Context: an optimization exercise on an open-source flow, tuned for small area and a short achievable clock period. The choices shown serve that exercise and are no tape-out recipe.
Where RTL was checked, it was by simulation tests only, not by an equivalence proof against the original.
Some runs may be left out. An edit can pass the tests and still lose a function that they never use.
For runs 2, 3 and 11, only the layout was checked, not whether the RTL still works.
Power figures rest on the tool's default switching activity, not on a simulated workload.

<file path="flow/config.mk">
export PLATFORM = sky130hd
export DESIGN_NAME = counters
export DESIGN_NICKNAME = counters
export VERILOG_FILES = /design/flow/design.v
export SDC_FILE = /design/flow/constraint.sdc
export NUM_CORES = 4
export LEC_CHECK = 0
export CAP_MARGIN = 20
export CORE_MARGIN = 2
export CORE_UTILIZATION = 40
export SLEW_MARGIN = 20
</file>
<file path="flow/run.sh">
#!/bin/bash
# synth_recipe.tcl (not shown) runs the flow's synth.tcl, then flattens the netlist and writes it again
# the make line also repeats each setting of config.mk as NAME=value (left out here)
make -C /OpenROAD-flow-scripts/flow DESIGN_CONFIG=/design/flow/config.mk WORK_HOME=/design/flow/orfs CLKGATE_MAP_FILE= SYNTH_SCRIPT=/design/flow/synth_recipe.tcl finish
</file>
<file path="flow/design.v">
module counters(
input wire sysclk,
input wire foo_card,
input wire wfoo0_baz,
input wire wfoo0_blrb,
input wire wfoo0_zz1pb,
input wire [31:0] wfoo0_turn,
input wire debct_baz,
input wire debct_blrb,
input wire debct_zz1pb,
input wire debct_bar,
input wire [31:0] debct_turn,
input wire Z0_bar,
input wire Z0_baz,
input wire Z0_blrb,
input wire Z0_zz1pb,
input wire [31:0] Z0_turn,
input wire Y1_bar,
input wire Y1_baz,
input wire Y1_blrb,
input wire Y1_zz1pb,
input wire [31:0] Y1_turn,
input wire X2_bar,
input wire X2_baz,
input wire X2_blrb,
input wire X2_zz1pb,
input wire [31:0] X2_turn,
input wire W3_bar,
input wire W3_baz,
input wire W3_blrb,
input wire W3_zz1pb,
input wire [31:0] W3_turn,
output wire Z0_cwm,
output wire [31:0] Z0,
output wire Y1_cwm,
output wire [31:0] Y1,
output wire X2_cwm,
output wire [31:0] X2,
output wire W3_cwm,
output wire [31:0] W3,
output reg wfoo0_cwm,
output wire [31:0] wfoo0_llwln,
output wire debct_cwm,
output reg debct_pull,
output wire [31:0] debct,
output wire wdfilecardA2P
);
reg [31:0] wfoo0_llwln_var;
reg [31:0] debct_var;
reg [31:0] Z0_var;
reg [31:0] Y1_var;
reg [31:0] X2_var;
reg [31:0] W3_var;
reg main_wfoo0_cwm;
reg do_q3p_Z0;
reg do_q3p_Y1;
reg do_q3p_X2;
reg do_q3p_W3;
reg do_q3p_wfoo0;
reg do_q3p_debct;
reg Z0_cwm_i;
reg Y1_cwm_i;
reg X2_cwm_i;
reg W3_cwm_i;
reg debct_cwm_i;
reg file_card_i;
reg do_file_card_i;
reg prev_do_file_card;
  assign wfoo0_llwln = wfoo0_llwln_var;
  assign debct = debct_var;
  assign Z0 = Z0_var;
  assign Y1 = Y1_var;
  assign X2 = X2_var;
  assign W3 = W3_var;
  assign Z0_cwm = Z0_cwm_i;
  assign Y1_cwm = Y1_cwm_i;
  assign X2_cwm = X2_cwm_i;
  assign W3_cwm = W3_cwm_i;
  assign debct_cwm = debct_cwm_i;
  assign wdfilecardA2P = do_file_card_i;
  always @(posedge foo_card, posedge sysclk) begin
    if(foo_card == 1'b1) begin
      wfoo0_llwln_var <= {32{1'b0}};
      debct_var <= {32{1'b0}};
      Z0_var <= {32{1'b0}};
      Y1_var <= {32{1'b0}};
      X2_var <= {32{1'b0}};
      W3_var <= {32{1'b0}};
      wfoo0_cwm <= 1'b0;
      debct_cwm_i <= 1'b0;
      debct_pull <= 1'b0;
      Z0_cwm_i <= 1'b0;
      Y1_cwm_i <= 1'b0;
      X2_cwm_i <= 1'b0;
      W3_cwm_i <= 1'b0;
      main_wfoo0_cwm <= 1'b0;
      file_card_i <= 1'b0;
      do_q3p_wfoo0 <= 1'b0;
      do_file_card_i <= 1'b0;
      prev_do_file_card <= 1'b0;
      do_q3p_Z0 <= 1'b0;
      do_q3p_Y1 <= 1'b0;
      do_q3p_X2 <= 1'b0;
      do_q3p_W3 <= 1'b0;
      do_q3p_debct <= 1'b0;
    end else begin
      debct_pull <= 1'b0;
      do_file_card_i <= 1'b0;
      if(wfoo0_baz == 1'b1) begin
        wfoo0_llwln_var <= wfoo0_turn;
        main_wfoo0_cwm <= 1'b0;
        if(wfoo0_llwln_var == 32'b00000000000000000000000000000000) begin
          do_q3p_wfoo0 <= 1'b0;
        end
        else begin
          do_q3p_wfoo0 <= 1'b1;
        end
      end
      else begin
        if(do_q3p_wfoo0 == 1'b1 && wfoo0_blrb == 1'b1) begin
          wfoo0_llwln_var <= wfoo0_llwln_var - 1;
          if((wfoo0_llwln_var == 32'b00000000000000000000000000000000)) begin
            wfoo0_llwln_var <= wfoo0_turn;
            if(main_wfoo0_cwm == 1'b0) begin
              wfoo0_cwm <= 1'b1;
              main_wfoo0_cwm <= 1'b1;
            end
            else begin
              do_file_card_i <= 1'b1;
              do_q3p_wfoo0 <= 1'b0;
            end
          end
        end
      end
      if(wfoo0_zz1pb == 1'b0) begin
        wfoo0_cwm <= 1'b0;
      end
      if(Z0_baz == 1'b1) begin
        Z0_var <= Z0_turn;
        if(Z0_turn == 32'b00000000000000000000000000000000) begin
          do_q3p_Z0 <= 1'b0;
        end
        else begin
          do_q3p_Z0 <= 1'b1;
        end
      end
      else begin
        if(do_q3p_Z0 == 1'b1 && Z0_blrb == 1'b1) begin
          if(Z0_bar == 1'b0) begin
            if(Z0_cwm_i == 1'b0) begin
              if(do_q3p_Z0 == 1'b1) begin
                Z0_var <= Z0_var - 1;
                if((Z0_var == 32'b00000000000000000000000000000001)) begin
                  Z0_cwm_i <= 1'b1;
                  do_q3p_Z0 <= 1'b0;
                end
              end
            end
          end
          else begin
            Z0_var <= Z0_var - 1;
            if((Z0_var == 32'b00000000000000000000000000000000)) begin
              Z0_cwm_i <= 1'b1;
              Z0_var <= Z0_turn;
            end
          end
        end
      end
      if(Z0_zz1pb == 1'b0) begin
        Z0_cwm_i <= 1'b0;
      end
      if(Y1_baz == 1'b1) begin
        Y1_var <= Y1_turn;
        if(Y1_turn == 32'b00000000000000000000000000000000) begin
          do_q3p_Y1 <= 1'b0;
        end
        else begin
          do_q3p_Y1 <= 1'b1;
        end
      end
      else if(do_q3p_Y1 == 1'b1 && Y1_blrb == 1'b1) begin
        if(Y1_bar == 1'b0) begin
          if(Y1_cwm_i == 1'b0) begin
            if(do_q3p_Y1 == 1'b1) begin
              Y1_var <= Y1_var - 1;
              if((Y1_var == 32'b00000000000000000000000000000001)) begin
                Y1_cwm_i <= 1'b1;
                do_q3p_Y1 <= 1'b0;
              end
            end
          end
        end
        else begin
          Y1_var <= Y1_var - 1;
          if((Y1_var == 32'b00000000000000000000000000000000)) begin
            Y1_cwm_i <= 1'b1;
            Y1_var <= Y1_turn;
          end
        end
      end
      if(Y1_zz1pb == 1'b0) begin
        Y1_cwm_i <= 1'b0;
      end
      if(X2_baz == 1'b1) begin
        X2_var <= X2_turn;
        if(X2_turn == 32'b00000000000000000000000000000000) begin
          do_q3p_X2 <= 1'b0;
        end
        else begin
          do_q3p_X2 <= 1'b1;
        end
      end
      else if(do_q3p_X2 == 1'b1 && X2_blrb == 1'b1) begin
        if(X2_bar == 1'b0) begin
          if(X2_cwm_i == 1'b0) begin
            if(do_q3p_X2 == 1'b1) begin
              X2_var <= X2_var - 1;
              if((X2_var == 32'b00000000000000000000000000000001)) begin
                X2_cwm_i <= 1'b1;
                do_q3p_X2 <= 1'b0;
              end
            end
          end
        end
        else begin
          X2_var <= X2_var - 1;
          if((X2_var == 32'b00000000000000000000000000000000)) begin
            X2_cwm_i <= 1'b1;
            X2_var <= X2_turn;
          end
        end
      end
      if(X2_zz1pb == 1'b0) begin
        X2_cwm_i <= 1'b0;
      end
      if(W3_baz == 1'b1) begin
        W3_var <= W3_turn;
        if(W3_turn == 32'b00000000000000000000000000000000) begin
          do_q3p_W3 <= 1'b0;
        end
        else begin
          do_q3p_W3 <= 1'b1;
        end
      end
      else if(do_q3p_W3 == 1'b1 && W3_blrb == 1'b1) begin
        if(W3_bar == 1'b0) begin
          if(W3_cwm_i == 1'b0) begin
            if(do_q3p_W3 == 1'b1) begin
              W3_var <= W3_var - 1;
              if((W3_var == 32'b00000000000000000000000000000001)) begin
                W3_cwm_i <= 1'b1;
                do_q3p_W3 <= 1'b0;
              end
            end
          end
        end
        else begin
          W3_var <= W3_var - 1;
          if((W3_var == 32'b00000000000000000000000000000000)) begin
            W3_cwm_i <= 1'b1;
            W3_var <= W3_turn;
          end
        end
      end
      if(W3_zz1pb == 1'b0) begin
        W3_cwm_i <= 1'b0;
      end
      if(debct_baz == 1'b1) begin
        debct_var <= debct_turn;
        if(debct_turn == 32'b00000000000000000000000000000000) begin
          do_q3p_debct <= 1'b0;
        end
        else begin
          do_q3p_debct <= 1'b1;
        end
      end
      else if(do_q3p_debct == 1'b1 && debct_blrb == 1'b1) begin
        if(debct_bar == 1'b0) begin
          if(debct_cwm_i == 1'b0) begin
            if(do_q3p_debct == 1'b1) begin
              debct_var <= debct_var - 1;
              if((debct_var == 32'b00000000000000000000000000000001)) begin
                debct_cwm_i <= 1'b1;
                debct_pull <= 1'b1;
                do_q3p_debct <= 1'b0;
              end
            end
          end
        end
        else begin
          debct_var <= debct_var - 1;
          if((debct_var == 32'b00000000000000000000000000000000)) begin
            debct_cwm_i <= 1'b1;
            debct_pull <= 1'b1;
            debct_var <= debct_turn;
          end
        end
      end
      if(debct_zz1pb == 1'b0) begin
        debct_cwm_i <= 1'b0;
      end
    end
  end
endmodule
</file>
<file path="flow/constraint.sdc">
create_clock -name core_clock -period 3.3 [get_ports {sysclk}]
set_input_delay 0.6600 -clock core_clock [delete_from_list [all_inputs] [get_ports {sysclk}]]
set_output_delay 0.6600 -clock core_clock [all_outputs]
set_load 0.01 [all_outputs]
</file>
### Wires at chosen ports, followed through buffers, run 1

Scale bar: 50 um.
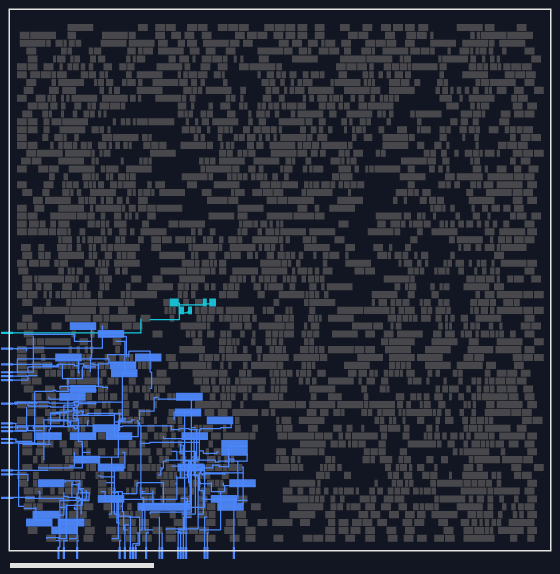
[`X2_bar`] cyan | bits: 1 | direction: input | end cells: 5 | buffers: 1 | wire: 83.5 um
[`Z0`] blue | bits: 32 | direction: output | end cells: 32 | buffers: 32 | wire: 2150 um
Buffers on Ports: 416
# IOs: 417

### Gate-type map, run 1

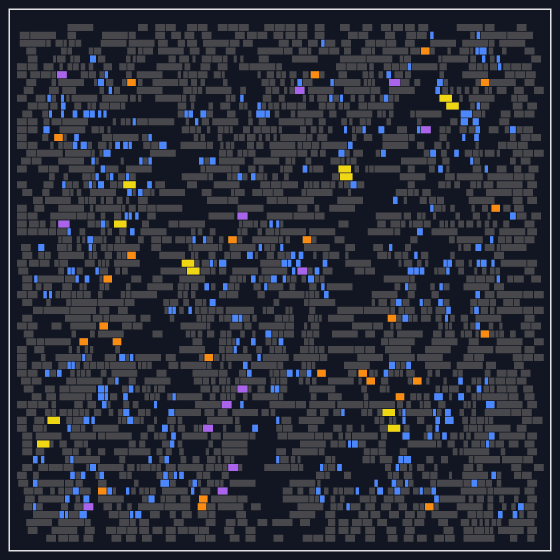
[multiplexers] purple | cells: 13 | most used: mux2i_1
[NAND gates] blue | cells: 284 | most used: nand2_1 | where: widely spread
[adder and majority cells] yellow | cells: 12 | most used: ha_1
[XOR/XNOR gates] orange | cells: 25 | most used: xnor2_1 | where: widely spread

==> summary.txt, run 1 <==
Clock root cell: sky130_fd_sc_hd__clkbuf_16
Number of hold buffers added after CTS: 0
Fraction of final layout cells with drive strength greater than 1: 8.00%
Clock tree buffer depth: 3
Total Die Area: 0.0349 mm2
Overflow left after global routing: 0
Signed area change from the synthesized netlist to the final layout: 45.6%
Instance area at placement: 0.0187 mm2
Top cells by area, synth: sky130_fd_sc_hd__dfrtp_1 39%, sky130_fd_sc_hd__nor4_1 5.2%, sky130_fd_sc_hd__a21oi_1 4.7%
First-pass GRT wire length: 91.3 mm
Fraction of power spent switching nets: 32.6%
Post-synthesis cell area: 0.0134 mm2
Max Clock Freq: 324 MHz
Worst Setup End Kind: flop
Most common cell in the synthesized netlist: sky130_fd_sc_hd__dfrtp_1
Length of the first detailed-routing pass in iterations: 5
Proportion of register bits with asynchronous set or reset after synthesis: 100%
Internal power: 5.62 mW
Area of the core region: 0.0328 mm2
Setup bufs post-CTS: 0
Leakage: 7.11 nW
RSZ-0062 raised after global routing: false
Cell class contributing the biggest share of worst-path delay: simple AND/OR/NAND/NOR gates
Via count of the first global-routing pass: 15400
Critical-path top delay cell: sky130_fd_sc_hd__o41a_2
Seq/Total Area, Yosys: 38.7%
Top library cells by usage in the layout, fill and taps aside: 416 x sky130_fd_sc_hd__clkdlybuf4s50_1, 207 x sky130_fd_sc_hd__dfrtp_1, 167 x sky130_fd_sc_hd__nor2_1, 127 x sky130_fd_sc_hd__a21oi_1, 125 x sky130_fd_sc_hd__nand2_1
Tightest slew margin relative to the limit: 37.2%
Tcrit/Tclk final: 93.5%
Placer Congestion: 0.992
Share of power burned in the clock network: 33.2%
Data arrival, critical path: 3.54 ns
Post-synthesis net count: 1867
Maximum clock skew at final layout: 0.0177 ns
Post-route standard cell area excluding fillers: 0.0195 mm2
Net load switching power: 2.71 mW
Initial antenna violation count: 6
Class of the tightest hold or removal check: flop to flop
Crit-path cells: inv_1 > ha_1 > or4b_1 > or4_4 > o41a_2 > nor2_1 > buf_4 > a22oi_1 > o21ai_0
Global routing usage summed across all routing layers: 32.5%
Total vias in the final route: 16100
Timing startpoint of the critical path: X2_var[0]
Met3 layer usage reported by global route: 5.97%
TritonCTS Buffers: 26
Total met2 wirelength after detailed routing: 27.1 mm
Hold_sp: wfoo0_cwm
Outcome: complete, no violations
Share of the synthesized area in the top cell type: 38.7%
Required time of the critical path: 3.76 ns
Class of the most critical setup path: flop to flop
CP startpoint kind: flop
Final critical path time including I/O delays and setup: 3.08 ns
Total design power: 8.33 mW
Transition at the pin with the smallest max-transition slack: 0.936 ns
Number of nets with antenna violations after detailed routing: 0
Pwr dens: 427 mW/mm2
Most used flip-flop cell after synthesis: sky130_fd_sc_hd__dfrtp_1
CP peak stage delay: 0.59 ns
Total of flip-flops plus latches after synthesis: 207
Count of flip-flops with a built-in enable after synthesis: 0
Detail Placement HPWL: 44.9 mm
Via-to-Cell Ratio: 6.26
Clk Latency, worst-skew pair: 0.55 ns
Part of the power in registers: 39.6%
Final #Nets: 2334
Post-route met1 wirelength: 24.0 mm
Average wire per cell in the routed design: 22.7 um
Depth of the CTS H-tree: 1
FP Rows: 66
Highest fanout seen on the critical path: 20
Max Slew Vio Count: 0
Mean cell area of the mapped netlist: 8.17 um2
Peak supply drop: 405 uV
Fill count: 3006
Number of gates resized after cts: 0
Post-synthesis cell type count: 75
Number of remaining DRC errors: 0
Commonest non-fill, non-tap cell in the layout: sky130_fd_sc_hd__clkdlybuf4s50_1
Met1 track utilization from global routing: 43.3%
WL met3: 5.43 mm
Total of warnings raised by yosys: 1
Final-report setup violation count: 0
Comb pwr share: 27.2%
Final number of hold-violating endpoints: 0
CTS tree: built
1st-iter DRT viols: 1481
Buffer and inverter count on the worst path: 2
Maximum number of pins on one net before global-route repair: 40
Syn Inst Count: 1638
Biggest area consumer among synthesized cells: sky130_fd_sc_hd__dfrtp_1
Uppermost layer routed: met5
Clk sink count: 207
Clock transition at the registers of the reported paths: 0.06 ns
Busiest layer in global routing: met2
RR Startpoint: X2_var[0]
Global routing met2 resource utilization: 53.6%
Effective utilization at floorplan: 40.8%
Max-Cap Viols: 0
List of most frequent post-synthesis cells: 207 x sky130_fd_sc_hd__dfrtp_1, 167 x sky130_fd_sc_hd__nor2_1, 127 x sky130_fd_sc_hd__a21oi_1
### Placed cells, one color a class, run 1

Scale bar: 50 um.
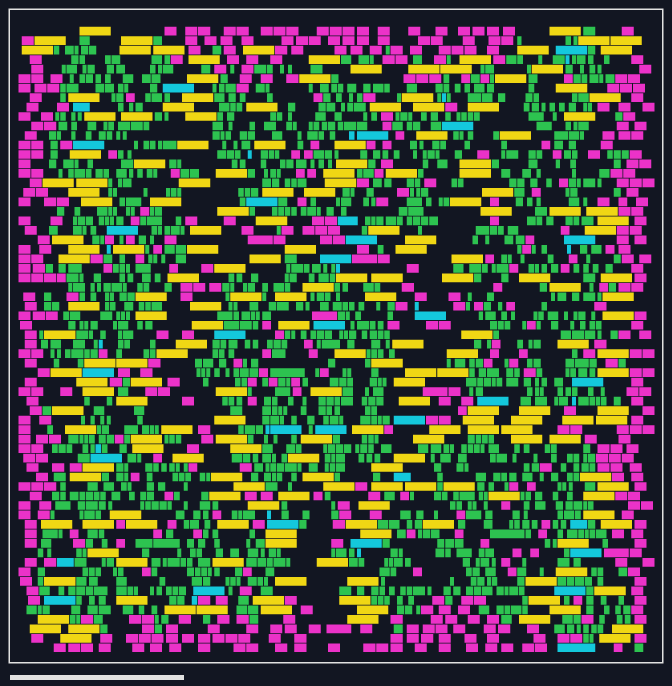
[combinational and other logic] green | cells: 1348
[flops] yellow | cells: 207
[other buffers and delay cells] magenta | cells: 522
[clock drivers and dummy loads] cyan | cells: 47

### Final layout, run 1

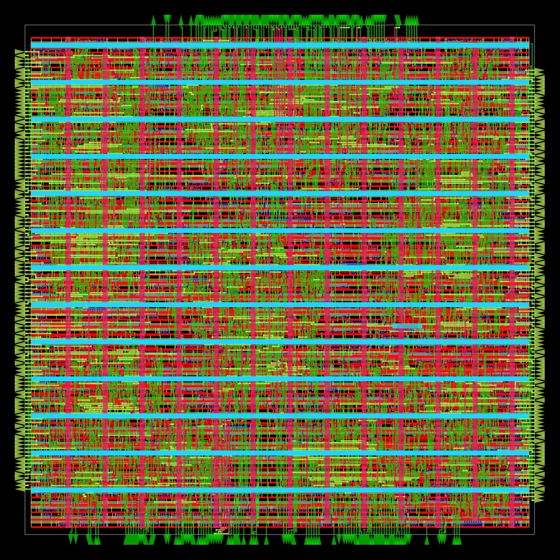
Detailed Route WL: 58.4 mm
Die Height: 187 um
final core area utilization: 59.5%
horizontal die dimension: 187 um

[run 1: power groups by stage]
stage	combinational, mW	sequential, mW	clock [mW]
3_5_place_dp	2.24	3.32	0
6_report	2.26	3.30	2.77
3_3_place_gp	2.23	3.32	0
2_1_floorplan	0.831	3.32	0
4_1_cts	2.25	3.29	2.82
5_1_grt	2.43	3.35	2.93
[run 1: cell type report]
class / instances / area, um2 / share of cell area (%)
multi-input cells: 1313 / 7770 / 39.8
flip-flops and latches: 207 / 5180 / 26.6
repair buffers: 522 / 5030 / 25.8
clock buffers: 42 / 751 / 3.85
well taps: 442 / 553 / 2.84
inverters: 35 / 135 / 0.693
clock inverters: 5 / 61.3 / 0.315
diodes: 4 / 10.0 / 0.0514
[run 1: path summary, 6_finish.rpt]
check	endpoint	slack [ns]	cells after the start
max	X2_var[19]	0.22	9
min	wfoo0_cwm	0.50	1
max reg2reg	X2_var[19]	0.22	9
min reg2reg	wfoo0_cwm	0.50	1
max in group asynchronous	debct_var[13]	2.00	3
min in group asynchronous	Y1_var[18]	0.61	2
[run 1: metrics by stage]
step	hold slack (ns)	setup slack, ns	util [%]	TNS, ns	cells
5_1_grt	0.530	0.0243	59.5	0	2570
4_1_cts	0.501	0.146	59.4	0	2566
6_report	0.499	0.215	59.5	0	2570
2_1_floorplan	0.486	-0.0462	-	-9.57	1638
3_5_place_dp	0.488	0.171	56.9	0	2519
3_3_place_gp	0.476	0.265	56.9	0	2519
[run 1: cell families (layout without fill, tap and decap cells)]
logic type      after synthesis  in the layout  synth area share (%)
simple gates                792            792                  30.9
compound gates              471            471                  23.2
flops                       207            207                  38.7
buf+inv                     118            604                  3.49
xor+xnor                     25             25                  1.64
mux                          13             13                 0.991
fa+ha+maj                    12             12                  1.12
other cells                   0              4                     0
[run 1: registers in the layout (all words and copies together), names as in the netlist]
name,count
W3_cwm_i,1
W3_var,32
X2_cwm_i,1
X2_var,32
Y1_cwm_i,1
Y1_var,32
Z0_cwm_i,1
Z0_var,32
debct_cwm_i,1
debct_pull,1
debct_var,32
do_file_card_i,1
do_q3p_W3,1
do_q3p_X2,1
do_q3p_Y1,1
do_q3p_Z0,1
do_q3p_debct,1
do_q3p_wfoo0,1
main_wfoo0_cwm,1
wfoo0_cwm,1
wfoo0_llwln_var,32
==> run 2: changes to the inputs <==
==> flow/design.v (replaced) <==
module counters_tmr(
input wire clk,
input wire rst,
input wire baz,
input wire blrb,
input wire bar,
input wire zz1pb,
input wire [31:0] turn,
output reg [31:0] cnt,
output reg cwm,
output wire expire
);
  reg armed;
  wire up_zero = ~|cnt[31:1];
  wire is_zero = up_zero & ~cnt[0];
  wire is_one = up_zero & cnt[0];
  wire go = ~baz & armed & blrb;
  wire reload = go & bar & is_zero;
  wire dec = go & (bar ? ~is_zero : ~cwm);
  wire shot = go & ~bar & ~cwm & is_one;
  assign expire = reload | shot;
  always @(posedge clk, posedge rst) begin
    if (rst) begin
      cnt <= 32'd0;
      cwm <= 1'b0;
      armed <= 1'b0;
    end else begin
      if (baz | reload) cnt <= turn;
      else if (dec) cnt <= cnt - 32'd1;
      if (baz) armed <= |turn;
      else if (shot) armed <= 1'b0;
      if (~zz1pb) cwm <= 1'b0;
      else if (expire) cwm <= 1'b1;
    end
  end
endmodule
module counters(
input wire sysclk,
input wire foo_card,
input wire wfoo0_baz,
input wire wfoo0_blrb,
input wire wfoo0_zz1pb,
input wire [31:0] wfoo0_turn,
input wire debct_baz,
input wire debct_blrb,
input wire debct_zz1pb,
input wire debct_bar,
input wire [31:0] debct_turn,
input wire Z0_bar,
input wire Z0_baz,
input wire Z0_blrb,
input wire Z0_zz1pb,
input wire [31:0] Z0_turn,
input wire Y1_bar,
input wire Y1_baz,
input wire Y1_blrb,
input wire Y1_zz1pb,
input wire [31:0] Y1_turn,
input wire X2_bar,
input wire X2_baz,
input wire X2_blrb,
input wire X2_zz1pb,
input wire [31:0] X2_turn,
input wire W3_bar,
input wire W3_baz,
input wire W3_blrb,
input wire W3_zz1pb,
input wire [31:0] W3_turn,
output wire Z0_cwm,
output wire [31:0] Z0,
output wire Y1_cwm,
output wire [31:0] Y1,
output wire X2_cwm,
output wire [31:0] X2,
output wire W3_cwm,
output wire [31:0] W3,
output reg wfoo0_cwm,
output wire [31:0] wfoo0_llwln,
output wire debct_cwm,
output reg debct_pull,
output wire [31:0] debct,
output wire wdfilecardA2P
);
  wire debct_exp, z0_exp, y1_exp, x2_exp, w3_exp;
  counters_tmr t_debct(.clk(sysclk), .rst(foo_card), .baz(debct_baz), .blrb(debct_blrb),
    .bar(debct_bar), .zz1pb(debct_zz1pb), .turn(debct_turn), .cnt(debct), .cwm(debct_cwm),
    .expire(debct_exp));
  counters_tmr t_Z0(.clk(sysclk), .rst(foo_card), .baz(Z0_baz), .blrb(Z0_blrb),
    .bar(Z0_bar), .zz1pb(Z0_zz1pb), .turn(Z0_turn), .cnt(Z0), .cwm(Z0_cwm),
    .expire(z0_exp));
  counters_tmr t_Y1(.clk(sysclk), .rst(foo_card), .baz(Y1_baz), .blrb(Y1_blrb),
    .bar(Y1_bar), .zz1pb(Y1_zz1pb), .turn(Y1_turn), .cnt(Y1), .cwm(Y1_cwm),
    .expire(y1_exp));
  counters_tmr t_X2(.clk(sysclk), .rst(foo_card), .baz(X2_baz), .blrb(X2_blrb),
    .bar(X2_bar), .zz1pb(X2_zz1pb), .turn(X2_turn), .cnt(X2), .cwm(X2_cwm),
    .expire(x2_exp));
  counters_tmr t_W3(.clk(sysclk), .rst(foo_card), .baz(W3_baz), .blrb(W3_blrb),
    .bar(W3_bar), .zz1pb(W3_zz1pb), .turn(W3_turn), .cnt(W3), .cwm(W3_cwm),
    .expire(w3_exp));
  reg [31:0] wd_cnt;
  reg wd_armed, wd_mark, wd_a2p;
  wire wd_zero = ~|wd_cnt;
  wire wd_go = ~wfoo0_baz & wd_armed & wfoo0_blrb;
  wire wd_hit = wd_go & wd_zero;
  assign wfoo0_llwln = wd_cnt;
  assign wdfilecardA2P = wd_a2p;
  always @(posedge sysclk, posedge foo_card) begin
    if (foo_card) begin
      wd_cnt <= 32'd0;
      wd_armed <= 1'b0;
      wd_mark <= 1'b0;
      wd_a2p <= 1'b0;
      wfoo0_cwm <= 1'b0;
      debct_pull <= 1'b0;
    end else begin
      debct_pull <= debct_exp;
      wd_a2p <= wd_hit & wd_mark;
      if (wfoo0_baz | wd_hit) wd_cnt <= wfoo0_turn;
      else if (wd_go) wd_cnt <= wd_cnt - 32'd1;
      if (wfoo0_baz) wd_armed <= ~wd_zero;
      else if (wd_hit & wd_mark) wd_armed <= 1'b0;
      if (wfoo0_baz) wd_mark <= 1'b0;
      else if (wd_hit) wd_mark <= 1'b1;
      if (~wfoo0_zz1pb) wfoo0_cwm <= 1'b0;
      else if (wd_hit & ~wd_mark) wfoo0_cwm <= 1'b1;
    end
  end
endmodule
==> summary.txt, run 2 <==
Pwr dens: 448 mW/mm2
Tightest hold margin: 0.497 ns
Clock root cell: sky130_fd_sc_hd__clkbuf_16
List of most frequent post-synthesis cells: 207 x sky130_fd_sc_hd__dfrtp_1, 147 x sky130_fd_sc_hd__nor2_1, 142 x sky130_fd_sc_hd__nand2_1
Clk Latency, worst-skew pair: 0.54 ns
Buffers on Ports: 416
Clock tree buffer depth: 3
Seq/Total Area, Yosys: 39.9%
Syn Inst Count: 1541
Count of flip-flops with a built-in enable after synthesis: 0
Instance area at placement: 0.0180 mm2
Maximum clock skew at final layout: 0.0129 ns
Post-synthesis cell area: 0.0130 mm2
Proportion of register bits with asynchronous set or reset after synthesis: 100%
Required time of the critical path: 3.72 ns
Total of flip-flops plus latches after synthesis: 207
Sequential power: 3.27 mW
Detailed Route WL: 52.9 mm
Combinational power: 2.14 mW
Max-Cap Viols: 0
Mean cell area of the mapped netlist: 8.43 um2
Number of gates resized after cts: 0
Post-Synth XOR/XNOR Area: 4.04%
Final critical path time including I/O delays and setup: 2.95 ns
1st-iter DRT viols: 1294
Most common cell in the synthesized netlist: sky130_fd_sc_hd__dfrtp_1
Final-report setup violation count: 0
Total of warnings raised by yosys: 2
Placer Congestion: 0.953
Highest fanout seen on the critical path: 7
Total vias in the final route: 14700
Worst Setup End Kind: flop
Number of nets with antenna violations after detailed routing: 0
Outcome: complete, no violations
Depth of the CTS H-tree: 1
Top library cells by usage in the layout, fill and taps aside: 416 x sky130_fd_sc_hd__clkdlybuf4s50_1, 207 x sky130_fd_sc_hd__dfrtp_1, 145 x sky130_fd_sc_hd__nor2_1, 142 x sky130_fd_sc_hd__nand2_1, 128 x sky130_fd_sc_hd__o21ai_0
Commonest non-fill, non-tap cell in the layout: sky130_fd_sc_hd__clkdlybuf4s50_1
Clk sink count: 207
Post-synthesis net count: 1765
Via-to-Cell Ratio: 5.98
Number of remaining DRC errors: 0
Share of power burned in the clock network: 36.3%
Detail Placement HPWL: 40.4 mm
Area of the core region: 0.0323 mm2
Data arrival, critical path: 3.37 ns
Final number of hold-violating endpoints: 0
Number of hold buffers added after CTS: 0
First-pass GRT wire length: 81.6 mm
Internal power: 5.82 mW
Most used flip-flop cell after synthesis: sky130_fd_sc_hd__dfrtp_1
Power dissipated in the clock network: 3.08 mW
CP startpoint kind: flop
Tightest slew margin relative to the limit: 36.8%
Transition at the pin with the smallest max-transition slack: 0.947 ns
Average wire per cell in the routed design: 21.6 um
Fraction of final layout cells with drive strength greater than 1: 7.43%
Horizontal die dimension: 184 um
Biggest area consumer among synthesized cells: sky130_fd_sc_hd__dfrtp_1
Part of the power in registers: 38.5%
TritonCTS Buffers: 27
Group drawing the most power: sequential cells
CTS tree: built
Peak supply drop: 365 uV
Length of the first detailed-routing pass in iterations: 5
RSZ-0062 raised after global routing: false
Multiplexer area fraction after synthesis: 0.472%
Clock transition at the registers of the reported paths: 0.06 ns
Comb pwr share: 25.2%
Signed area change from the synthesized netlist to the final layout: 45.9%
Post-synthesis cell type count: 74
Fill count: 2904
Total placed cells including tap cells: 2398
Via count of the first global-routing pass: 14100
Initial antenna violation count: 12
Cell count of the worst hold path: 1
Combinational family with the most area after synthesis: simple AND/OR/NAND/NOR gates
Overflow left after global routing: 0
Tcrit/Tclk final: 89.3%
Effective utilization at floorplan: 40.3%
Global routing usage summed across all routing layers: 30.4%
Final #Nets: 2209
Class of the most critical setup path: flop to flop
Post-Synth Simple-Gate Area: 27.4%
Complex-gate fraction of the synthesized area: 24.1%
Maximum number of pins on one net before global-route repair: 114
Net load switching power: 2.68 mW
# IOs: 417
Max Slew Vio Count: 0
Fraction of power spent switching nets: 31.5%
Worst setup slack after layout: 0.355 ns
Length in cells of the worst reg-to-reg path: 6
Leakage: 7.14 nW
Top cells by area, synth: sky130_fd_sc_hd__dfrtp_1 40%, sky130_fd_sc_hd__o21ai_0 5.0%, sky130_fd_sc_hd__nor4_1 4.9%
Max Clock Freq: 340 MHz
Class of the tightest hold or removal check: flop to flop
Setup bufs post-CTS: 0
Setup WS pre-CTS: 0.0945 ns
Area share of fa/ha/maj cells after synthesis: 0.674%
Share of the synthesized area in the top cell type: 39.9%
==> run 2: cell types whose count changed in the layout (fill, tap and decap cells not counted), sizes merged, moves of 15 or more <==
| cell | before | now |
|---|---|---|
| nand2 | 127 | 142 |
| nand3 | 90 | 54 |
| xnor2 | 21 | 47 |
| nor3 | 105 | 78 |
| a31oi | 27 | 10 |
| a221o | 16 | 44 |
| nor2 | 167 | 147 |
| a22oi | 13 | 44 |
| buf | 106 | 72 |
| a21oi | 127 | 85 |
==> run 2: final cells by class <==
class	count	area (um2)	area share (%)
inverters	44	169	0.891
multi-input cells	1217	7400	39.0
well taps	442	553	2.92
flip-flops and latches	207	5180	27.3
diodes	6	15.0	0.0792
clock buffers	35	736	3.88
clock inverters	14	184	0.970
repair buffers	488	4730	24.9
==> run 2: per-layer routing <==
metal	vias up	global-route usage (%)	share of wire (%)
met5	-	0	0.15
met2	649	49.6	47
met4	12	10.6	3.4
met3	110	6.74	8.5
li1	6838	-	-
met1	7055	39.7	41
==> run 2: worst paths after layout <==
path	endpoint	startpoint	slack [ns]
max in group asynchronous	t_Z0.cnt[7]	foo_card	2.08
hold reg to reg	wfoo0_cwm	wfoo0_cwm	0.50
setup / recovery	t_X2.cnt[29]	t_X2.cnt[6]	0.35
min in group asynchronous	t_W3.cnt[9]	foo_card	0.63
setup reg to reg	t_X2.cnt[29]	t_X2.cnt[6]	0.35
hold / removal	wfoo0_cwm	wfoo0_cwm	0.50
==> run 2: stage by stage <==
| step | setup TNS, ns | utilization [%] | total power, mW |
|---|---|---|---|
| 3_5_place_dp | 0 | 55.8 | 5.43 |
| 2_1_floorplan | -9.57 | - | 4.11 |
| 4_1_cts | 0 | 58.7 | 8.54 |
| 6_report | 0 | 58.7 | 8.50 |
| 3_3_place_gp | 0 | 55.8 | 5.42 |
| 5_1_grt | 0 | 58.7 | 8.88 |
==> run 2: worst max-delay path: stages (launching register included) <==
cell	delay, ns
sky130_fd_sc_hd__dfrtp_1	0.46
sky130_fd_sc_hd__or4_1	0.57
sky130_fd_sc_hd__nor4_1	0.54
sky130_fd_sc_hd__o2111ai_1	0.37
sky130_fd_sc_hd__nor2_1	0.47
sky130_fd_sc_hd__a21oi_1	0.14
sky130_fd_sc_hd__a221o_1	0.27
### Final layout, run 2

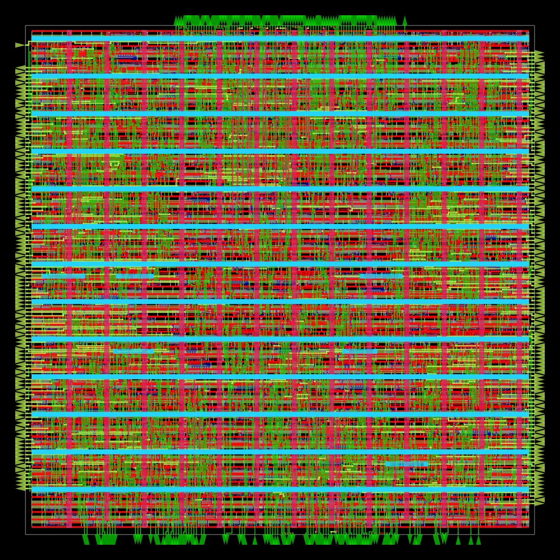
FP Rows: 66
Die Height: 184 um
Total Die Area: 0.0340 mm2
post-route standard cell area excluding fillers: 0.0190 mm2
non-filler cells in the finished layout: 2453

### Wires at chosen ports, followed through buffers, run 2

Scale bar: 50 um.
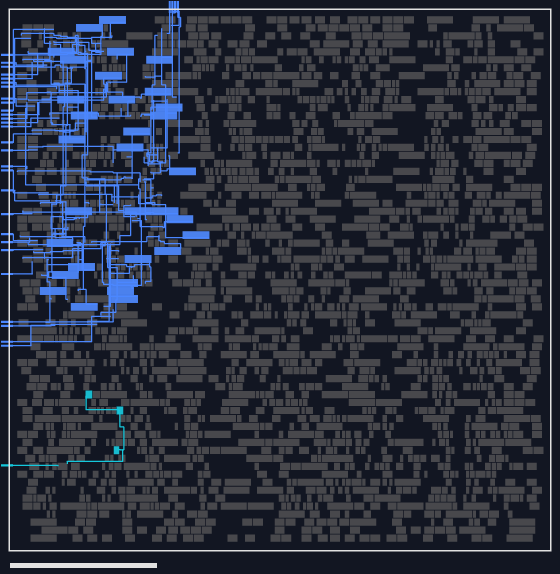
[`Z0`] blue | bits: 32 | direction: output | end cells: 32 | buffers: 34 | wire: 2720 um
[`X2_bar`] cyan | bits: 1 | direction: input | end cells: 3 | buffers: 1 | wire: 73.2 um

### Routed metal, one color a layer, run 2

Two of the layers only.
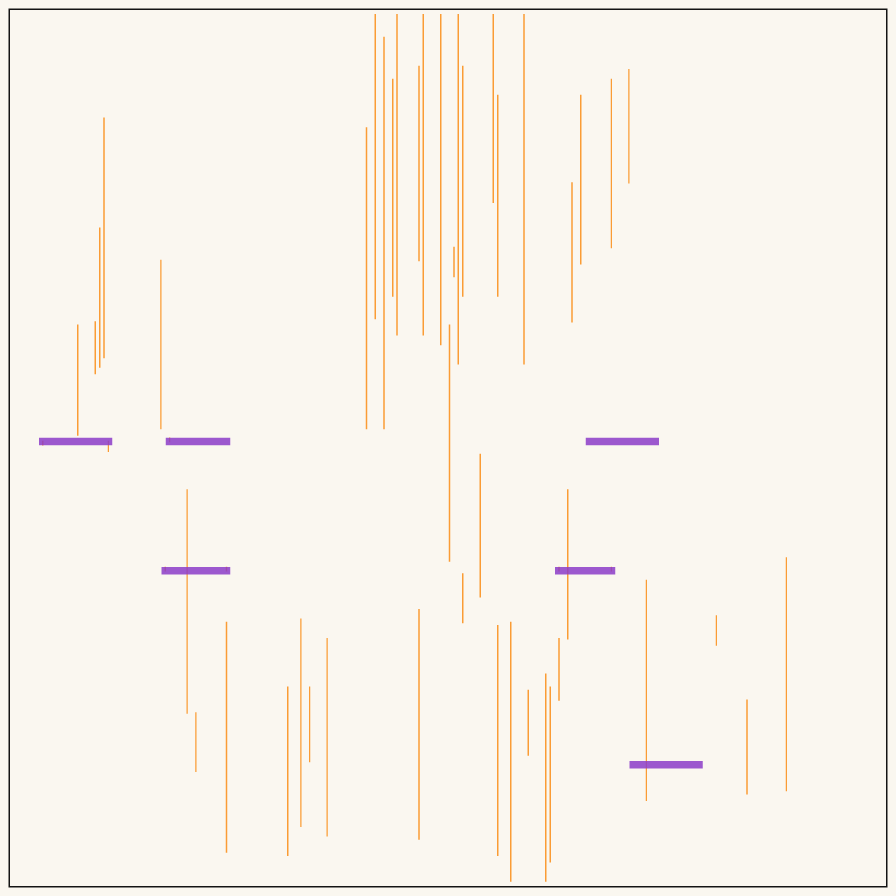
[metal 5] purple | wire length: 77.3 um
[metal 4] orange | wire length: 1800 um

==> run 3: changes to the inputs <==
--- a/flow/config.mk
+++ b/flow/config.mk
@@ -7,5 +7,6 @@
 export LEC_CHECK = 0
 export CAP_MARGIN = 20
 export CORE_MARGIN = 2
-export CORE_UTILIZATION = 40
+export CORE_UTILIZATION = 60
+export SETUP_SLACK_MARGIN = 1.4
 export SLEW_MARGIN = 20
==> summary.txt, run 3 <==
Outcome: did not finish
Stage at which the flow ended: 4_1_cts
Error that ended the run: [ERROR DPL-0038] Utilization greater than 100%, impossible to legalize
Number of hold buffers added after CTS: 0
Clock tree buffer depth: 3
Post-synthesis cell type count: 74
Seq/Total Area, Yosys: 39.9%
Setup WS pre-CTS: 0.235 ns
List of most frequent post-synthesis cells: 207 x sky130_fd_sc_hd__dfrtp_1, 147 x sky130_fd_sc_hd__nor2_1, 142 x sky130_fd_sc_hd__nand2_1
Total placed cells including tap cells: 2201
TritonCTS Buffers: 23
Count of flip-flops with a built-in enable after synthesis: 0
Clk sink count: 207
FP Rows: 53
Clock root cell: sky130_fd_sc_hd__clkbuf_16
Buffers on Ports: 416
Mean cell area of the mapped netlist: 8.43 um2
Setup bufs post-CTS: 367
Biggest area consumer among synthesized cells: sky130_fd_sc_hd__dfrtp_1
Post-synthesis net count: 1765
Number of gates resized after cts: 1181
Most used flip-flop cell after synthesis: sky130_fd_sc_hd__dfrtp_1
Syn Inst Count: 1541
Top cells by area, synth: sky130_fd_sc_hd__dfrtp_1 40%, sky130_fd_sc_hd__o21ai_0 5.0%, sky130_fd_sc_hd__nor4_1 4.9%
Post-synthesis cell area: 0.0130 mm2
Horizontal die dimension: 151 um
Effective utilization at floorplan: 61.4%
Total of warnings raised by yosys: 2
Depth of the CTS H-tree: 1
Placer Congestion: 0.951
Most common cell in the synthesized netlist: sky130_fd_sc_hd__dfrtp_1
Share of the synthesized area in the top cell type: 39.9%
Die Height: 151 um
Detail Placement HPWL: 37.3 mm
Proportion of register bits with asynchronous set or reset after synthesis: 100%
Total of flip-flops plus latches after synthesis: 207
# IOs: 417
## run 3: cell counts after synthesis
No cell type changed its count.
## run 3: power by group through the flow
stage	clock network (mW)	registers, mW	logic, mW
3_5_place_dp	0	3.32	2.13
3_3_place_gp	0	3.30	2.07
2_1_floorplan	0	3.33	0.884
## run 3: how the worst max path moves through the flow
| stage | startpoint | endpoint | cells past startpoint |
|---|---|---|---|
| after floorplan | foo_card | debct_pull | 1 |
| after global placement | X2_bar | t_X2.cnt[2] | 7 |
| after detailed placement | Z0_bar | t_Z0.cnt[19] | 8 |
## run 3: stage by stage
stage | area (um2) | setup TNS (ns) | hold slack (ns)
floorplan | 13700 | -9.57 | 0.498
global placement | 18100 | 0 | 0.475
detailed placement | 18100 | 0 | 0.483
## run 3: cell families after synthesis
kind of cell,after synthesis,synth area share (%)
AND/OR/NAND/NOR,689,27.4
adder cells (fa/ha/maj),7,0.674
AO/OA/AOI/OAI,455,24.1
XOR/XNOR,60,4.04
multiplexers,6,0.472
buffers and inverters,117,3.52
flip-flops,207,39.9
==> run 4: changes to the inputs <==
--- a/flow/design.v
+++ b/flow/design.v
@@ -11,22 +11,27 @@
 output wire expire
 );
   reg armed;
+  wire [31:0] b;
+  genvar i;
+  assign b[0] = 1'b1;
+  generate for (i = 1; i < 32; i = i + 1) begin : g_b
+    assign b[i] = ~|cnt[i-1:0];
+  end endgenerate
   wire up_zero = ~|cnt[31:1];
   wire is_zero = up_zero & ~cnt[0];
   wire is_one = up_zero & cnt[0];
   wire go = ~baz & armed & blrb;
-  wire reload = go & bar & is_zero;
-  wire dec = go & (bar ? ~is_zero : ~cwm);
+  wire load = baz | (go & bar & is_zero);
+  wire dec = go & (bar | ~cwm);
   wire shot = go & ~bar & ~cwm & is_one;
-  assign expire = reload | shot;
+  assign expire = (go & bar & is_zero) | shot;
   always @(posedge clk, posedge rst) begin
     if (rst) begin
       cnt <= 32'd0;
       cwm <= 1'b0;
       armed <= 1'b0;
     end else begin
-      if (baz | reload) cnt <= turn;
-      else if (dec) cnt <= cnt - 32'd1;
+      cnt <= load ? turn : cnt ^ ({32{dec}} & b);
       if (baz) armed <= |turn;
       else if (shot) armed <= 1'b0;
       if (~zz1pb) cwm <= 1'b0;
@@ -100,6 +105,12 @@
   reg [31:0] wd_cnt;
   reg wd_armed, wd_mark, wd_a2p;
   wire wd_zero = ~|wd_cnt;
+  wire [31:0] wd_b;
+  genvar j;
+  assign wd_b[0] = 1'b1;
+  generate for (j = 1; j < 32; j = j + 1) begin : g_wb
+    assign wd_b[j] = ~|wd_cnt[j-1:0];
+  end endgenerate
   wire wd_go = ~wfoo0_baz & wd_armed & wfoo0_blrb;
   wire wd_hit = wd_go & wd_zero;
   assign wfoo0_llwln = wd_cnt;
@@ -115,8 +126,7 @@
     end else begin
       debct_pull <= debct_exp;
       wd_a2p <= wd_hit & wd_mark;
-      if (wfoo0_baz | wd_hit) wd_cnt <= wfoo0_turn;
-      else if (wd_go) wd_cnt <= wd_cnt - 32'd1;
+      wd_cnt <= (wfoo0_baz | wd_hit) ? wfoo0_turn : wd_cnt ^ ({32{wd_go}} & wd_b);
       if (wfoo0_baz) wd_armed <= ~wd_zero;
       else if (wd_hit & wd_mark) wd_armed <= 1'b0;
       if (wfoo0_baz) wd_mark <= 1'b0;
--- a/flow/config.mk
+++ b/flow/config.mk
@@ -7,6 +7,5 @@
 export LEC_CHECK = 0
 export CAP_MARGIN = 20
 export CORE_MARGIN = 2
-export CORE_UTILIZATION = 60
-export SETUP_SLACK_MARGIN = 1.4
+export CORE_UTILIZATION = 40
 export SLEW_MARGIN = 20
==> summary.txt, run 4 <==
Post-synthesis net count: 1472
Leakage: 6.22 nW
Complex-gate fraction of the synthesized area: 12.3%
Combinational family with the most area after synthesis: simple AND/OR/NAND/NOR gates
Post-Synth XOR/XNOR Area: 11.9%
Multiplexer area fraction after synthesis: 0.636%
RR Startpoint: t_Y1.cnt[8]
Length in cells of the worst reg-to-reg path: 7
Most used flip-flop cell after synthesis: sky130_fd_sc_hd__dfrtp_1
Buffer and inverter count on the worst path: 1
Number of gates resized after cts: 0
Highest fanout seen on the critical path: 63
Signed area change from the synthesized netlist to the final layout: 51.6%
Part of the power in registers: 40.0%
Length of the first detailed-routing pass in iterations: 7
Average wire per cell in the routed design: 18.9 um
Tightest slew margin relative to the limit: 47.3%
Slack of the worst reg-to-reg path: 0.54 ns
Maximum number of pins on one net before global-route repair: 64
Required time of the critical path: 3.67 ns
Area share of fa/ha/maj cells after synthesis: 0.670%
Storage element area: 0.00518 mm2
Die Height: 171 um
Post-route standard cell area excluding fillers: 0.0170 mm2
Post-Synth Simple-Gate Area: 25.8%
RSZ-0062 raised after global routing: false
Worst Setup End Kind: flop
Class of the most critical setup path: flop to flop
1st-iter DRT viols: 620
Instance area at placement: 0.0161 mm2
Global routing usage summed across all routing layers: 25.9%
Final critical path time including I/O delays and setup: 2.76 ns
Clock root cell: sky130_fd_sc_hd__clkbuf_16
Max-Cap Viols: 0
Max Slew Vio Count: 0
Capture endpoint of the worst hold path: t_Y1.armed
First-pass GRT wire length: 59.5 mm
Fraction of final layout cells with drive strength greater than 1: 6.60%
Critical register-to-register path endpoint: t_Y1.cnt[14]
Clk sink count: 207
CP peak stage delay: 0.55 ns
Data arrival, critical path: 3.13 ns
Cell class contributing the biggest share of worst-path delay: simple AND/OR/NAND/NOR gates
End point of the critical path: t_Y1.cnt[14]
Transition at the pin with the smallest max-transition slack: 0.789 ns
Share of power burned in the clock network: 39.6%
Share of the synthesized area in the top cell type: 46.2%
Via count of the first global-routing pass: 11100
Top cells by area, synth: sky130_fd_sc_hd__dfrtp_1 46%, sky130_fd_sc_hd__nor2_1 8.2%, sky130_fd_sc_hd__a21oi_1 7.6%
Most common cell in the synthesized netlist: sky130_fd_sc_hd__nor2_1
Fraction of power spent switching nets: 27.6%
Commonest non-fill, non-tap cell in the layout: sky130_fd_sc_hd__clkdlybuf4s50_1
Total placed cells including tap cells: 2031
Syn Inst Count: 1249
Total vias in the final route: 11000
Post-synthesis cell area: 0.0112 mm2
Final number of hold-violating endpoints: 0
Maximum clock skew at final layout: 0.0185 ns
Effective utilization at floorplan: 40.5%
Worst setup slack after layout: 0.536 ns
Buffers on Ports: 416
Detailed Route WL: 39.3 mm
Internal power: 5.55 mW
Count of flip-flops with a built-in enable after synthesis: 0
Fill count: 2440
Final-report setup violation count: 0
Total of flip-flops plus latches after synthesis: 207
# IOs: 417
Pwr dens: 451 mW/mm2
Biggest area consumer among synthesized cells: sky130_fd_sc_hd__dfrtp_1
Total of warnings raised by yosys: 2
CTS tree: built
Horizontal die dimension: 171 um
Detail Placement HPWL: 30.3 mm
Final #Nets: 1903
Final TNS setup: 0 ns
List of most frequent post-synthesis cells: 245 x sky130_fd_sc_hd__nor2_1, 207 x sky130_fd_sc_hd__dfrtp_1, 170 x sky130_fd_sc_hd__a21oi_1
Multi-input combinational cell area: 0.00582 mm2
Proportion of register bits with asynchronous set or reset after synthesis: 100%
Overflow left after global routing: 0
Cell count along the critical path: 7
Post-synthesis cell type count: 47
Hold_sp: t_Y1.armed
Top library cells by usage in the layout, fill and taps aside: 416 x sky130_fd_sc_hd__clkdlybuf4s50_1, 245 x sky130_fd_sc_hd__nor2_1, 207 x sky130_fd_sc_hd__dfrtp_1, 169 x sky130_fd_sc_hd__a21oi_1, 89 x sky130_fd_sc_hd__xnor2_1
Number of remaining DRC errors: 0
Number of nets with antenna violations after detailed routing: 0
Clock transition at the registers of the reported paths: 0.06 ns
Peak supply drop: 305 uV
Depth of the CTS H-tree: 1
Crit-path cells: or4_1 > nor3_2 > nand3_2 > o41a_2 > buf_4 > nor2_1 > a21oi_1
Net load switching power: 2.11 mW
Max Clock Freq: 362 MHz
Outcome: complete, no violations
Mean cell area of the mapped netlist: 8.97 um2
Clock tree buffer depth: 3
CP startpoint kind: flop
Seq/Total Area, Yosys: 46.2%
Setup WS pre-CTS: 0.187 ns
Comb pwr share: 20.4%
Tcrit/Tclk final: 83.8%
Critical-path top delay cell: sky130_fd_sc_hd__or4_1
Placer Congestion: 0.883
Via-to-Cell Ratio: 5.29
Area of the core region: 0.0277 mm2
Cell count of the worst hold path: 2
Class of the tightest hold or removal check: flop to flop
Setup bufs post-CTS: 0
TritonCTS Buffers: 25
Number of hold buffers added after CTS: 0
Initial antenna violation count: 6
Clk Latency, worst-skew pair: 0.53 ns
Timing startpoint of the critical path: t_Y1.cnt[8]
-- run 4: changes by cell type after synthesis, moves of 23 or more --
cell	previous run	this run
sky130_fd_sc_hd__o21ai_0	129	18
sky130_fd_sc_hd__nor2_1	147	245
sky130_fd_sc_hd__nand2_1	142	47
sky130_fd_sc_hd__a21oi_1	84	170
sky130_fd_sc_hd__xor2_1	13	63
sky130_fd_sc_hd__a221o_1	44	0
sky130_fd_sc_hd__a22oi_1	44	0
sky130_fd_sc_hd__xnor2_1	47	89
sky130_fd_sc_hd__nand3_1	54	15
sky130_fd_sc_hd__nor3_1	76	44
sky130_fd_sc_hd__clkbuf_1	59	31
sky130_fd_sc_hd__inv_1	43	20
-- run 4: worst reg2reg max path: stages (launching register included) --
cell                      delay (ns)
sky130_fd_sc_hd__dfrtp_1        0.44
sky130_fd_sc_hd__or4_1          0.55
sky130_fd_sc_hd__nor3_2         0.27
sky130_fd_sc_hd__nand3_2        0.24
sky130_fd_sc_hd__o41a_2         0.53
sky130_fd_sc_hd__buf_4          0.32
sky130_fd_sc_hd__nor2_1         0.21
sky130_fd_sc_hd__a21oi_1        0.06
-- run 4: power groups by stage --
stage	logic, mW	clock network, mW	registers, mW
finish	1.56	3.04	3.07
global route	1.69	3.20	3.10
floorplan	0.515	0	3.14
detailed placement	1.56	0	3.10
CTS	1.58	3.09	3.06
global placement	1.56	0	3.10
-- run 4: layer usage --
layer,vias to the layer above,track usage (%),routed length (um)
met5,-,0,27
met4,4,9.51,1480
met1,5182,32.3,16300
met2,406,42.8,17900
li1,5323,-,-
met3,80,7.69,3550
-- run 4: cells by family after synthesis --
group	after synthesis
multiplexers	7
buffers and inverters	68
adder cells (fa/ha/maj)	6
AND/OR/NAND/NOR	562
AO/OA/AOI/OAI	247
flip-flops	207
XOR/XNOR	152
-- run 4: stage by stage --
step	hold WS, ns	power, mW
2_1_floorplan	0.473	3.66
3_3_place_gp	0.532	4.66
3_5_place_dp	0.526	4.67
4_1_cts	0.539	7.73
5_1_grt	0.559	7.99
6_report	0.535	7.66
-- run 4: cell type report --
type | instances | share of cell area [%]
sequential | 207 | 30.5
clock buffer | 33 | 4.21
inverter | 20 | 0.464
multi-input combinational | 974 | 34.3
timing repair buffer | 452 | 26.6
clock inverter | 12 | 1.10
tap | 378 | 2.78
antenna | 3 | 0.0442
### Final layout, run 4

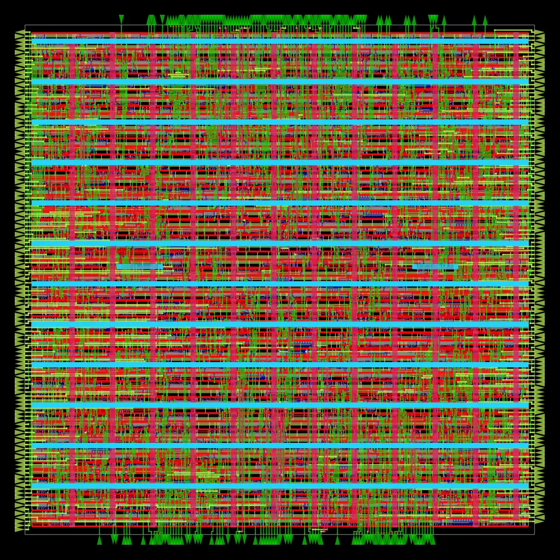
FP Rows: 61
final core area utilization: 61.3%
Total Die Area: 0.0294 mm2
non-filler cells in the finished layout: 2079

### Gate-type map, run 4

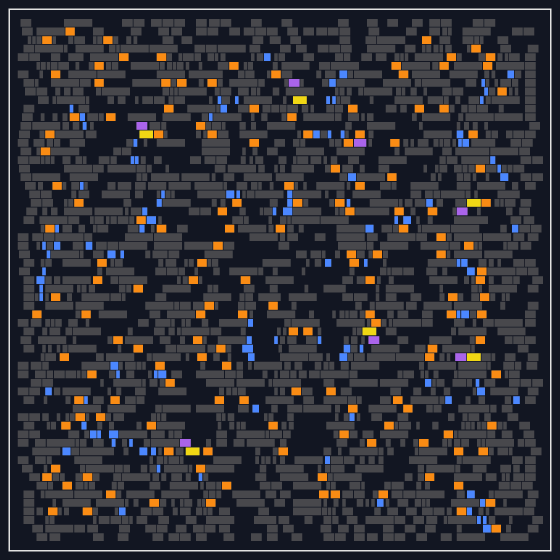
[multiplexers] purple | cells: 7 | most used: mux2i_1
[adder and majority cells] yellow | cells: 6 | most used: ha_1
[NAND gates] blue | cells: 107 | most used: nand2_1 | where: widely spread
[XOR/XNOR gates] orange | cells: 152 | most used: xnor2_1 | where: widely spread

### Placed cells, one color a class, run 4

Scale bar: 50 um.
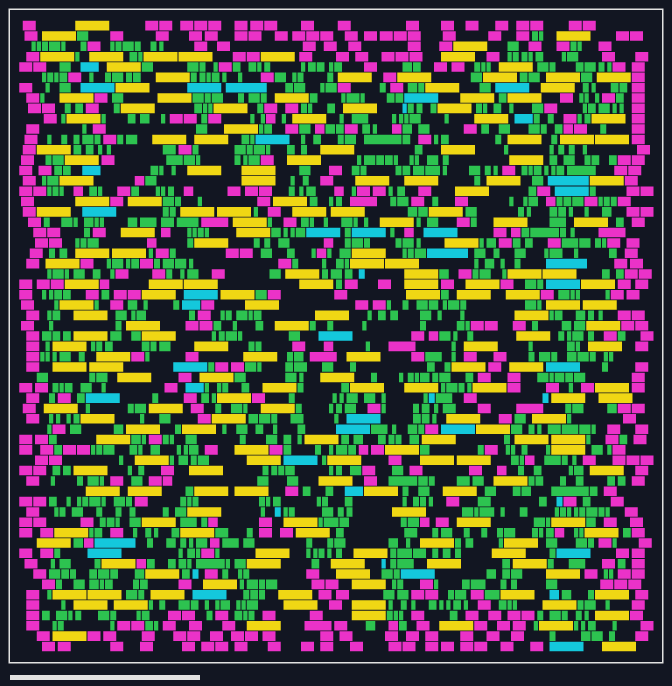
[clock drivers and dummy loads] cyan | cells: 45
[other buffers and delay cells] magenta | cells: 452
[combinational and other logic] green | cells: 994
[flops] yellow | cells: 207

==> run 5: changes to the inputs <==
==> flow/flow/run.sh (new file) <==
#!/bin/bash
# The standard layout (standard.sh), with two changes:
#  - port buffers use the smallest buffer cell (buf_1) instead of the default choice;
#  - if flow/dont_use.txt exists, it replaces the platform's don't-use list
#    (it repeats the platform's list and adds slow wide OR/NOR cells).
set -uo pipefail
export BUFFER_PORTS_ARGS="-buffer_cell sky130_fd_sc_hd__buf_1"
args=()
if [[ -s flow/dont_use.txt ]]; then
  args+=("DONT_USE_CELLS=$(tr '\n' ' ' < flow/dont_use.txt)")
fi
echo "extra make args: ${args[*]:-}" > run_args.log
bash standard.sh "${args[@]}" finish > standard.log 2>&1
==> flow/flow/dont_use.txt (new file) <==
sky130_fd_sc_hd__probe_p_8
sky130_fd_sc_hd__probec_p_8
sky130_fd_sc_hd__lpflow_bleeder_1
sky130_fd_sc_hd__lpflow_clkbufkapwr_1
sky130_fd_sc_hd__lpflow_clkbufkapwr_16
sky130_fd_sc_hd__lpflow_clkbufkapwr_2
sky130_fd_sc_hd__lpflow_clkbufkapwr_4
sky130_fd_sc_hd__lpflow_clkbufkapwr_8
sky130_fd_sc_hd__lpflow_clkinvkapwr_1
sky130_fd_sc_hd__lpflow_clkinvkapwr_16
sky130_fd_sc_hd__lpflow_clkinvkapwr_2
sky130_fd_sc_hd__lpflow_clkinvkapwr_4
sky130_fd_sc_hd__lpflow_clkinvkapwr_8
sky130_fd_sc_hd__lpflow_decapkapwr_12
sky130_fd_sc_hd__lpflow_decapkapwr_3
sky130_fd_sc_hd__lpflow_decapkapwr_4
sky130_fd_sc_hd__lpflow_decapkapwr_6
sky130_fd_sc_hd__lpflow_decapkapwr_8
sky130_fd_sc_hd__lpflow_inputiso0n_1
sky130_fd_sc_hd__lpflow_inputiso0p_1
sky130_fd_sc_hd__lpflow_inputiso1n_1
sky130_fd_sc_hd__lpflow_inputiso1p_1
sky130_fd_sc_hd__lpflow_inputisolatch_1
sky130_fd_sc_hd__lpflow_isobufsrc_1
sky130_fd_sc_hd__lpflow_isobufsrc_16
sky130_fd_sc_hd__lpflow_isobufsrc_2
sky130_fd_sc_hd__lpflow_isobufsrc_4
sky130_fd_sc_hd__lpflow_isobufsrc_8
sky130_fd_sc_hd__lpflow_isobufsrckapwr_16
sky130_fd_sc_hd__lpflow_lsbuf_lh_hl_isowell_tap_1
sky130_fd_sc_hd__lpflow_lsbuf_lh_hl_isowell_tap_2
sky130_fd_sc_hd__lpflow_lsbuf_lh_hl_isowell_tap_4
sky130_fd_sc_hd__lpflow_lsbuf_lh_isowell_4
sky130_fd_sc_hd__lpflow_lsbuf_lh_isowell_tap_1
sky130_fd_sc_hd__lpflow_lsbuf_lh_isowell_tap_2
sky130_fd_sc_hd__lpflow_lsbuf_lh_isowell_tap_4
#
#
Define
fill
cells
sky130_fd_sc_hd__or4_1
sky130_fd_sc_hd__or4_2
sky130_fd_sc_hd__or4_4
sky130_fd_sc_hd__nor4_1
sky130_fd_sc_hd__nor4_2
sky130_fd_sc_hd__nor4_4
sky130_fd_sc_hd__or4b_1
sky130_fd_sc_hd__or4b_2
sky130_fd_sc_hd__or4b_4
sky130_fd_sc_hd__or4bb_1
sky130_fd_sc_hd__or4bb_2
sky130_fd_sc_hd__or4bb_4
sky130_fd_sc_hd__nor4b_1
sky130_fd_sc_hd__nor4b_2
sky130_fd_sc_hd__nor4b_4
sky130_fd_sc_hd__nor4bb_1
sky130_fd_sc_hd__nor4bb_2
sky130_fd_sc_hd__nor4bb_4
sky130_fd_sc_hd__or3_1
sky130_fd_sc_hd__or3_2
sky130_fd_sc_hd__or3_4
sky130_fd_sc_hd__nor3_1
sky130_fd_sc_hd__nor3_2
sky130_fd_sc_hd__nor3_4
sky130_fd_sc_hd__or3b_1
sky130_fd_sc_hd__or3b_2
sky130_fd_sc_hd__or3b_4
sky130_fd_sc_hd__nor3b_1
sky130_fd_sc_hd__nor3b_2
sky130_fd_sc_hd__nor3b_4
==> flow/standard.sh (new file) <==
#!/bin/bash
# synth_recipe.tcl (not shown) runs the flow's synth.tcl, then flattens the netlist and writes it again
# the make line also repeats each setting of config.mk as NAME=value (left out here)
make -C /OpenROAD-flow-scripts/flow DESIGN_CONFIG=/design/flow/config.mk WORK_HOME=/design/flow/orfs CLKGATE_MAP_FILE= SYNTH_SCRIPT=/design/flow/synth_recipe.tcl "${@:-finish}"
--- a/flow/config.mk
+++ b/flow/config.mk
@@ -8,4 +8,5 @@
 export CAP_MARGIN = 20
 export CORE_MARGIN = 2
 export CORE_UTILIZATION = 40
+export SETUP_SLACK_MARGIN = 0.8
 export SLEW_MARGIN = 20
removed: flow/run.sh
==> summary.txt, run 5 <==
Total vias in the final route: 11100
Final core area utilization: 50.4%
Effective utilization at floorplan: 40.5%
Detail Placement HPWL: 27.0 mm
List of most frequent post-synthesis cells: 394 x sky130_fd_sc_hd__nor2_1, 207 x sky130_fd_sc_hd__dfrtp_1, 150 x sky130_fd_sc_hd__a21oi_1
Multi-input combinational cell area: 0.00603 mm2
CP startpoint kind: flop
Data arrival, critical path: 2.73 ns
Tightest slew margin relative to the limit: 51.4%
Buffers on Ports: 416
Pwr dens: 482 mW/mm2
Clk sink count: 207
Length in cells of the worst reg-to-reg path: 7
Outcome: complete, no violations
Multiplexer area fraction after synthesis: 0.433%
Maximum clock skew at final layout: 0.0201 ns
FP Rows: 62
Top library cells by usage in the layout, fill and taps aside: 416 x sky130_fd_sc_hd__buf_1, 394 x sky130_fd_sc_hd__nor2_1, 207 x sky130_fd_sc_hd__dfrtp_1, 150 x sky130_fd_sc_hd__a21oi_1, 76 x sky130_fd_sc_hd__xor2_1
Total placed cells including tap cells: 2118
Fill count: 2900
Number of nets with antenna violations after detailed routing: 0
Max Clock Freq: 427 MHz
CTS tree: built
Proportion of register bits with asynchronous set or reset after synthesis: 100%
Met3 layer usage reported by global route: 4.24%
Final number of hold-violating endpoints: 0
Area of the core region: 0.0285 mm2
Leakage: 5.54 nW
Total of flip-flops plus latches after synthesis: 207
Share of the synthesized area in the top cell type: 44.8%
1st-iter DRT viols: 615
Top cells by area, synth: sky130_fd_sc_hd__dfrtp_1 45%, sky130_fd_sc_hd__nor2_1 13%, sky130_fd_sc_hd__a21oi_1 6.5%
Maximum number of pins on one net before global-route repair: 65
Slack of the worst reg-to-reg path: 0.96 ns
Length of the first detailed-routing pass in iterations: 5
First-pass GRT wire length: 56.0 mm
Storage element area: 0.00518 mm2
TritonCTS Buffers: 26
Final-report setup violation count: 0
Class of the most critical setup path: flop to flop
# IOs: 417
Instance area at placement: 0.0135 mm2
Peak supply drop: 360 uV
Required time of the critical path: 3.69 ns
Tcrit/Tclk final: 71.0%
Global routing usage summed across all routing layers: 22.5%
Signed area change from the synthesized netlist to the final layout: 24.6%
Fraction of final layout cells with drive strength greater than 1: 3.99%
Count of flip-flops with a built-in enable after synthesis: 0
Number of remaining DRC errors: 0
Most common cell in the synthesized netlist: sky130_fd_sc_hd__nor2_1
Area share of fa/ha/maj cells after synthesis: 0.649%
Highest fanout seen on the critical path: 63
Biggest area consumer among synthesized cells: sky130_fd_sc_hd__dfrtp_1
Crit-path cells: nor2_2 > and4_2 > and4bb_4 > a41oi_4 > buf_6 > nor2_1 > a21oi_1
Global routing met2 resource utilization: 37.5%
Worst Setup End Kind: flop
Depth of the CTS H-tree: 1
Post-synthesis cell area: 0.0116 mm2
Total design power: 6.95 mW
Setup bufs post-CTS: 0
Total Die Area: 0.0303 mm2
CP peak stage delay: 0.42 ns
Post-Synth Simple-Gate Area: 27.3%
RSZ-0062 raised after global routing: false
Worst setup slack after layout: 0.957 ns
Final #Nets: 1985
RR Startpoint: t_Y1.cnt[8]
Combinational family with the most area after synthesis: simple AND/OR/NAND/NOR gates
Clock transition at the registers of the reported paths: 0.06 ns
Placer Congestion: 0.889
Max Slew Vio Count: 0
Via-to-Cell Ratio: 5.14
Overflow left after global routing: 0
Tightest hold margin: 0.243 ns
Total of warnings raised by yosys: 2
Final critical path time including I/O delays and setup: 2.34 ns
Critical-path top delay cell: sky130_fd_sc_hd__dfrtp_1
Critical register-to-register path endpoint: t_Y1.cnt[7]
Met1 track utilization from global routing: 29.3%
Clock tree buffer depth: 3
Average wire per cell in the routed design: 16.1 um
Via count of the first global-routing pass: 10700
Final TNS setup: 0 ns
Complex-gate fraction of the synthesized area: 12.5%
Setup WS pre-CTS: 0.654 ns
Clk Latency, worst-skew pair: 0.53 ns
Post-synthesis cell type count: 46
Number of hold buffers added after CTS: 0
Most used flip-flop cell after synthesis: sky130_fd_sc_hd__dfrtp_1
Max-Cap Viols: 0
Class of the tightest hold or removal check: primary input to async pin
Busiest layer in global routing: met2
Syn Inst Count: 1359
Number of gates resized after cts: 1
Post-synthesis net count: 1582
Transition at the pin with the smallest max-transition slack: 0.727 ns
Post-Synth XOR/XNOR Area: 10.9%
Initial antenna violation count: 1
Seq/Total Area, Yosys: 44.8%
Mean cell area of the mapped netlist: 8.51 um2
Clock root cell: sky130_fd_sc_hd__clkbuf_16
run 5: cell count changes in the layout (fill, tap and decap cells not counted), moves of 19 or more:
cell,delta
sky130_fd_sc_hd__nand4_1,+23
sky130_fd_sc_hd__a31oi_1,+19
sky130_fd_sc_hd__buf_4,-21
sky130_fd_sc_hd__buf_1,+416
sky130_fd_sc_hd__nor2_1,+149
sky130_fd_sc_hd__nor4_1,-81
sky130_fd_sc_hd__or3_1,-25
sky130_fd_sc_hd__nor3_1,-44
sky130_fd_sc_hd__clkdlybuf4s50_1,-416
sky130_fd_sc_hd__and4_1,+20
sky130_fd_sc_hd__a21oi_1,-19
sky130_fd_sc_hd__xnor2_1,-21
sky130_fd_sc_hd__and3_1,+19
run 5: worst max-delay path by stage:
stage | from | to | slack, ns | cells after the start
5_1_grt | t_Y1.cnt[8] | t_Y1.cnt[7] | 0.87 | 7
3_3_place_gp | wfoo0_baz | wd_cnt[14] | 0.73 | 8
2_1_floorplan | foo_card | debct_pull | -0.05 | 1
6_report | t_Y1.cnt[8] | t_Y1.cnt[7] | 0.96 | 7
3_5_place_dp | wfoo0_baz | wd_cnt[14] | 0.65 | 8
4_1_cts | t_Y1.cnt[8] | t_Y1.cnt[7] | 0.81 | 7
run 5: report_power, final:
group          internal (mW)  leakage, nW  switching (mW)  total [mW]
registers               2.76         2.33           0.248        3.01
logic                  0.441         2.79           0.684        1.13
clock network           1.68        0.415            1.13        2.81
run 5: cell type report:
| type | instances | share of cell area [%] |
|---|---|---|
| timing repair buffer | 430 | 12.0 |
| clock buffer | 39 | 5.34 |
| clock inverter | 7 | 0.539 |
| antenna | 1 | 0.0174 |
| multi-input combinational | 1063 | 41.9 |
| tap | 384 | 3.34 |
| inverter | 34 | 0.912 |
| sequential | 207 | 36.0 |
run 5: cells by family after synthesis:
kind of cell             count (synthesis)
adder cells (fa/ha/maj)                  6
flip-flops                             207
buffers and inverters                   89
AO/OA/AOI/OAI                          245
XOR/XNOR                               144
multiplexers                             5
AND/OR/NAND/NOR                        663
run 5: worst max-delay path: cells and delay by family, from the launching register on:
family,cells,cell delay (ns)
AO/OA/AOI/OAI,2,0.20
buffers and inverters,1,0.27
flip-flops,1,0.42
AND/OR/NAND/NOR,4,1.28
run 5: routing by layer:
metal | part of all wire (%) | vias to the layer above
li1 | - | 5442
met1 | 43 | 5240
met2 | 47 | 360
met3 | 6.2 | 78
met4 | 4.1 | 0
met5 | 0 | -
### Placed cells, one color a class, run 5

Scale bar: 50 um.
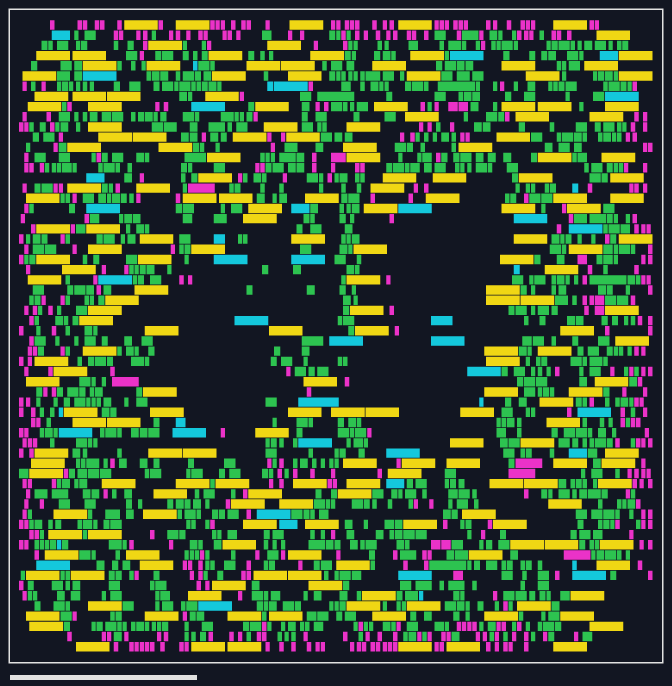
[other buffers and delay cells] magenta | cells: 430
[clock drivers and dummy loads] cyan | cells: 46
[flops] yellow | cells: 207
[combinational and other logic] green | cells: 1097

### Gate-type map, run 5

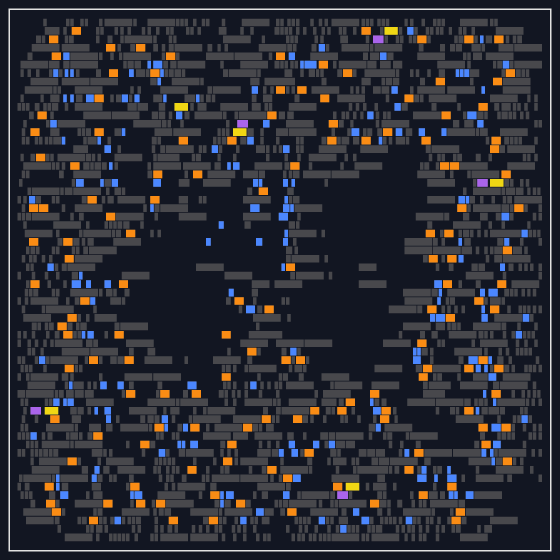
[XOR/XNOR gates] orange | cells: 144 | most used: xor2_1 | where: widely spread
[adder and majority cells] yellow | cells: 6 | most used: ha_1 | where: widely spread
[multiplexers] purple | cells: 5 | most used: mux2i_1
[NAND gates] blue | cells: 177 | most used: nand2_1 | where: widely spread
commonest non-fill, non-tap cell in the layout: sky130_fd_sc_hd__buf_1
non-filler cells in the finished layout: 2165

### Final layout, run 5

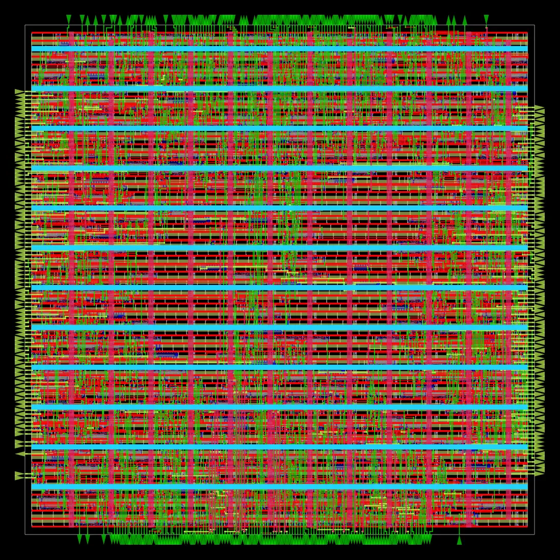
post-route standard cell area excluding fillers: 0.0144 mm2
horizontal die dimension: 174 um
Die Height: 174 um
Detailed Route WL: 34.9 mm

==> run 6: changes to the inputs <==
--- a/flow/config.mk
+++ b/flow/config.mk
@@ -8,5 +8,5 @@
 export CAP_MARGIN = 20
 export CORE_MARGIN = 2
 export CORE_UTILIZATION = 40
-export SETUP_SLACK_MARGIN = 0.8
+export SETUP_SLACK_MARGIN = 1.6
 export SLEW_MARGIN = 20
==> summary.txt, run 6 <==
Outcome: complete, no violations
Length in cells of the worst reg-to-reg path: 10
Worst Setup End Kind: flop
Required time of the critical path: 3.71 ns
Initial antenna violation count: 12
Post-synthesis cell area: 0.0116 mm2
Total of warnings raised by yosys: 2
Number of hold buffers added after CTS: 0
TritonCTS Buffers: 26
Class of the most critical setup path: flop to flop
Crit-path cells: nor2_2 > and4_4 > and3_4 > buf_6 > buf_6 > buf_6 > buf_4 > nand3_2 > xor2_1 > a21oi_2
Total vias in the final route: 14400
Post-Synth Simple-Gate Area: 27.3%
Total placed cells including tap cells: 2119
Length of the first detailed-routing pass in iterations: 5
Horizontal die dimension: 174 um
Global routing usage summed across all routing layers: 29.7%
Via count of the first global-routing pass: 13600
Pwr dens: 378 mW/mm2
Post-Synth XOR/XNOR Area: 10.9%
Class of the tightest hold or removal check: primary input to async pin
Peak supply drop: 334 uV
Final-report setup violation count: 0
Tightest hold margin: 0.273 ns
Max Clock Freq: 483 MHz
Area share of fa/ha/maj cells after synthesis: 0.649%
Number of nets with antenna violations after detailed routing: 0
Clock root cell: sky130_fd_sc_hd__clkbuf_16
Cell count along the critical path: 10
Final number of hold-violating endpoints: 0
Area of the core region: 0.0285 mm2
Signed area change from the synthesized netlist to the final layout: 92.2%
1st-iter DRT viols: 950
CP startpoint kind: flop
List of most frequent post-synthesis cells: 394 x sky130_fd_sc_hd__nor2_1, 207 x sky130_fd_sc_hd__dfrtp_1, 150 x sky130_fd_sc_hd__a21oi_1
Biggest area consumer among synthesized cells: sky130_fd_sc_hd__dfrtp_1
CP peak stage delay: 0.44 ns
Clock tree buffer depth: 3
First-pass GRT wire length: 72.7 mm
Depth of the CTS H-tree: 1
Top library cells by usage in the layout, fill and taps aside: 268 x sky130_fd_sc_hd__buf_4, 216 x sky130_fd_sc_hd__buf_1, 198 x sky130_fd_sc_hd__buf_6, 181 x sky130_fd_sc_hd__dfrtp_1, 178 x sky130_fd_sc_hd__nor2_1
Most repeated library cell on the critical path: sky130_fd_sc_hd__buf_6
Max-Cap Viols: 0
Mean cell area of the mapped netlist: 8.51 um2
Combinational family with the most area after synthesis: simple AND/OR/NAND/NOR gates
Transition at the pin with the smallest max-transition slack: 0.803 ns
Highest fanout seen on the critical path: 7
Syn Inst Count: 1359
Clk Latency, worst-skew pair: 0.53 ns
Total of flip-flops plus latches after synthesis: 207
Buffer and inverter count on the worst path: 4
Maximum number of pins on one net before global-route repair: 76
Via-to-Cell Ratio: 5.57
Number of remaining DRC errors: 0
Detail Placement HPWL: 27.3 mm
Maximum clock skew at final layout: 0.0150 ns
Clock transition at the registers of the reported paths: 0.06 ns
Post-synthesis net count: 1582
Setup WS pre-CTS: 0.699 ns
Max Slew Vio Count: 0
Commonest non-fill, non-tap cell in the layout: sky130_fd_sc_hd__buf_4
Count of flip-flops with a built-in enable after synthesis: 0
Complex-gate fraction of the synthesized area: 12.5%
Overflow left after global routing: 0
Seq/Total Area, Yosys: 44.8%
Effective utilization at floorplan: 40.5%
Top cells by area, synth: sky130_fd_sc_hd__dfrtp_1 45%, sky130_fd_sc_hd__nor2_1 13%, sky130_fd_sc_hd__a21oi_1 6.5%
Multiplexer area fraction after synthesis: 0.433%
Critical-path top delay cell: sky130_fd_sc_hd__dfrtp_1
Leakage: 9.14 nW
Most used flip-flop cell after synthesis: sky130_fd_sc_hd__dfrtp_1
Tightest slew margin relative to the limit: 46.3%
Cell class contributing the biggest share of worst-path delay: simple AND/OR/NAND/NOR gates
Post-synthesis cell type count: 46
Final #Nets: 2396
Most common cell in the synthesized netlist: sky130_fd_sc_hd__nor2_1
Die Height: 174 um
# IOs: 417
Data arrival, critical path: 2.48 ns
Final critical path time including I/O delays and setup: 2.07 ns
Fill count: 1685
Share of the synthesized area in the top cell type: 44.8%
Worst setup slack after layout: 1.23 ns
Fraction of final layout cells with drive strength greater than 1: 50.5%
Proportion of register bits with asynchronous set or reset after synthesis: 100%
Buffers on Ports: 416
Placer Congestion: 0.869
Average wire per cell in the routed design: 20.9 um
Clk sink count: 207
Tcrit/Tclk final: 62.7%
CTS tree: built
RSZ-0062 raised after global routing: true
-- run 6: cell count changes in the layout (fill, tap and decap cells not counted), moves of 64 or more --
cell,delta
sky130_fd_sc_hd__buf_4,+260
sky130_fd_sc_hd__nor2_1,-216
sky130_fd_sc_hd__buf_1,-200
sky130_fd_sc_hd__buf_6,+197
sky130_fd_sc_hd__nor2_4,+152
sky130_fd_sc_hd__a21oi_1,-85
sky130_fd_sc_hd__a21oi_2,+79
sky130_fd_sc_hd__nor2_2,+64
-- run 6: path summary, 6_finish.rpt --
check | startpoint | endpoint | slack, ns
max | t_Z0.cnt[14] | t_Z0.cnt[26] | 1.23
min | foo_card | t_debct.cnt[21] | 0.27
max reg2reg | t_Z0.cnt[14] | t_Z0.cnt[26] | 1.23
min reg2reg | wfoo0_cwm | wfoo0_cwm | 0.52
max in group asynchronous | foo_card | t_Y1.cnt[24] | 2.11
min in group core_clock | debct_zz1pb | t_debct.cwm | 0.33
-- run 6: layer usage --
metal	up-vias	global-route usage [%]	wire length, um
li1	6329	-	-
met1	7091	37.2	20700
met3	249	4.97	3620
met5	-	0	0
met4	0	16.4	3540
met2	750	49.1	26300
-- run 6: final cells by class --
cell class / instances / area [um2] / share of cell area [%]
Multi-Input combinational cell: 1067 / 8340 / 37.5
Clock inverter: 5 / 50.0 / 0.225
Antenna cell: 14 / 35.0 / 0.158
Timing Repair Buffer: 837 / 7190 / 32.4
Sequential cell: 207 / 5210 / 23.5
Tap cell: 384 / 480 / 2.16
Clock buffer: 39 / 781 / 3.51
Inverter: 34 / 131 / 0.591
-- run 6: stage by stage --
stage	util, %	setup TNS [ns]	total power, mW	area [um2]
after detailed placement	48.2	0	4.21	13700
after floorplan	-	-9.57	3.71	12000
after CTS	69.2	0	7.92	19800
after global routing	77.8	0	8.70	22200
final	77.8	0	8.41	22200
after global placement	48.2	0	4.19	13700
-- run 6: where the power goes --
part	switching, mW	internal, mW
Clock	1.15	1.69
Combinational	1.21	1.32
Sequential	0.273	2.77
-- run 6: timing repair --
item | 4_1_cts | 5_1_grt
gates cloned | 35 | 11
pin swaps | 64 | 90
endpoints found under the setup margin | 399 | 402
setup buffers | 246 | 118
resized for setup | 761 | 327
### Placed cells, one color a class, run 6

Scale bar: 50 um.
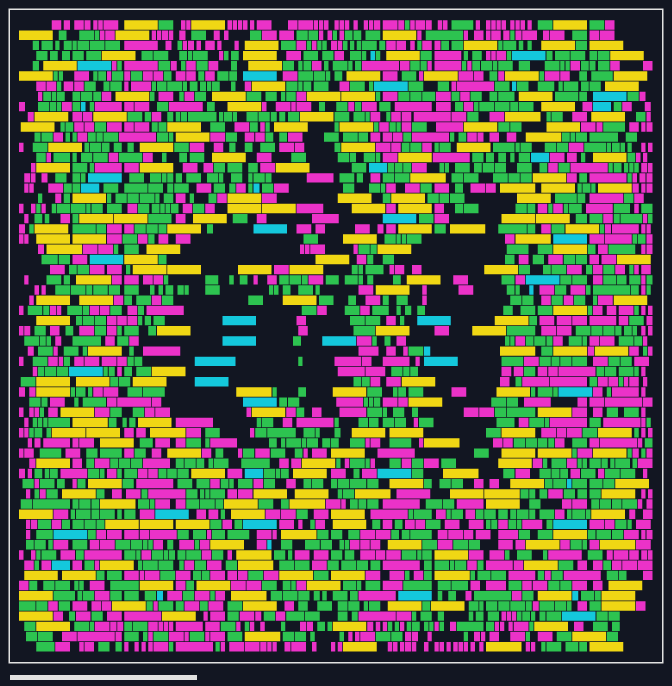
[flops] yellow | cells: 207
[other buffers and delay cells] magenta | cells: 837
[combinational and other logic] green | cells: 1101
[clock drivers and dummy loads] cyan | cells: 44

### Final layout, run 6

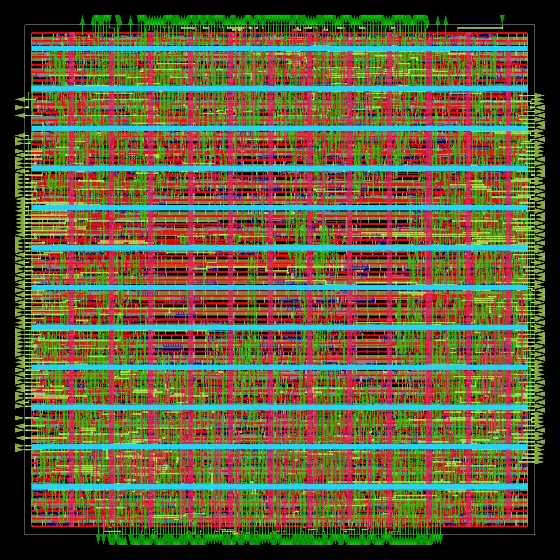
Detailed Route WL: 54.2 mm
Total Die Area: 0.0303 mm2
FP Rows: 62
non-filler cells in the finished layout: 2587
post-route standard cell area excluding fillers: 0.0222 mm2

### Gate-type map, run 6

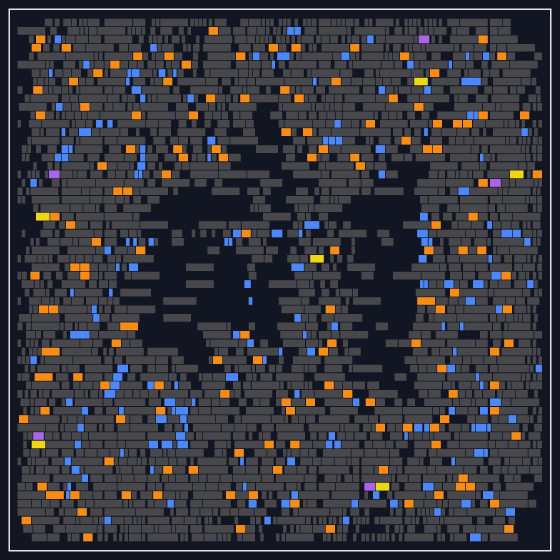
[NAND gates] blue | cells: 177 | most used: nand2_1 | where: widely spread
[multiplexers] purple | cells: 5 | most used: mux2i_1 | where: widely spread
[adder and majority cells] yellow | cells: 6 | most used: ha_1 | where: widely spread
[XOR/XNOR gates] orange | cells: 144 | most used: xor2_1 | where: widely spread

==> run 7: changes to the inputs <==
--- a/flow/config.mk
+++ b/flow/config.mk
@@ -8,5 +8,7 @@
 export CAP_MARGIN = 20
 export CORE_MARGIN = 2
 export CORE_UTILIZATION = 40
+export CTS_CLUSTER_DIAMETER = 80
+export CTS_CLUSTER_SIZE = 30
 export SETUP_SLACK_MARGIN = 1.6
 export SLEW_MARGIN = 20
==> summary.txt, run 7 <==
Highest fanout seen on the critical path: 6
Worst setup slack after layout: 1.19 ns
Multi-input combinational cell area: 0.00816 mm2
Peak supply drop: 390 uV
Critical-path top delay cell: sky130_fd_sc_hd__dfrtp_1
Overflow left after global routing: 0
Most common cell in the synthesized netlist: sky130_fd_sc_hd__nor2_1
Mean cell area of the mapped netlist: 8.51 um2
Number of nets with antenna violations after detailed routing: 0
Final-report setup violation count: 0
Post-synthesis cell area: 0.0116 mm2
Post-synthesis cell type count: 46
Pwr dens: 356 mW/mm2
Number of hold buffers added after CTS: 0
Class of the tightest hold or removal check: primary input to async pin
Initial antenna violation count: 9
Fraction of final layout cells with drive strength greater than 1: 49.0%
Detail Placement HPWL: 27.3 mm
Count of flip-flops with a built-in enable after synthesis: 0
CTS tree: built
1st-iter DRT viols: 916
Die Height: 174 um
Required time of the critical path: 3.70 ns
Max Slew Vio Count: 0
Via count of the first global-routing pass: 13200
Final critical path time including I/O delays and setup: 2.11 ns
Total design power: 7.66 mW
Fill count: 1861
Maximum clock skew at final layout: 0.0356 ns
Total Die Area: 0.0303 mm2
Tightest slew margin relative to the limit: 47.3%
Most used flip-flop cell after synthesis: sky130_fd_sc_hd__dfrtp_1
Most repeated library cell on the critical path: sky130_fd_sc_hd__buf_12
Clock root cell: sky130_fd_sc_hd__clkbuf_16
Clock transition at the registers of the reported paths: 0.10 ns
Share of the synthesized area in the top cell type: 44.8%
List of most frequent post-synthesis cells: 394 x sky130_fd_sc_hd__nor2_1, 207 x sky130_fd_sc_hd__dfrtp_1, 150 x sky130_fd_sc_hd__a21oi_1
Horizontal die dimension: 174 um
Class of the most critical setup path: flop to flop
Storage element area: 0.00521 mm2
Top cells by area, synth: sky130_fd_sc_hd__dfrtp_1 45%, sky130_fd_sc_hd__nor2_1 13%, sky130_fd_sc_hd__a21oi_1 6.5%
Effective utilization at floorplan: 40.5%
RSZ-0062 raised after global routing: true
Total vias in the final route: 14100
Global routing usage summed across all routing layers: 28.9%
Proportion of register bits with asynchronous set or reset after synthesis: 100%
Tcrit/Tclk final: 63.9%
Post-synthesis net count: 1582
Signed area change from the synthesized netlist to the final layout: 85.8%
Buffers on Ports: 416
First-pass GRT wire length: 70.4 mm
Setup WS pre-CTS: 0.699 ns
FP Rows: 62
Final number of hold-violating endpoints: 0
Clock tree buffer depth: 3
Transition at the pin with the smallest max-transition slack: 0.788 ns
Data arrival, critical path: 2.51 ns
Max-Cap Viols: 0
Number of remaining DRC errors: 0
Via-to-Cell Ratio: 5.52
Total placed cells including tap cells: 2119
Max Clock Freq: 474 MHz
Tightest hold margin: 0.296 ns
Leakage: 8.78 nW
Average wire per cell in the routed design: 20.4 um
Worst Setup End Kind: flop
Placer Congestion: 0.869
Final #Nets: 2366
Outcome: complete, no violations
==> run 7: final timing paths <==
check	slack, ns	from	cells past startpoint	to
setup / recovery	1.19	t_Y1.cnt[10]	8	t_Y1.cnt[6]
hold / removal	0.30	foo_card	2	t_debct.cnt[16]
setup reg to reg	1.19	t_Y1.cnt[10]	8	t_Y1.cnt[6]
hold reg to reg	0.52	wfoo0_cwm	1	wfoo0_cwm
max in group asynchronous	2.12	foo_card	3	t_Y1.cnt[24]
min in group core_clock	0.35	wfoo0_turn[5]	2	wd_cnt[5]
==> run 7: routing by layer <==
metal	track usage, %	routed length [um]	vias up
li1	-	-	6238
met4	16.9	3550	0
met5	0	0	-
met3	4.37	3410	243
met1	36.1	19800	6885
met2	47.7	25200	686
==> run 7: report_power, final <==
part           total [mW]  switching [mW]  leakage, nW  internal [mW]
clock                2.15            1.12        0.264           1.03
sequential           3.04           0.272         2.31           2.76
combinational        2.46            1.17         6.20           1.29
total                7.66            2.56         8.78           5.09
==> run 7: metrics by stage <==
| step | cell area (um2) | setup TNS, ns |
|---|---|---|
| 6_report | 21500 | 0 |
| 5_1_grt | 21500 | 0 |
| 4_1_cts | 19000 | 0 |
| 3_5_place_dp | 13700 | 0 |
| 3_3_place_gp | 13700 | 0 |
| 2_1_floorplan | 12000 | -9.57 |
==> run 7: cell type report <==
class	instances	area share, %
multi-input cells	1066	38.0
well taps	384	2.24
flip-flops and latches	207	24.3
repair buffers	819	32.3
inverters	34	0.611
diodes	10	0.116
clock buffers	18	1.89
clock inverters	7	0.641
==> run 7: cells by family (layout without fill, tap and decap cells) <==
| logic type | count (synthesis) | in the layout | synth area share [%] |
|---|---|---|---|
| and+or+nand+nor | 663 | 664 | 27.3 |
| AOI/OAI and AO/OA | 245 | 247 | 12.5 |
| DFF | 207 | 207 | 44.8 |
| xor gates and xnor gates | 144 | 144 | 10.9 |
| buffers and inverters | 89 | 878 | 3.42 |
| adders and majority gates | 6 | 6 | 0.649 |
| muxes | 5 | 5 | 0.433 |
| other | 0 | 10 | 0 |
==> run 7: repair_timing <==
action                     in CTS  in global routing
resized for setup             693                358
buffers inserted              237                109
pin swaps                      63                 68
setup endpoints to repair     397                400
cloned                         29                 16
### Final layout, run 7

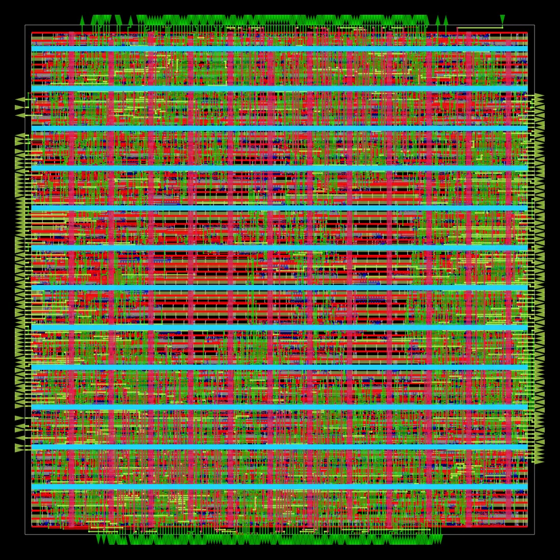
final core area utilization: 75.3%
Detailed Route WL: 52.0 mm
post-route standard cell area excluding fillers: 0.0215 mm2
non-filler cells in the finished layout: 2545

### Routed metal, one color a layer, run 7

Two of the layers only.
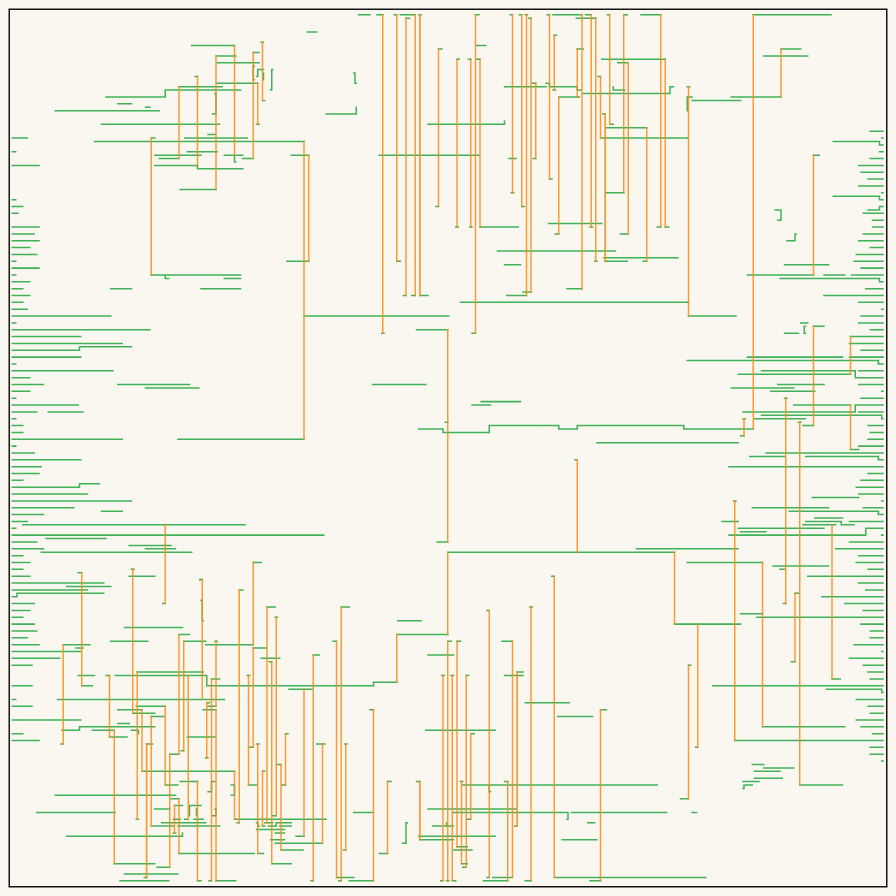
[metal 3] green | wire length: 3410 um
[metal 4] orange | wire length: 3550 um

### Gate-type map, run 7

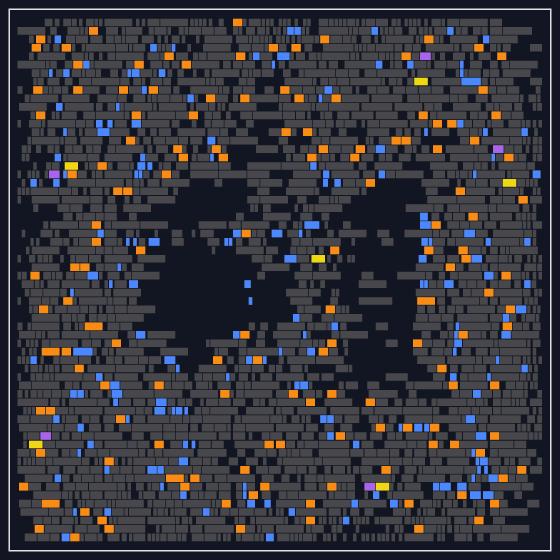
[adder and majority cells] yellow | cells: 6 | most used: ha_1 | where: widely spread
[multiplexers] purple | cells: 5 | most used: mux2i_1 | where: widely spread
[NAND gates] blue | cells: 177 | most used: nand2_1 | where: widely spread
[XOR/XNOR gates] orange | cells: 144 | most used: xor2_1 | where: widely spread
share of the final layout cell area in multi-input gates: 38.0%
commonest non-fill, non-tap cell in the layout: sky130_fd_sc_hd__buf_4

==> run 8: changes to the inputs <==
--- a/flow/config.mk
+++ b/flow/config.mk
@@ -8,7 +8,5 @@
 export CAP_MARGIN = 20
 export CORE_MARGIN = 2
 export CORE_UTILIZATION = 40
-export CTS_CLUSTER_DIAMETER = 80
-export CTS_CLUSTER_SIZE = 30
-export SETUP_SLACK_MARGIN = 1.6
+export SETUP_SLACK_MARGIN = 1.3
 export SLEW_MARGIN = 20
==> summary.txt, run 8 <==
Outcome: complete, no violations
Share of the synthesized area in the top cell type: 44.8%
Class of the most critical setup path: flop to primary output
Via count of the first global-routing pass: 11000
Commonest non-fill, non-tap cell in the layout: sky130_fd_sc_hd__buf_1
Maximum number of pins on one net before global-route repair: 79
# IOs: 417
Count of flip-flops with a built-in enable after synthesis: 0
Clk sink count: 207
Most used flip-flop cell after synthesis: sky130_fd_sc_hd__dfrtp_1
Overflow left after global routing: 0
Detail Placement HPWL: 26.9 mm
Final number of hold-violating endpoints: 0
Tcrit/Tclk final: 60.0%
Instance area at placement: 0.0136 mm2
Total Die Area: 0.0303 mm2
Effective utilization at floorplan: 40.5%
Top library cells by usage in the layout, fill and taps aside: 416 x sky130_fd_sc_hd__buf_1, 358 x sky130_fd_sc_hd__nor2_1, 205 x sky130_fd_sc_hd__dfrtp_1, 149 x sky130_fd_sc_hd__a21oi_1, 76 x sky130_fd_sc_hd__xor2_1
Horizontal die dimension: 174 um
Global routing usage summed across all routing layers: 22.7%
Top cells by area, synth: sky130_fd_sc_hd__dfrtp_1 45%, sky130_fd_sc_hd__nor2_1 13%, sky130_fd_sc_hd__a21oi_1 6.5%
Post-synthesis cell area: 0.0116 mm2
Seq/Total Area, Yosys: 44.8%
Number of hold buffers added after CTS: 0
1st-iter DRT viols: 698
CTS tree: built
Leakage: 5.65 nW
Highest fanout seen on the critical path: 3
RSZ-0062 raised after global routing: true
Worst Setup End Kind: primary output
Mean cell area of the mapped netlist: 8.51 um2
Data arrival, critical path: 1.32 ns
Slack of the worst reg-to-reg path: 1.37 ns
Transition at the pin with the smallest max-transition slack: 0.821 ns
Total vias in the final route: 11300
Total of flip-flops plus latches after synthesis: 207
Pwr dens: 464 mW/mm2
Peak supply drop: 327 uV
Biggest area consumer among synthesized cells: sky130_fd_sc_hd__dfrtp_1
Fraction of final layout cells with drive strength greater than 1: 8.13%
Maximum clock skew at final layout: 0.00647 ns
FP Rows: 62
Initial antenna violation count: 1
Final-report setup violation count: 0
RR Startpoint: t_X2.cnt[10]
Number of remaining DRC errors: 0
Total of warnings raised by yosys: 2
Timing startpoint of the critical path: t_debct.cnt[12]
Class of the tightest hold or removal check: primary input to async pin
List of most frequent post-synthesis cells: 394 x sky130_fd_sc_hd__nor2_1, 207 x sky130_fd_sc_hd__dfrtp_1, 150 x sky130_fd_sc_hd__a21oi_1
Final #Nets: 2002
Post-synthesis cell type count: 46
Most common cell in the synthesized netlist: sky130_fd_sc_hd__nor2_1
TritonCTS Buffers: 25
Clock transition at the registers of the reported paths: 0.06 ns
Syn Inst Count: 1359
Depth of the CTS H-tree: 1
Final critical path time including I/O delays and setup: 1.98 ns
Max Slew Vio Count: 0
Required time of the critical path: 2.64 ns
Die Height: 174 um
Max Clock Freq: 505 MHz
First-pass GRT wire length: 56.6 mm
CP startpoint kind: flop
Via-to-Cell Ratio: 5.17
Clock root cell: sky130_fd_sc_hd__clkbuf_16
Clk Latency, worst-skew pair: 0.51 ns
Number of nets with antenna violations after detailed routing: 0
Max-Cap Viols: 0
Clock tree buffer depth: 3
Proportion of register bits with asynchronous set or reset after synthesis: 100%
Length of the first detailed-routing pass in iterations: 7
Tightest slew margin relative to the limit: 45.2%
Signed area change from the synthesized netlist to the final layout: 27.9%
Post-synthesis net count: 1582
Average wire per cell in the routed design: 16.4 um
Placer Congestion: 0.889
Buffers on Ports: 416
Tightest hold margin: 0.292 ns
## run 8: final timing paths
path / endpoint / cells past startpoint
worst min register to register: t_debct.armed / 1
worst min-delay path: t_debct.cnt[5] / 2
worst max-delay path: debct[12] / 3
max in group asynchronous: t_W3.cnt[1] / 3
worst max register to register: t_X2.cnt[15] / 7
min in group core_clock: t_debct.cwm / 2
## run 8: timing repair
action	4_1_cts	5_1_grt
cloned	2	3
pin swaps	3	9
endpoints found under the setup margin	154	184
gates resized for setup	22	69
buffers inserted	5	7
## run 8: stage by stage
step | worst slack [ns] | total power [mW] | TNS, ns | cells
after floorplan | -0.0462 | 3.68 | -9.57 | 1359
after global placement | 0.778 | 4.17 | 0 | 2119
after detailed placement | 0.724 | 4.19 | 0 | 2119
after CTS | 1.31 | 6.91 | 0 | 2169
after global routing | 1.26 | 7.23 | 0 | 2180
final | 1.32 | 6.86 | 0 | 2182
## run 8: logic make-up after synthesis
kind of cell	Yosys count	synth area share, %
simple gates	663	27.3
compound gates	245	12.5
flops	207	44.8
xor+xnor	144	10.9
buf+inv	89	3.42
fa+ha+maj	6	0.649
mux	5	0.433
## run 8: layer usage
layer / track usage, % / share of wire (%) / vias up
met5: 0 / 0 / -
met4: 9.42 / 3.8 / 0
met3: 4.70 / 6.4 / 79
met2: 37.1 / 47 / 362
met1: 29.6 / 43 / 5342
li1: - / - / 5503
## run 8: critical path, cell delays in order (launching register included)
cell and delay, ns:
sky130_fd_sc_hd__dfrtp_1 0.40, sky130_fd_sc_hd__buf_4 0.14, sky130_fd_sc_hd__buf_4 0.13, sky130_fd_sc_hd__buf_1 0.13
## run 8: power breakdown
group | internal, mW | switching, mW
Clock | 1.60 | 1.06
Combinational | 0.474 | 0.708
Sequential | 2.77 | 0.257
## run 8: layout make-up
| class | instances | area [um2] |
|---|---|---|
| inverter | 34 | 131 |
| clock inverter | 5 | 50.0 |
| timing repair buffer | 447 | 1950 |
| tap | 384 | 480 |
| clock buffer | 38 | 734 |
| sequential | 207 | 5180 |
| fill | 2880 | 13800 |
| multi-input combinational | 1064 | 6250 |
| antenna | 3 | 7.51 |
### Placed cells, one color a class, run 8

Scale bar: 50 um.
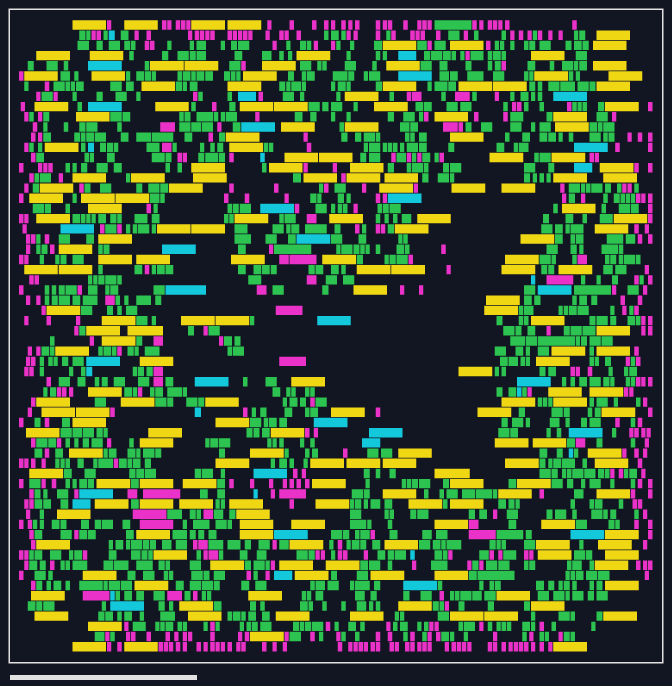
[other buffers and delay cells] magenta | cells: 447
[clock drivers and dummy loads] cyan | cells: 43
[combinational and other logic] green | cells: 1098
[flops] yellow | cells: 207
final core area utilization: 51.8%
area of the core region: 0.0285 mm2
post-route standard cell area excluding fillers: 0.0148 mm2

### Final layout, run 8

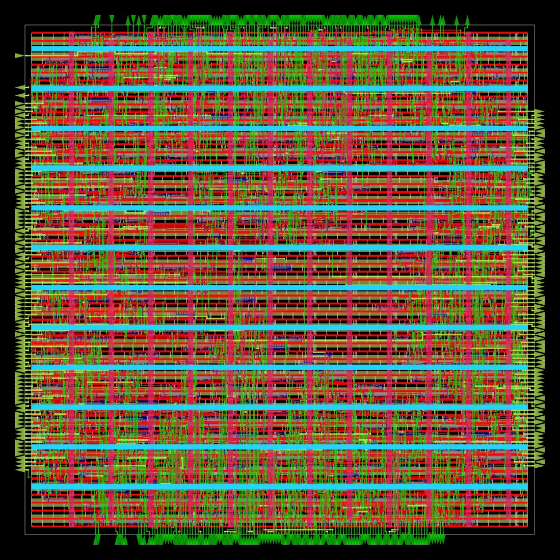
Detailed Route WL: 35.9 mm
non-filler cells in the finished layout: 2182

### Wires at chosen ports, followed through buffers, run 8

Scale bar: 50 um.
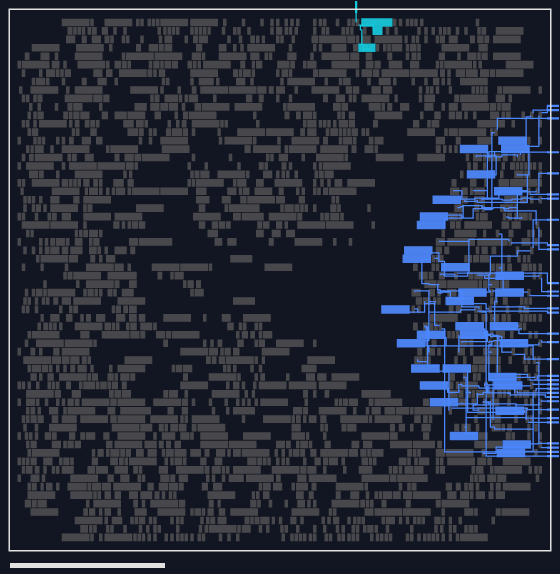
[`X2_bar`] cyan | bits: 1 | direction: input | end cells: 4 | buffers: 1 | wire: 22.2 um
[`Z0`] blue | bits: 32 | direction: output | end cells: 32 | buffers: 32 | wire: 1530 um

==> run 9: changes to the inputs <==
==> flow/flow/run.sh (replaced) <==
#!/bin/bash
# The standard layout (standard.sh), with these changes:
#  - port buffers use the smallest buffer cell (buf_1) instead of the default choice;
#  - if flow/dont_use.txt exists, it replaces the platform's don't-use list
#    (it repeats the platform's list and adds slow wide OR/NOR cells);
#  - each line of flow/make_args.txt (if it exists) is passed to make as VAR=value.
set -uo pipefail
export BUFFER_PORTS_ARGS="-buffer_cell sky130_fd_sc_hd__buf_1"
args=()
if [[ -s flow/dont_use.txt ]]; then
  args+=("DONT_USE_CELLS=$(tr '\n' ' ' < flow/dont_use.txt)")
fi
if [[ -s flow/make_args.txt ]]; then
  while IFS= read -r line; do
    [[ -n "$line" ]] && args+=("$line")
  done < flow/make_args.txt
fi
printf '%s\n' "${args[@]}" > run_args.log
bash standard.sh "${args[@]}" finish > standard.log 2>&1
==> flow/flow/make_args.txt (new file) <==
CTS_ARGS=-sink_clustering_enable -repair_clock_nets -dont_use_dummy_load
==> summary.txt, run 9 <==
Outcome: complete, no violations
Clk sink count: 207
Clock tree buffer depth: 3
Most repeated library cell on the critical path: sky130_fd_sc_hd__nor2_1
CTS tree: built
Fill count: 2912
Number of hold buffers added after CTS: 0
Via-to-Cell Ratio: 5.19
Placer Congestion: 0.889
Crit-path cells: nor2_1 > nand4bb_1 > and4b_1 > a41oi_4 > buf_4 > nor2_1 > a21oi_1
WL met3: 2.34 mm
Buffers on Ports: 416
Buffer and inverter count on the worst path: 1
Share of the synthesized area in the top cell type: 44.8%
Global routing met2 resource utilization: 37.0%
Peak supply drop: 315 uV
Worst Setup End Kind: flop
Met1 track utilization from global routing: 29.2%
Mean cell area of the mapped netlist: 8.51 um2
Multi-input combinational cell area: 0.00617 mm2
Uppermost layer routed: met4
List of most frequent post-synthesis cells: 394 x sky130_fd_sc_hd__nor2_1, 207 x sky130_fd_sc_hd__dfrtp_1, 150 x sky130_fd_sc_hd__a21oi_1
Transition at the pin with the smallest max-transition slack: 0.805 ns
Pwr dens: 447 mW/mm2
Most common cell in the synthesized netlist: sky130_fd_sc_hd__nor2_1
Initial antenna violation count: 1
Max Slew Vio Count: 0
Fraction of final layout cells with drive strength greater than 1: 6.20%
Effective utilization at floorplan: 40.5%
Worst setup slack after layout: 1.31 ns
Number of remaining DRC errors: 0
Highest fanout seen on the critical path: 31
RSZ-0062 raised after global routing: true
Max Clock Freq: 501 MHz
Final number of hold-violating endpoints: 0
Number of nets with antenna violations after detailed routing: 0
Clock transition at the registers of the reported paths: 0.05 ns
Post-synthesis net count: 1582
Post-route met1 wirelength: 15.2 mm
FP Rows: 62
Post-route standard cell area excluding fillers: 0.0145 mm2
Tcrit/Tclk final: 60.5%
Clk Latency, worst-skew pair: 0.51 ns
First-pass GRT wire length: 56.3 mm
Seq/Total Area, Yosys: 44.8%
1st-iter DRT viols: 666
Critical-path top delay cell: sky130_fd_sc_hd__dfrtp_1
Clock root cell: sky130_fd_sc_hd__clkbuf_16
Average wire per cell in the routed design: 16.4 um
Total Die Area: 0.0303 mm2
Overflow left after global routing: 0
Required time of the critical path: 3.68 ns
CP startpoint kind: flop
Length of the first detailed-routing pass in iterations: 5
Post-synthesis cell type count: 46
Busiest layer in global routing: met2
Final-report setup violation count: 0
# IOs: 417
Top cells by area, synth: sky130_fd_sc_hd__dfrtp_1 45%, sky130_fd_sc_hd__nor2_1 13%, sky130_fd_sc_hd__a21oi_1 6.5%
Biggest area consumer among synthesized cells: sky130_fd_sc_hd__dfrtp_1
CP peak stage delay: 0.42 ns
Final critical path time including I/O delays and setup: 1.99 ns
Total vias in the final route: 11200
Post-synthesis cell area: 0.0116 mm2
Count of flip-flops with a built-in enable after synthesis: 0
Depth of the CTS H-tree: 1
Setup WS pre-CTS: 0.724 ns
Class of the most critical setup path: flop to flop
Final #Nets: 2000
Top library cells by usage in the layout, fill and taps aside: 416 x sky130_fd_sc_hd__buf_1, 379 x sky130_fd_sc_hd__nor2_1, 205 x sky130_fd_sc_hd__dfrtp_1, 150 x sky130_fd_sc_hd__a21oi_1, 76 x sky130_fd_sc_hd__xor2_1
Class of the tightest hold or removal check: primary input to async pin
Instance area at placement: 0.0136 mm2
TritonCTS Buffers: 25
Maximum clock skew at final layout: 0.0114 ns
Syn Inst Count: 1359
Total of warnings raised by yosys: 2
Max-Cap Viols: 0
Leakage: 5.55 nW
Data arrival, critical path: 2.37 ns
Detail Placement HPWL: 26.9 mm
Signed area change from the synthesized netlist to the final layout: 25.5%
Most used flip-flop cell after synthesis: sky130_fd_sc_hd__dfrtp_1
Horizontal die dimension: 174 um
Cell class contributing the biggest share of worst-path delay: simple AND/OR/NAND/NOR gates
Area of the core region: 0.0285 mm2
Die Height: 174 um
Total met2 wirelength after detailed routing: 16.7 mm
Proportion of register bits with asynchronous set or reset after synthesis: 100%
Storage element area: 0.00518 mm2
Via count of the first global-routing pass: 10900
Total of flip-flops plus latches after synthesis: 207
Met3 layer usage reported by global route: 4.72%
Maximum number of pins on one net before global-route repair: 79
Tightest hold margin: 0.292 ns
Tightest slew margin relative to the limit: 46.2%
==> run 9: worst reg2reg max path, cell delays in order, from the launching register on <==
cell and delay (ns):
sky130_fd_sc_hd__dfrtp_1 0.42, sky130_fd_sc_hd__nor2_1 0.23, sky130_fd_sc_hd__nand4bb_1 0.21, sky130_fd_sc_hd__and4b_1 0.36
sky130_fd_sc_hd__a41oi_4 0.14, sky130_fd_sc_hd__buf_4 0.26, sky130_fd_sc_hd__nor2_1 0.19, sky130_fd_sc_hd__a21oi_1 0.06
==> run 9: final cells by class <==
type | count | area share (%)
Inverter | 34 | 0.906
Clock buffer | 25 | 4.31
Multi-Input combinational cell | 1064 | 42.5
Timing Repair Buffer | 445 | 13.2
Antenna cell | 4 | 0.0690
Tap cell | 384 | 3.31
Sequential cell | 207 | 35.7
==> run 9: where the power goes <==
part / switching, mW / internal, mW
clock network: 0.980 / 1.32
registers: 0.257 / 2.77
logic: 0.698 / 0.465
total: 1.94 / 4.55
==> run 9: path summary, 6_finish.rpt <==
kind | startpoint | to | slack, ns | depth (start not counted)
setup / recovery | t_X2.cnt[24] | t_X2.cnt[15] | 1.31 | 7
hold / removal | foo_card | t_debct.cnt[7] | 0.29 | 2
setup reg to reg | t_X2.cnt[24] | t_X2.cnt[15] | 1.31 | 7
hold reg to reg | wfoo0_cwm | wfoo0_cwm | 0.51 | 1
max in group asynchronous | foo_card | t_Z0.cnt[0] | 2.13 | 3
min in group core_clock | debct_zz1pb | t_debct.cwm | 0.35 | 2
==> run 9: metrics by stage <==
| step | TNS (ns) | power (mW) | utilization (%) | instances |
|---|---|---|---|---|
| floorplan | -9.57 | 3.68 | - | 1359 |
| global route | 0 | 6.84 | 50.8 | 2160 |
| global placement | 0 | 4.17 | 47.5 | 2119 |
| CTS | 0 | 6.56 | 50.1 | 2151 |
| finish | 0 | 6.49 | 50.8 | 2163 |
| detailed placement | 0 | 4.19 | 47.5 | 2119 |
==> run 9: repair_timing <==
action,in CTS,in global routing
pin swaps,3,7
setup buffers,5,6
setup endpoints to repair,155,184
gates resized for setup,21,42
cloned,2,2
==> run 9: cell families after synthesis <==
logic type / count (synthesis) / share of synthesized area [%]
muxes: 5 / 0.433
DFF: 207 / 44.8
adders and majority gates: 6 / 0.649
buffers and inverters: 89 / 3.42
and+or+nand+nor: 663 / 27.3
xor gates and xnor gates: 144 / 10.9
AOI/OAI and AO/OA: 245 / 12.5
### Wires at chosen ports, followed through buffers, run 9

Scale bar: 50 um.
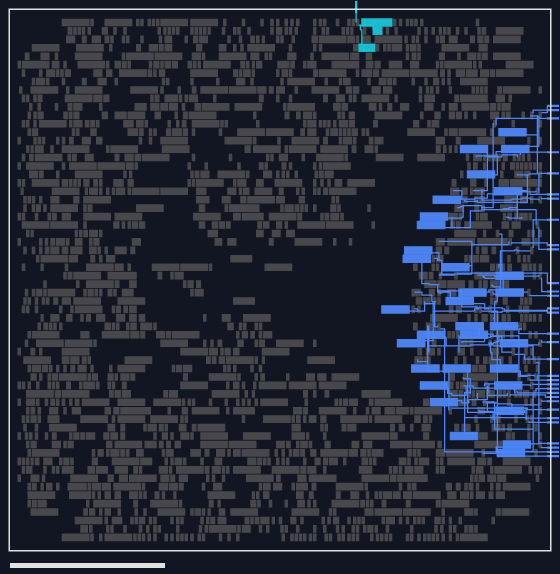
[`Z0`] blue | bits: 32 | direction: output | end cells: 32 | buffers: 32 | wire: 1530 um
[`X2_bar`] cyan | bits: 1 | direction: input | end cells: 4 | buffers: 1 | wire: 22.9 um

### Routed metal, one color a layer, run 9

Two of the layers only.
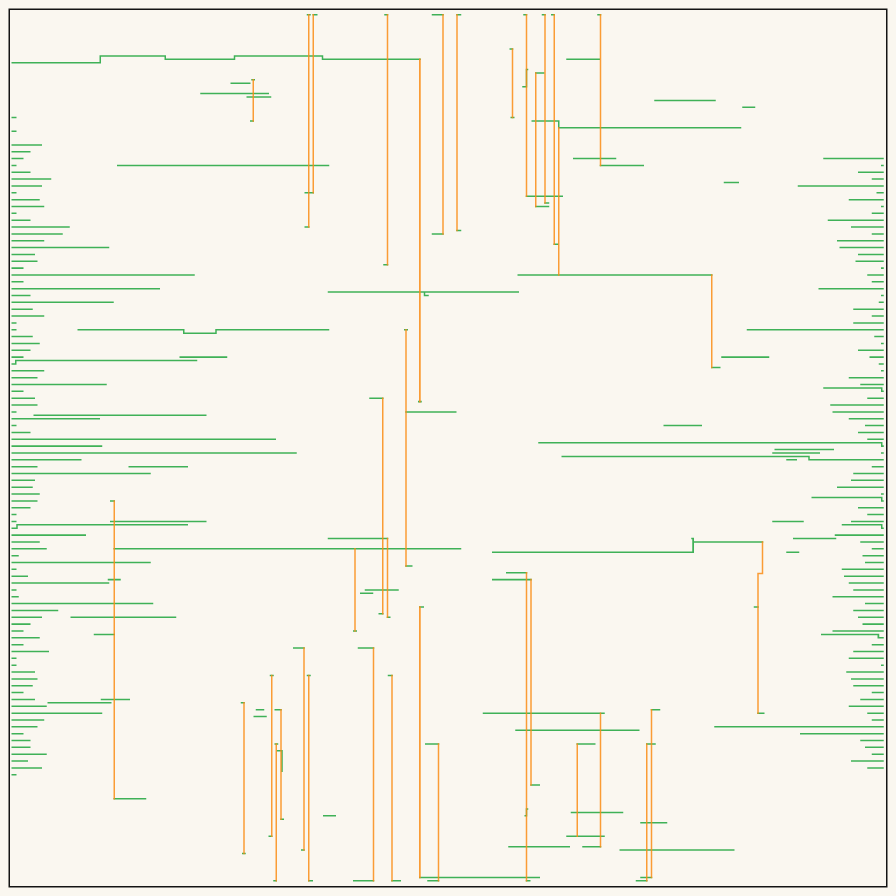
[metal 3] green | wire length: 2340 um
[metal 4] orange | wire length: 1310 um
global routing usage summed across all routing layers: 22.6%
Detailed Route WL: 35.5 mm

### Gate-type map, run 9

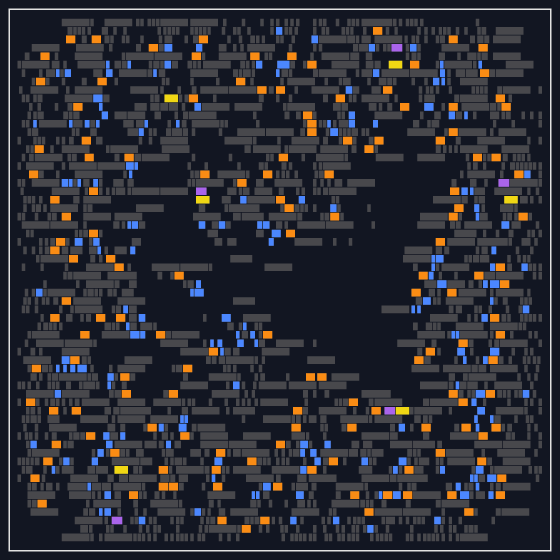
[multiplexers] purple | cells: 5 | most used: mux2i_1
[adder and majority cells] yellow | cells: 6 | most used: ha_1
[NAND gates] blue | cells: 177 | most used: nand2_1 | where: widely spread
[XOR/XNOR gates] orange | cells: 144 | most used: xor2_1 | where: widely spread
share of the final layout cell area in multi-input gates: 42.5%
commonest non-fill, non-tap cell in the layout: sky130_fd_sc_hd__buf_1

==> run 10: changes to the inputs <==
==> flow/flow/make_args.txt (replaced) <==
CTS_ARGS=-sink_clustering_enable -repair_clock_nets -dont_use_dummy_load -sink_clustering_size 20 -sink_clustering_max_diameter 100 -buf_list {sky130_fd_sc_hd__clkbuf_8 sky130_fd_sc_hd__clkbuf_16}
==> summary.txt, run 10 <==
Outcome: complete, no violations
Pwr dens: 406 mW/mm2
Clock root cell: sky130_fd_sc_hd__clkbuf_16
Length in cells of the worst reg-to-reg path: 7
Final #Nets: 1993
Total of warnings raised by yosys: 2
Peak supply drop: 316 uV
Final critical path time including I/O delays and setup: 1.97 ns
Leakage: 5.46 nW
Timing startpoint of the critical path: t_debct.cnt[21]
Worst Setup End Kind: flop
Die Height: 174 um
Required time of the critical path: 3.66 ns
List of most frequent post-synthesis cells: 394 x sky130_fd_sc_hd__nor2_1, 207 x sky130_fd_sc_hd__dfrtp_1, 150 x sky130_fd_sc_hd__a21oi_1
Final number of hold-violating endpoints: 0
Share of the synthesized area in the top cell type: 44.8%
Biggest area consumer among synthesized cells: sky130_fd_sc_hd__dfrtp_1
Top library cells by usage in the layout, fill and taps aside: 416 x sky130_fd_sc_hd__buf_1, 363 x sky130_fd_sc_hd__nor2_1, 206 x sky130_fd_sc_hd__dfrtp_1, 148 x sky130_fd_sc_hd__a21oi_1, 76 x sky130_fd_sc_hd__xor2_1
Most used flip-flop cell after synthesis: sky130_fd_sc_hd__dfrtp_1
Via-to-Cell Ratio: 5.19
Horizontal die dimension: 174 um
Total Die Area: 0.0303 mm2
Post-synthesis cell area: 0.0116 mm2
Critical register-to-register path endpoint: t_debct.cnt[12]
Instance area at placement: 0.0136 mm2
Total placed cells including tap cells: 2119
Max Slew Vio Count: 0
Max Clock Freq: 509 MHz
Detail Placement HPWL: 26.9 mm
# IOs: 417
Placer Congestion: 0.889
Proportion of register bits with asynchronous set or reset after synthesis: 100%
Most common cell in the synthesized netlist: sky130_fd_sc_hd__nor2_1
Data arrival, critical path: 2.32 ns
Signed area change from the synthesized netlist to the final layout: 24.3%
Class of the tightest hold or removal check: primary input to async pin
Slack of the worst reg-to-reg path: 1.33 ns
Tcrit/Tclk final: 59.5%
Syn Inst Count: 1359
Maximum clock skew at final layout: 0.0201 ns
Total of flip-flops plus latches after synthesis: 207
Clock transition at the registers of the reported paths: 0.08 ns
Via count of the first global-routing pass: 10800
Class of the most critical setup path: flop to flop
Max-Cap Viols: 0
Clock tree buffer depth: 3
RSZ-0062 raised after global routing: true
Overflow left after global routing: 0
RR Startpoint: t_debct.cnt[21]
TritonCTS Buffers: 14
Initial antenna violation count: 1
Commonest non-fill, non-tap cell in the layout: sky130_fd_sc_hd__buf_1
First-pass GRT wire length: 56.0 mm
Effective utilization at floorplan: 40.5%
Number of remaining DRC errors: 0
Clk sink count: 207
CTS tree: built
CP startpoint kind: flop
Mean cell area of the mapped netlist: 8.51 um2
Tightest slew margin relative to the limit: 46.1%
Transition at the pin with the smallest max-transition slack: 0.807 ns
Number of nets with antenna violations after detailed routing: 0
Depth of the CTS H-tree: 1
Post-synthesis cell type count: 46
1st-iter DRT viols: 721
Average wire per cell in the routed design: 16.6 um
Final-report setup violation count: 0
Seq/Total Area, Yosys: 44.8%
Maximum number of pins on one net before global-route repair: 79
Post-synthesis net count: 1582
Clk Latency, worst-skew pair: 0.48 ns
Non-filler cells in the finished layout: 2155
Length of the first detailed-routing pass in iterations: 5
FP Rows: 62
Fraction of final layout cells with drive strength greater than 1: 6.79%
Area of the core region: 0.0285 mm2
Highest fanout seen on the critical path: 8
Buffers on Ports: 416
Count of flip-flops with a built-in enable after synthesis: 0
Number of hold buffers added after CTS: 0
Top cells by area, synth: sky130_fd_sc_hd__dfrtp_1 45%, sky130_fd_sc_hd__nor2_1 13%, sky130_fd_sc_hd__a21oi_1 6.5%
## run 10: cell counts after synthesis
Identical to the previous run, type by type.
## run 10: how the worst max path moves through the flow
stage | slack [ns] | cells after the start | end
2_1_floorplan | -0.05 | 1 | debct_pull
3_3_place_gp | 0.78 | 7 | t_Y1.cnt[14]
3_5_place_dp | 0.72 | 7 | t_Y1.cnt[14]
4_1_cts | 1.31 | 7 | t_debct.cnt[6]
5_1_grt | 1.25 | 7 | t_debct.cnt[20]
6_report | 1.33 | 7 | t_debct.cnt[12]
## run 10: through the flow
step	total power, mW	TNS, ns	hold WS (ns)	worst slack (ns)
global placement	4.17	0	0.473	0.778
finish	5.84	0	0.321	1.33
detailed placement	4.19	0	0.496	0.724
global route	6.17	0	0.350	1.25
floorplan	3.68	-9.57	0.481	-0.0462
CTS	5.87	0	0.313	1.31
## run 10: cell families after synthesis
kind of cell / synth area share (%)
multiplexers: 0.433
XOR/XNOR: 10.9
AO/OA/AOI/OAI: 12.5
adder cells (fa/ha/maj): 0.649
AND/OR/NAND/NOR: 27.3
flip-flops: 44.8
buffers and inverters: 3.42
## run 10: where the power goes
part,switching (mW),internal (mW),total [mW]
clock,0.877,0.760,1.64
sequential,0.257,2.76,3.02
combinational,0.709,0.476,1.18
## run 10: metal layers
layer,wire length [um],track usage [%]
met5,0,0
met4,1460,9.45
met3,2340,4.68
met2,16700,36.7
met1,15300,29.2
## run 10: repair_timing
item,4_1_cts,5_1_grt
setup buffers,4,9
endpoints found under the setup margin,155,173
cloned,2,4
pin swaps,3,8
resized for setup,22,62
## run 10: cell type report
type                       count  area [um2]
antenna                        3        7.51
multi-input combinational   1064        6220
inverter                      34         131
timing repair buffer         449        2000
tap                          384         480
sequential                   207        5180
fill                        2910       14200
clock buffer                  14         350
## run 10: critical path: stages (launching register included)
cell and delay [ns]:
sky130_fd_sc_hd__dfrtp_1 0.42, sky130_fd_sc_hd__nor2_2 0.17, sky130_fd_sc_hd__and4_4 0.26, sky130_fd_sc_hd__nand4_1 0.16, sky130_fd_sc_hd__o31a_4 0.48, sky130_fd_sc_hd__clkbuf_16 0.20, sky130_fd_sc_hd__nor2_1 0.10, sky130_fd_sc_hd__a21oi_1 0.06
### Wires at chosen ports, followed through buffers, run 10

Scale bar: 50 um.
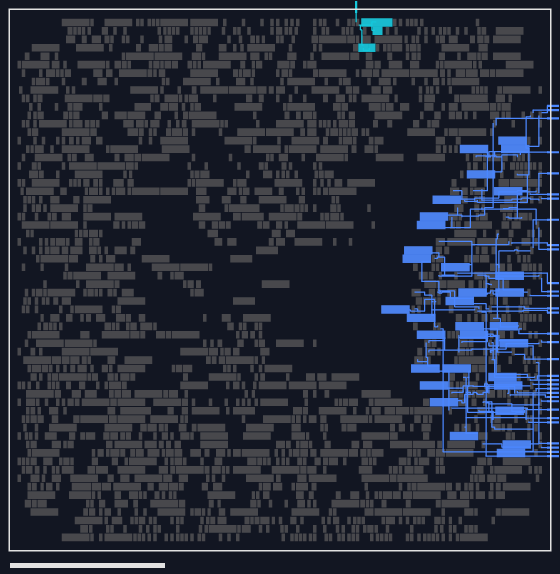
[`Z0`] blue | bits: 32 | direction: output | end cells: 32 | buffers: 32 | wire: 1510 um
[`X2_bar`] cyan | bits: 1 | direction: input | end cells: 4 | buffers: 1 | wire: 23.3 um

### Placed cells, one color a class, run 10

Scale bar: 50 um.
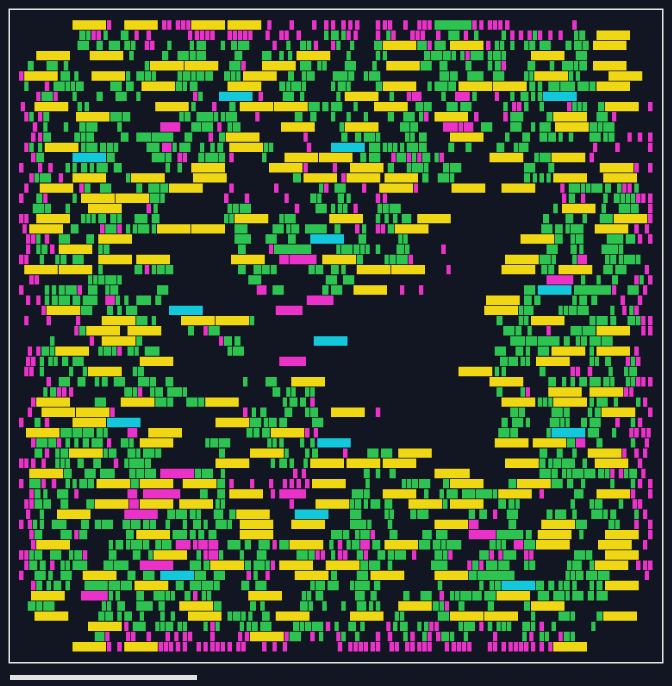
[combinational and other logic] green | cells: 1098
[flops] yellow | cells: 207
[clock drivers] cyan | cells: 14
[other buffers and delay cells] magenta | cells: 449
final core area utilization: 50.3%
post-route standard cell area excluding fillers: 0.0144 mm2

### Routed metal, one color a layer, run 10

Two of the layers only.
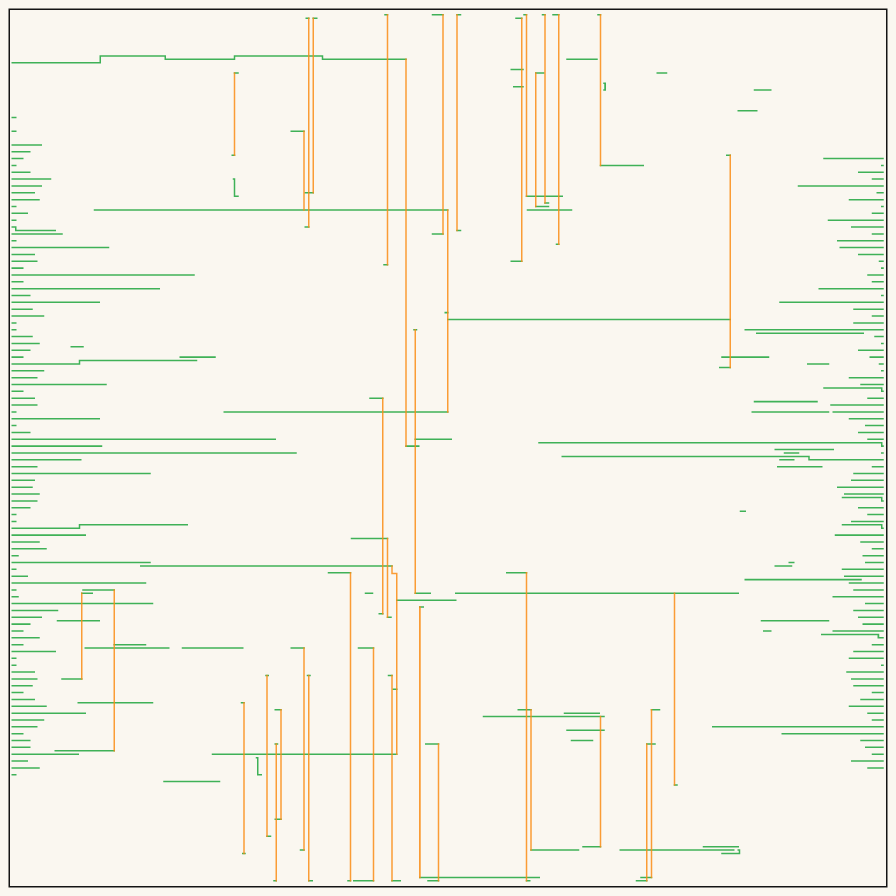
[metal 4] orange | wire length: 1460 um
[metal 3] green | wire length: 2340 um
global routing usage summed across all routing layers: 22.5%
Detailed Route WL: 35.8 mm
total vias in the final route: 11200

## Run 11: large edit since run 10, in outline
flow/design.v: 138 -> 217 lines; modules unchanged: 0
  counters_tmr: edited, 41 -> 79 lines
  counters: edited, 97 -> 138 lines
==> flow/flow/run.sh (replaced) <==
#!/bin/bash
# The standard layout (standard.sh), with two changes:
#  - port buffers use the smallest buffer cell (buf_1) instead of the default choice;
#  - if flow/dont_use.txt exists, it replaces the platform's don't-use list
#    (it repeats the platform's list and adds slow wide OR/NOR cells).
set -uo pipefail
export BUFFER_PORTS_ARGS="-buffer_cell sky130_fd_sc_hd__buf_1"
args=()
if [[ -s flow/dont_use.txt ]]; then
  args+=("DONT_USE_CELLS=$(tr '\n' ' ' < flow/dont_use.txt)")
fi
echo "extra make args: ${args[*]:-}" > run_args.log
bash standard.sh "${args[@]}" finish > standard.log 2>&1
--- a/flow/config.mk
+++ b/flow/config.mk
@@ -9,4 +9,4 @@
 export CORE_MARGIN = 2
 export CORE_UTILIZATION = 40
-export SETUP_SLACK_MARGIN = 1.3
+export SETUP_SLACK_MARGIN = 0.8
 export SLEW_MARGIN = 20
removed: flow/flow/make_args.txt
==> summary.txt, run 11 <==
Outcome: complete, no violations
Maximum number of pins on one net before global-route repair: 59
Mean cell area of the mapped netlist: 8.28 um2
Global routing met2 resource utilization: 39.5%
Max-Cap Viols: 0
Met3 layer usage reported by global route: 5.05%
Most common cell in the synthesized netlist: sky130_fd_sc_hd__nor2_1
First-pass GRT wire length: 65.1 mm
Share of the synthesized area in the top cell type: 41.7%
Post-synthesis net count: 1765
Length of the first detailed-routing pass in iterations: 5
Leakage: 6.16 nW
Count of flip-flops with a built-in enable after synthesis: 0
Total of warnings raised by yosys: 2
Depth of the CTS H-tree: 1
Commonest non-fill, non-tap cell in the layout: sky130_fd_sc_hd__buf_1
Top cells by area, synth: sky130_fd_sc_hd__dfrtp_1 42%, sky130_fd_sc_hd__nor2_1 9.5%, sky130_fd_sc_hd__a31oi_1 4.8%
Initial antenna violation count: 5
Final number of hold-violating endpoints: 0
Number of gates resized after cts: 0
Clock root cell: sky130_fd_sc_hd__clkbuf_16
Placer Congestion: 0.866
Pwr dens: 480 mW/mm2
Tightest slew margin relative to the limit: 36.0%
Via count of the first global-routing pass: 12400
Post-synthesis cell type count: 62
Transition at the pin with the smallest max-transition slack: 0.960 ns
Number of remaining DRC errors: 0
Most used flip-flop cell after synthesis: sky130_fd_sc_hd__dfrtp_1
List of most frequent post-synthesis cells: 322 x sky130_fd_sc_hd__nor2_1, 213 x sky130_fd_sc_hd__dfrtp_1, 146 x sky130_fd_sc_hd__nand2_1
Buffers on Ports: 416
Max Clock Freq: 462 MHz
Critical register-to-register path endpoint: t_X2.cnt[25]
Setup bufs post-CTS: 0
Via-to-Cell Ratio: 5.53
Total design power: 7.44 mW
Post-synthesis cell area: 0.0128 mm2
TritonCTS Buffers: 28
Met1 track utilization from global routing: 31.7%
Peak supply drop: 386 uV
Clock tree buffer depth: 3
Data arrival, critical path: 2.57 ns
Seq/Total Area, Yosys: 41.7%
Proportion of register bits with asynchronous set or reset after synthesis: 100%
CP startpoint kind: flop
Effective utilization at floorplan: 40.6%
Final-report setup violation count: 0
Total of flip-flops plus latches after synthesis: 213
Clk sink count: 213
RR Startpoint: t_X2.cnt[0]
Clk Latency, worst-skew pair: 0.54 ns
Tcrit/Tclk final: 65.5%
Syn Inst Count: 1542
FP Rows: 65
==> run 11: worst max-delay path: stages, from the launching register on <==
cell and delay (ns):
sky130_fd_sc_hd__dfrtp_1 0.40, sky130_fd_sc_hd__nor2_1 0.19, sky130_fd_sc_hd__and4_1 0.66, sky130_fd_sc_hd__nand4_1 0.35
sky130_fd_sc_hd__o31ai_1 0.32, sky130_fd_sc_hd__a31oi_1 0.12
==> run 11: power breakdown <==
part | internal, mW | leakage [nW] | total, mW | switching (mW)
Sequential | 2.87 | 2.47 | 3.16 | 0.288
Combinational | 0.514 | 3.27 | 1.38 | 0.862
Clock | 1.74 | 0.426 | 2.91 | 1.17
Total | 5.12 | 6.16 | 7.44 | 2.32
==> run 11: final cells by class <==
cell class,count,area [um2],share of cell area (%)
antenna,4,10.0,0.0645
sequential,213,5330,34.4
clock buffer,46,850,5.48
clock inverter,3,18.8,0.121
timing repair buffer,439,1770,11.4
tap,402,503,3.24
inverter,50,191,1.23
multi-input combinational,1199,6840,44.1
==> run 11: through the flow <==
step,instance area [um2],worst slack (ns),util [%]
5_1_grt,15500,0.903,49.3
4_1_cts,15500,1.12,49.2
2_1_floorplan,12800,-0.130,-
3_5_place_dp,14600,0.829,46.5
6_report,15500,1.14,49.3
3_3_place_gp,14600,0.909,46.5
==> run 11: kinds of logic (layout without fill, tap and decap cells) <==
kind of cell / Yosys count / after routing / synth area share, %
multiplexers: 6 / 6 / 0.519
other: 0 / 4 / 0
AO/OA/AOI/OAI: 304 / 304 / 14.6
XOR/XNOR: 73 / 73 / 5.00
AND/OR/NAND/NOR: 810 / 810 / 32.7
flip-flops: 213 / 213 / 41.7
adder cells (fa/ha/maj): 6 / 6 / 0.588
buffers and inverters: 130 / 538 / 4.91
==> run 11: per-layer routing <==
layer,vias up,part of all wire (%)
met5,-,0.065
met4,4,3.5
met3,76,6.9
met2,435,46
met1,6264,43
li1,6261,-
### Wires at chosen ports, followed through buffers, run 11

Scale bar: 50 um.
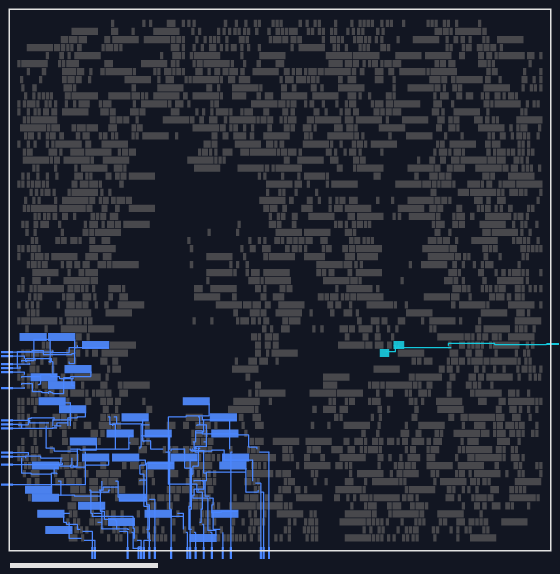
[`X2_bar`] cyan | bits: 1 | direction: input | end cells: 3 | buffers: 1 | wire: 60.6 um
[`Z0`] blue | bits: 32 | direction: output | end cells: 32 | buffers: 32 | wire: 1410 um

### Routed metal, one color a layer, run 11

Two of the layers only.
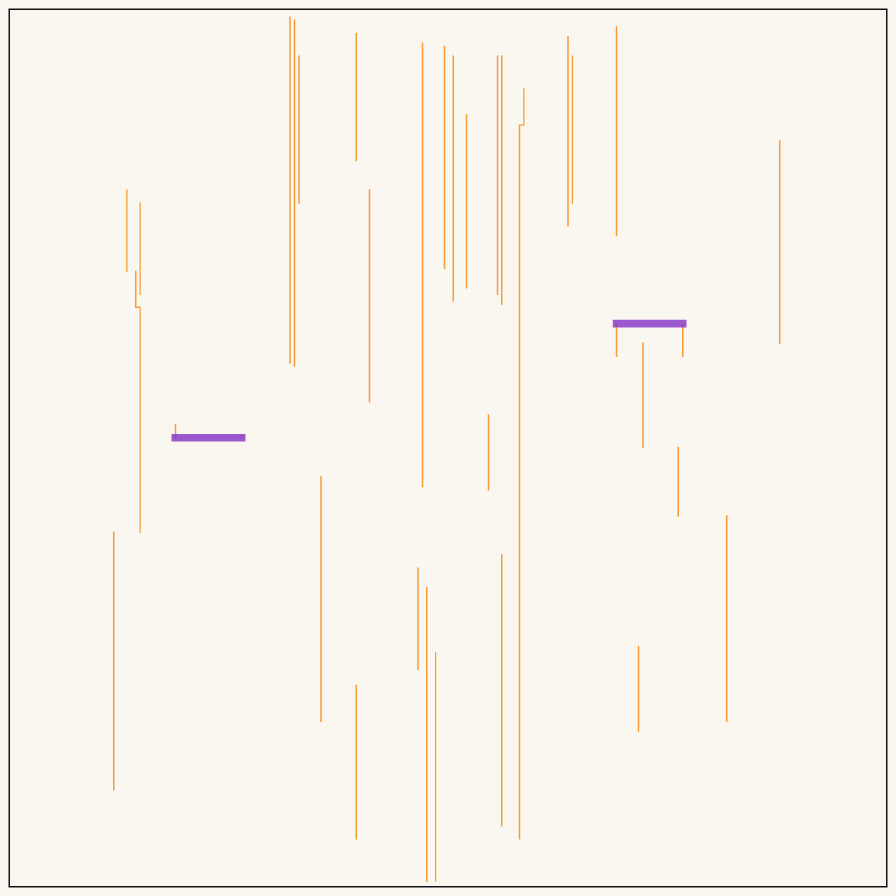
[metal 4] orange | wire length: 1430 um
[metal 5] purple | wire length: 27.6 um
average wire per cell in the routed design: 17.6 um
Detailed Route WL: 41.4 mm
total vias in the final route: 13000
global routing usage summed across all routing layers: 24.1%

### Final layout, run 11

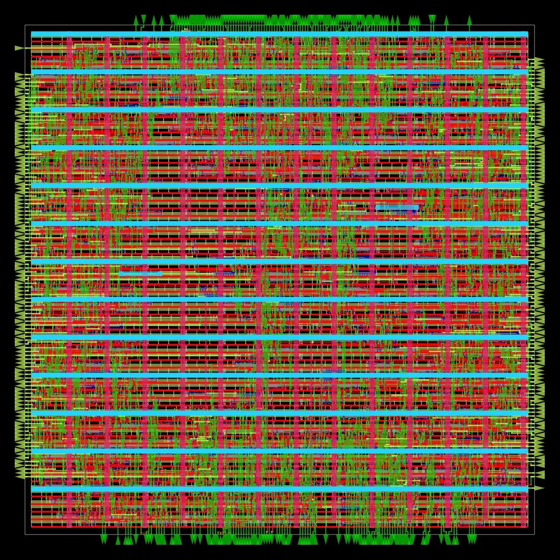
final core area utilization: 49.3%
Die Height: 183 um
Total Die Area: 0.0334 mm2

Setup slack of run 11, layout unchanged: 1.137 ns with ideal ports, 1.137 ns with driving cells assumed (clock clkbuf_16, inputs buf_2), 0.781 ns with port delays also shifted by the 0.591 ns mid clock arrival.
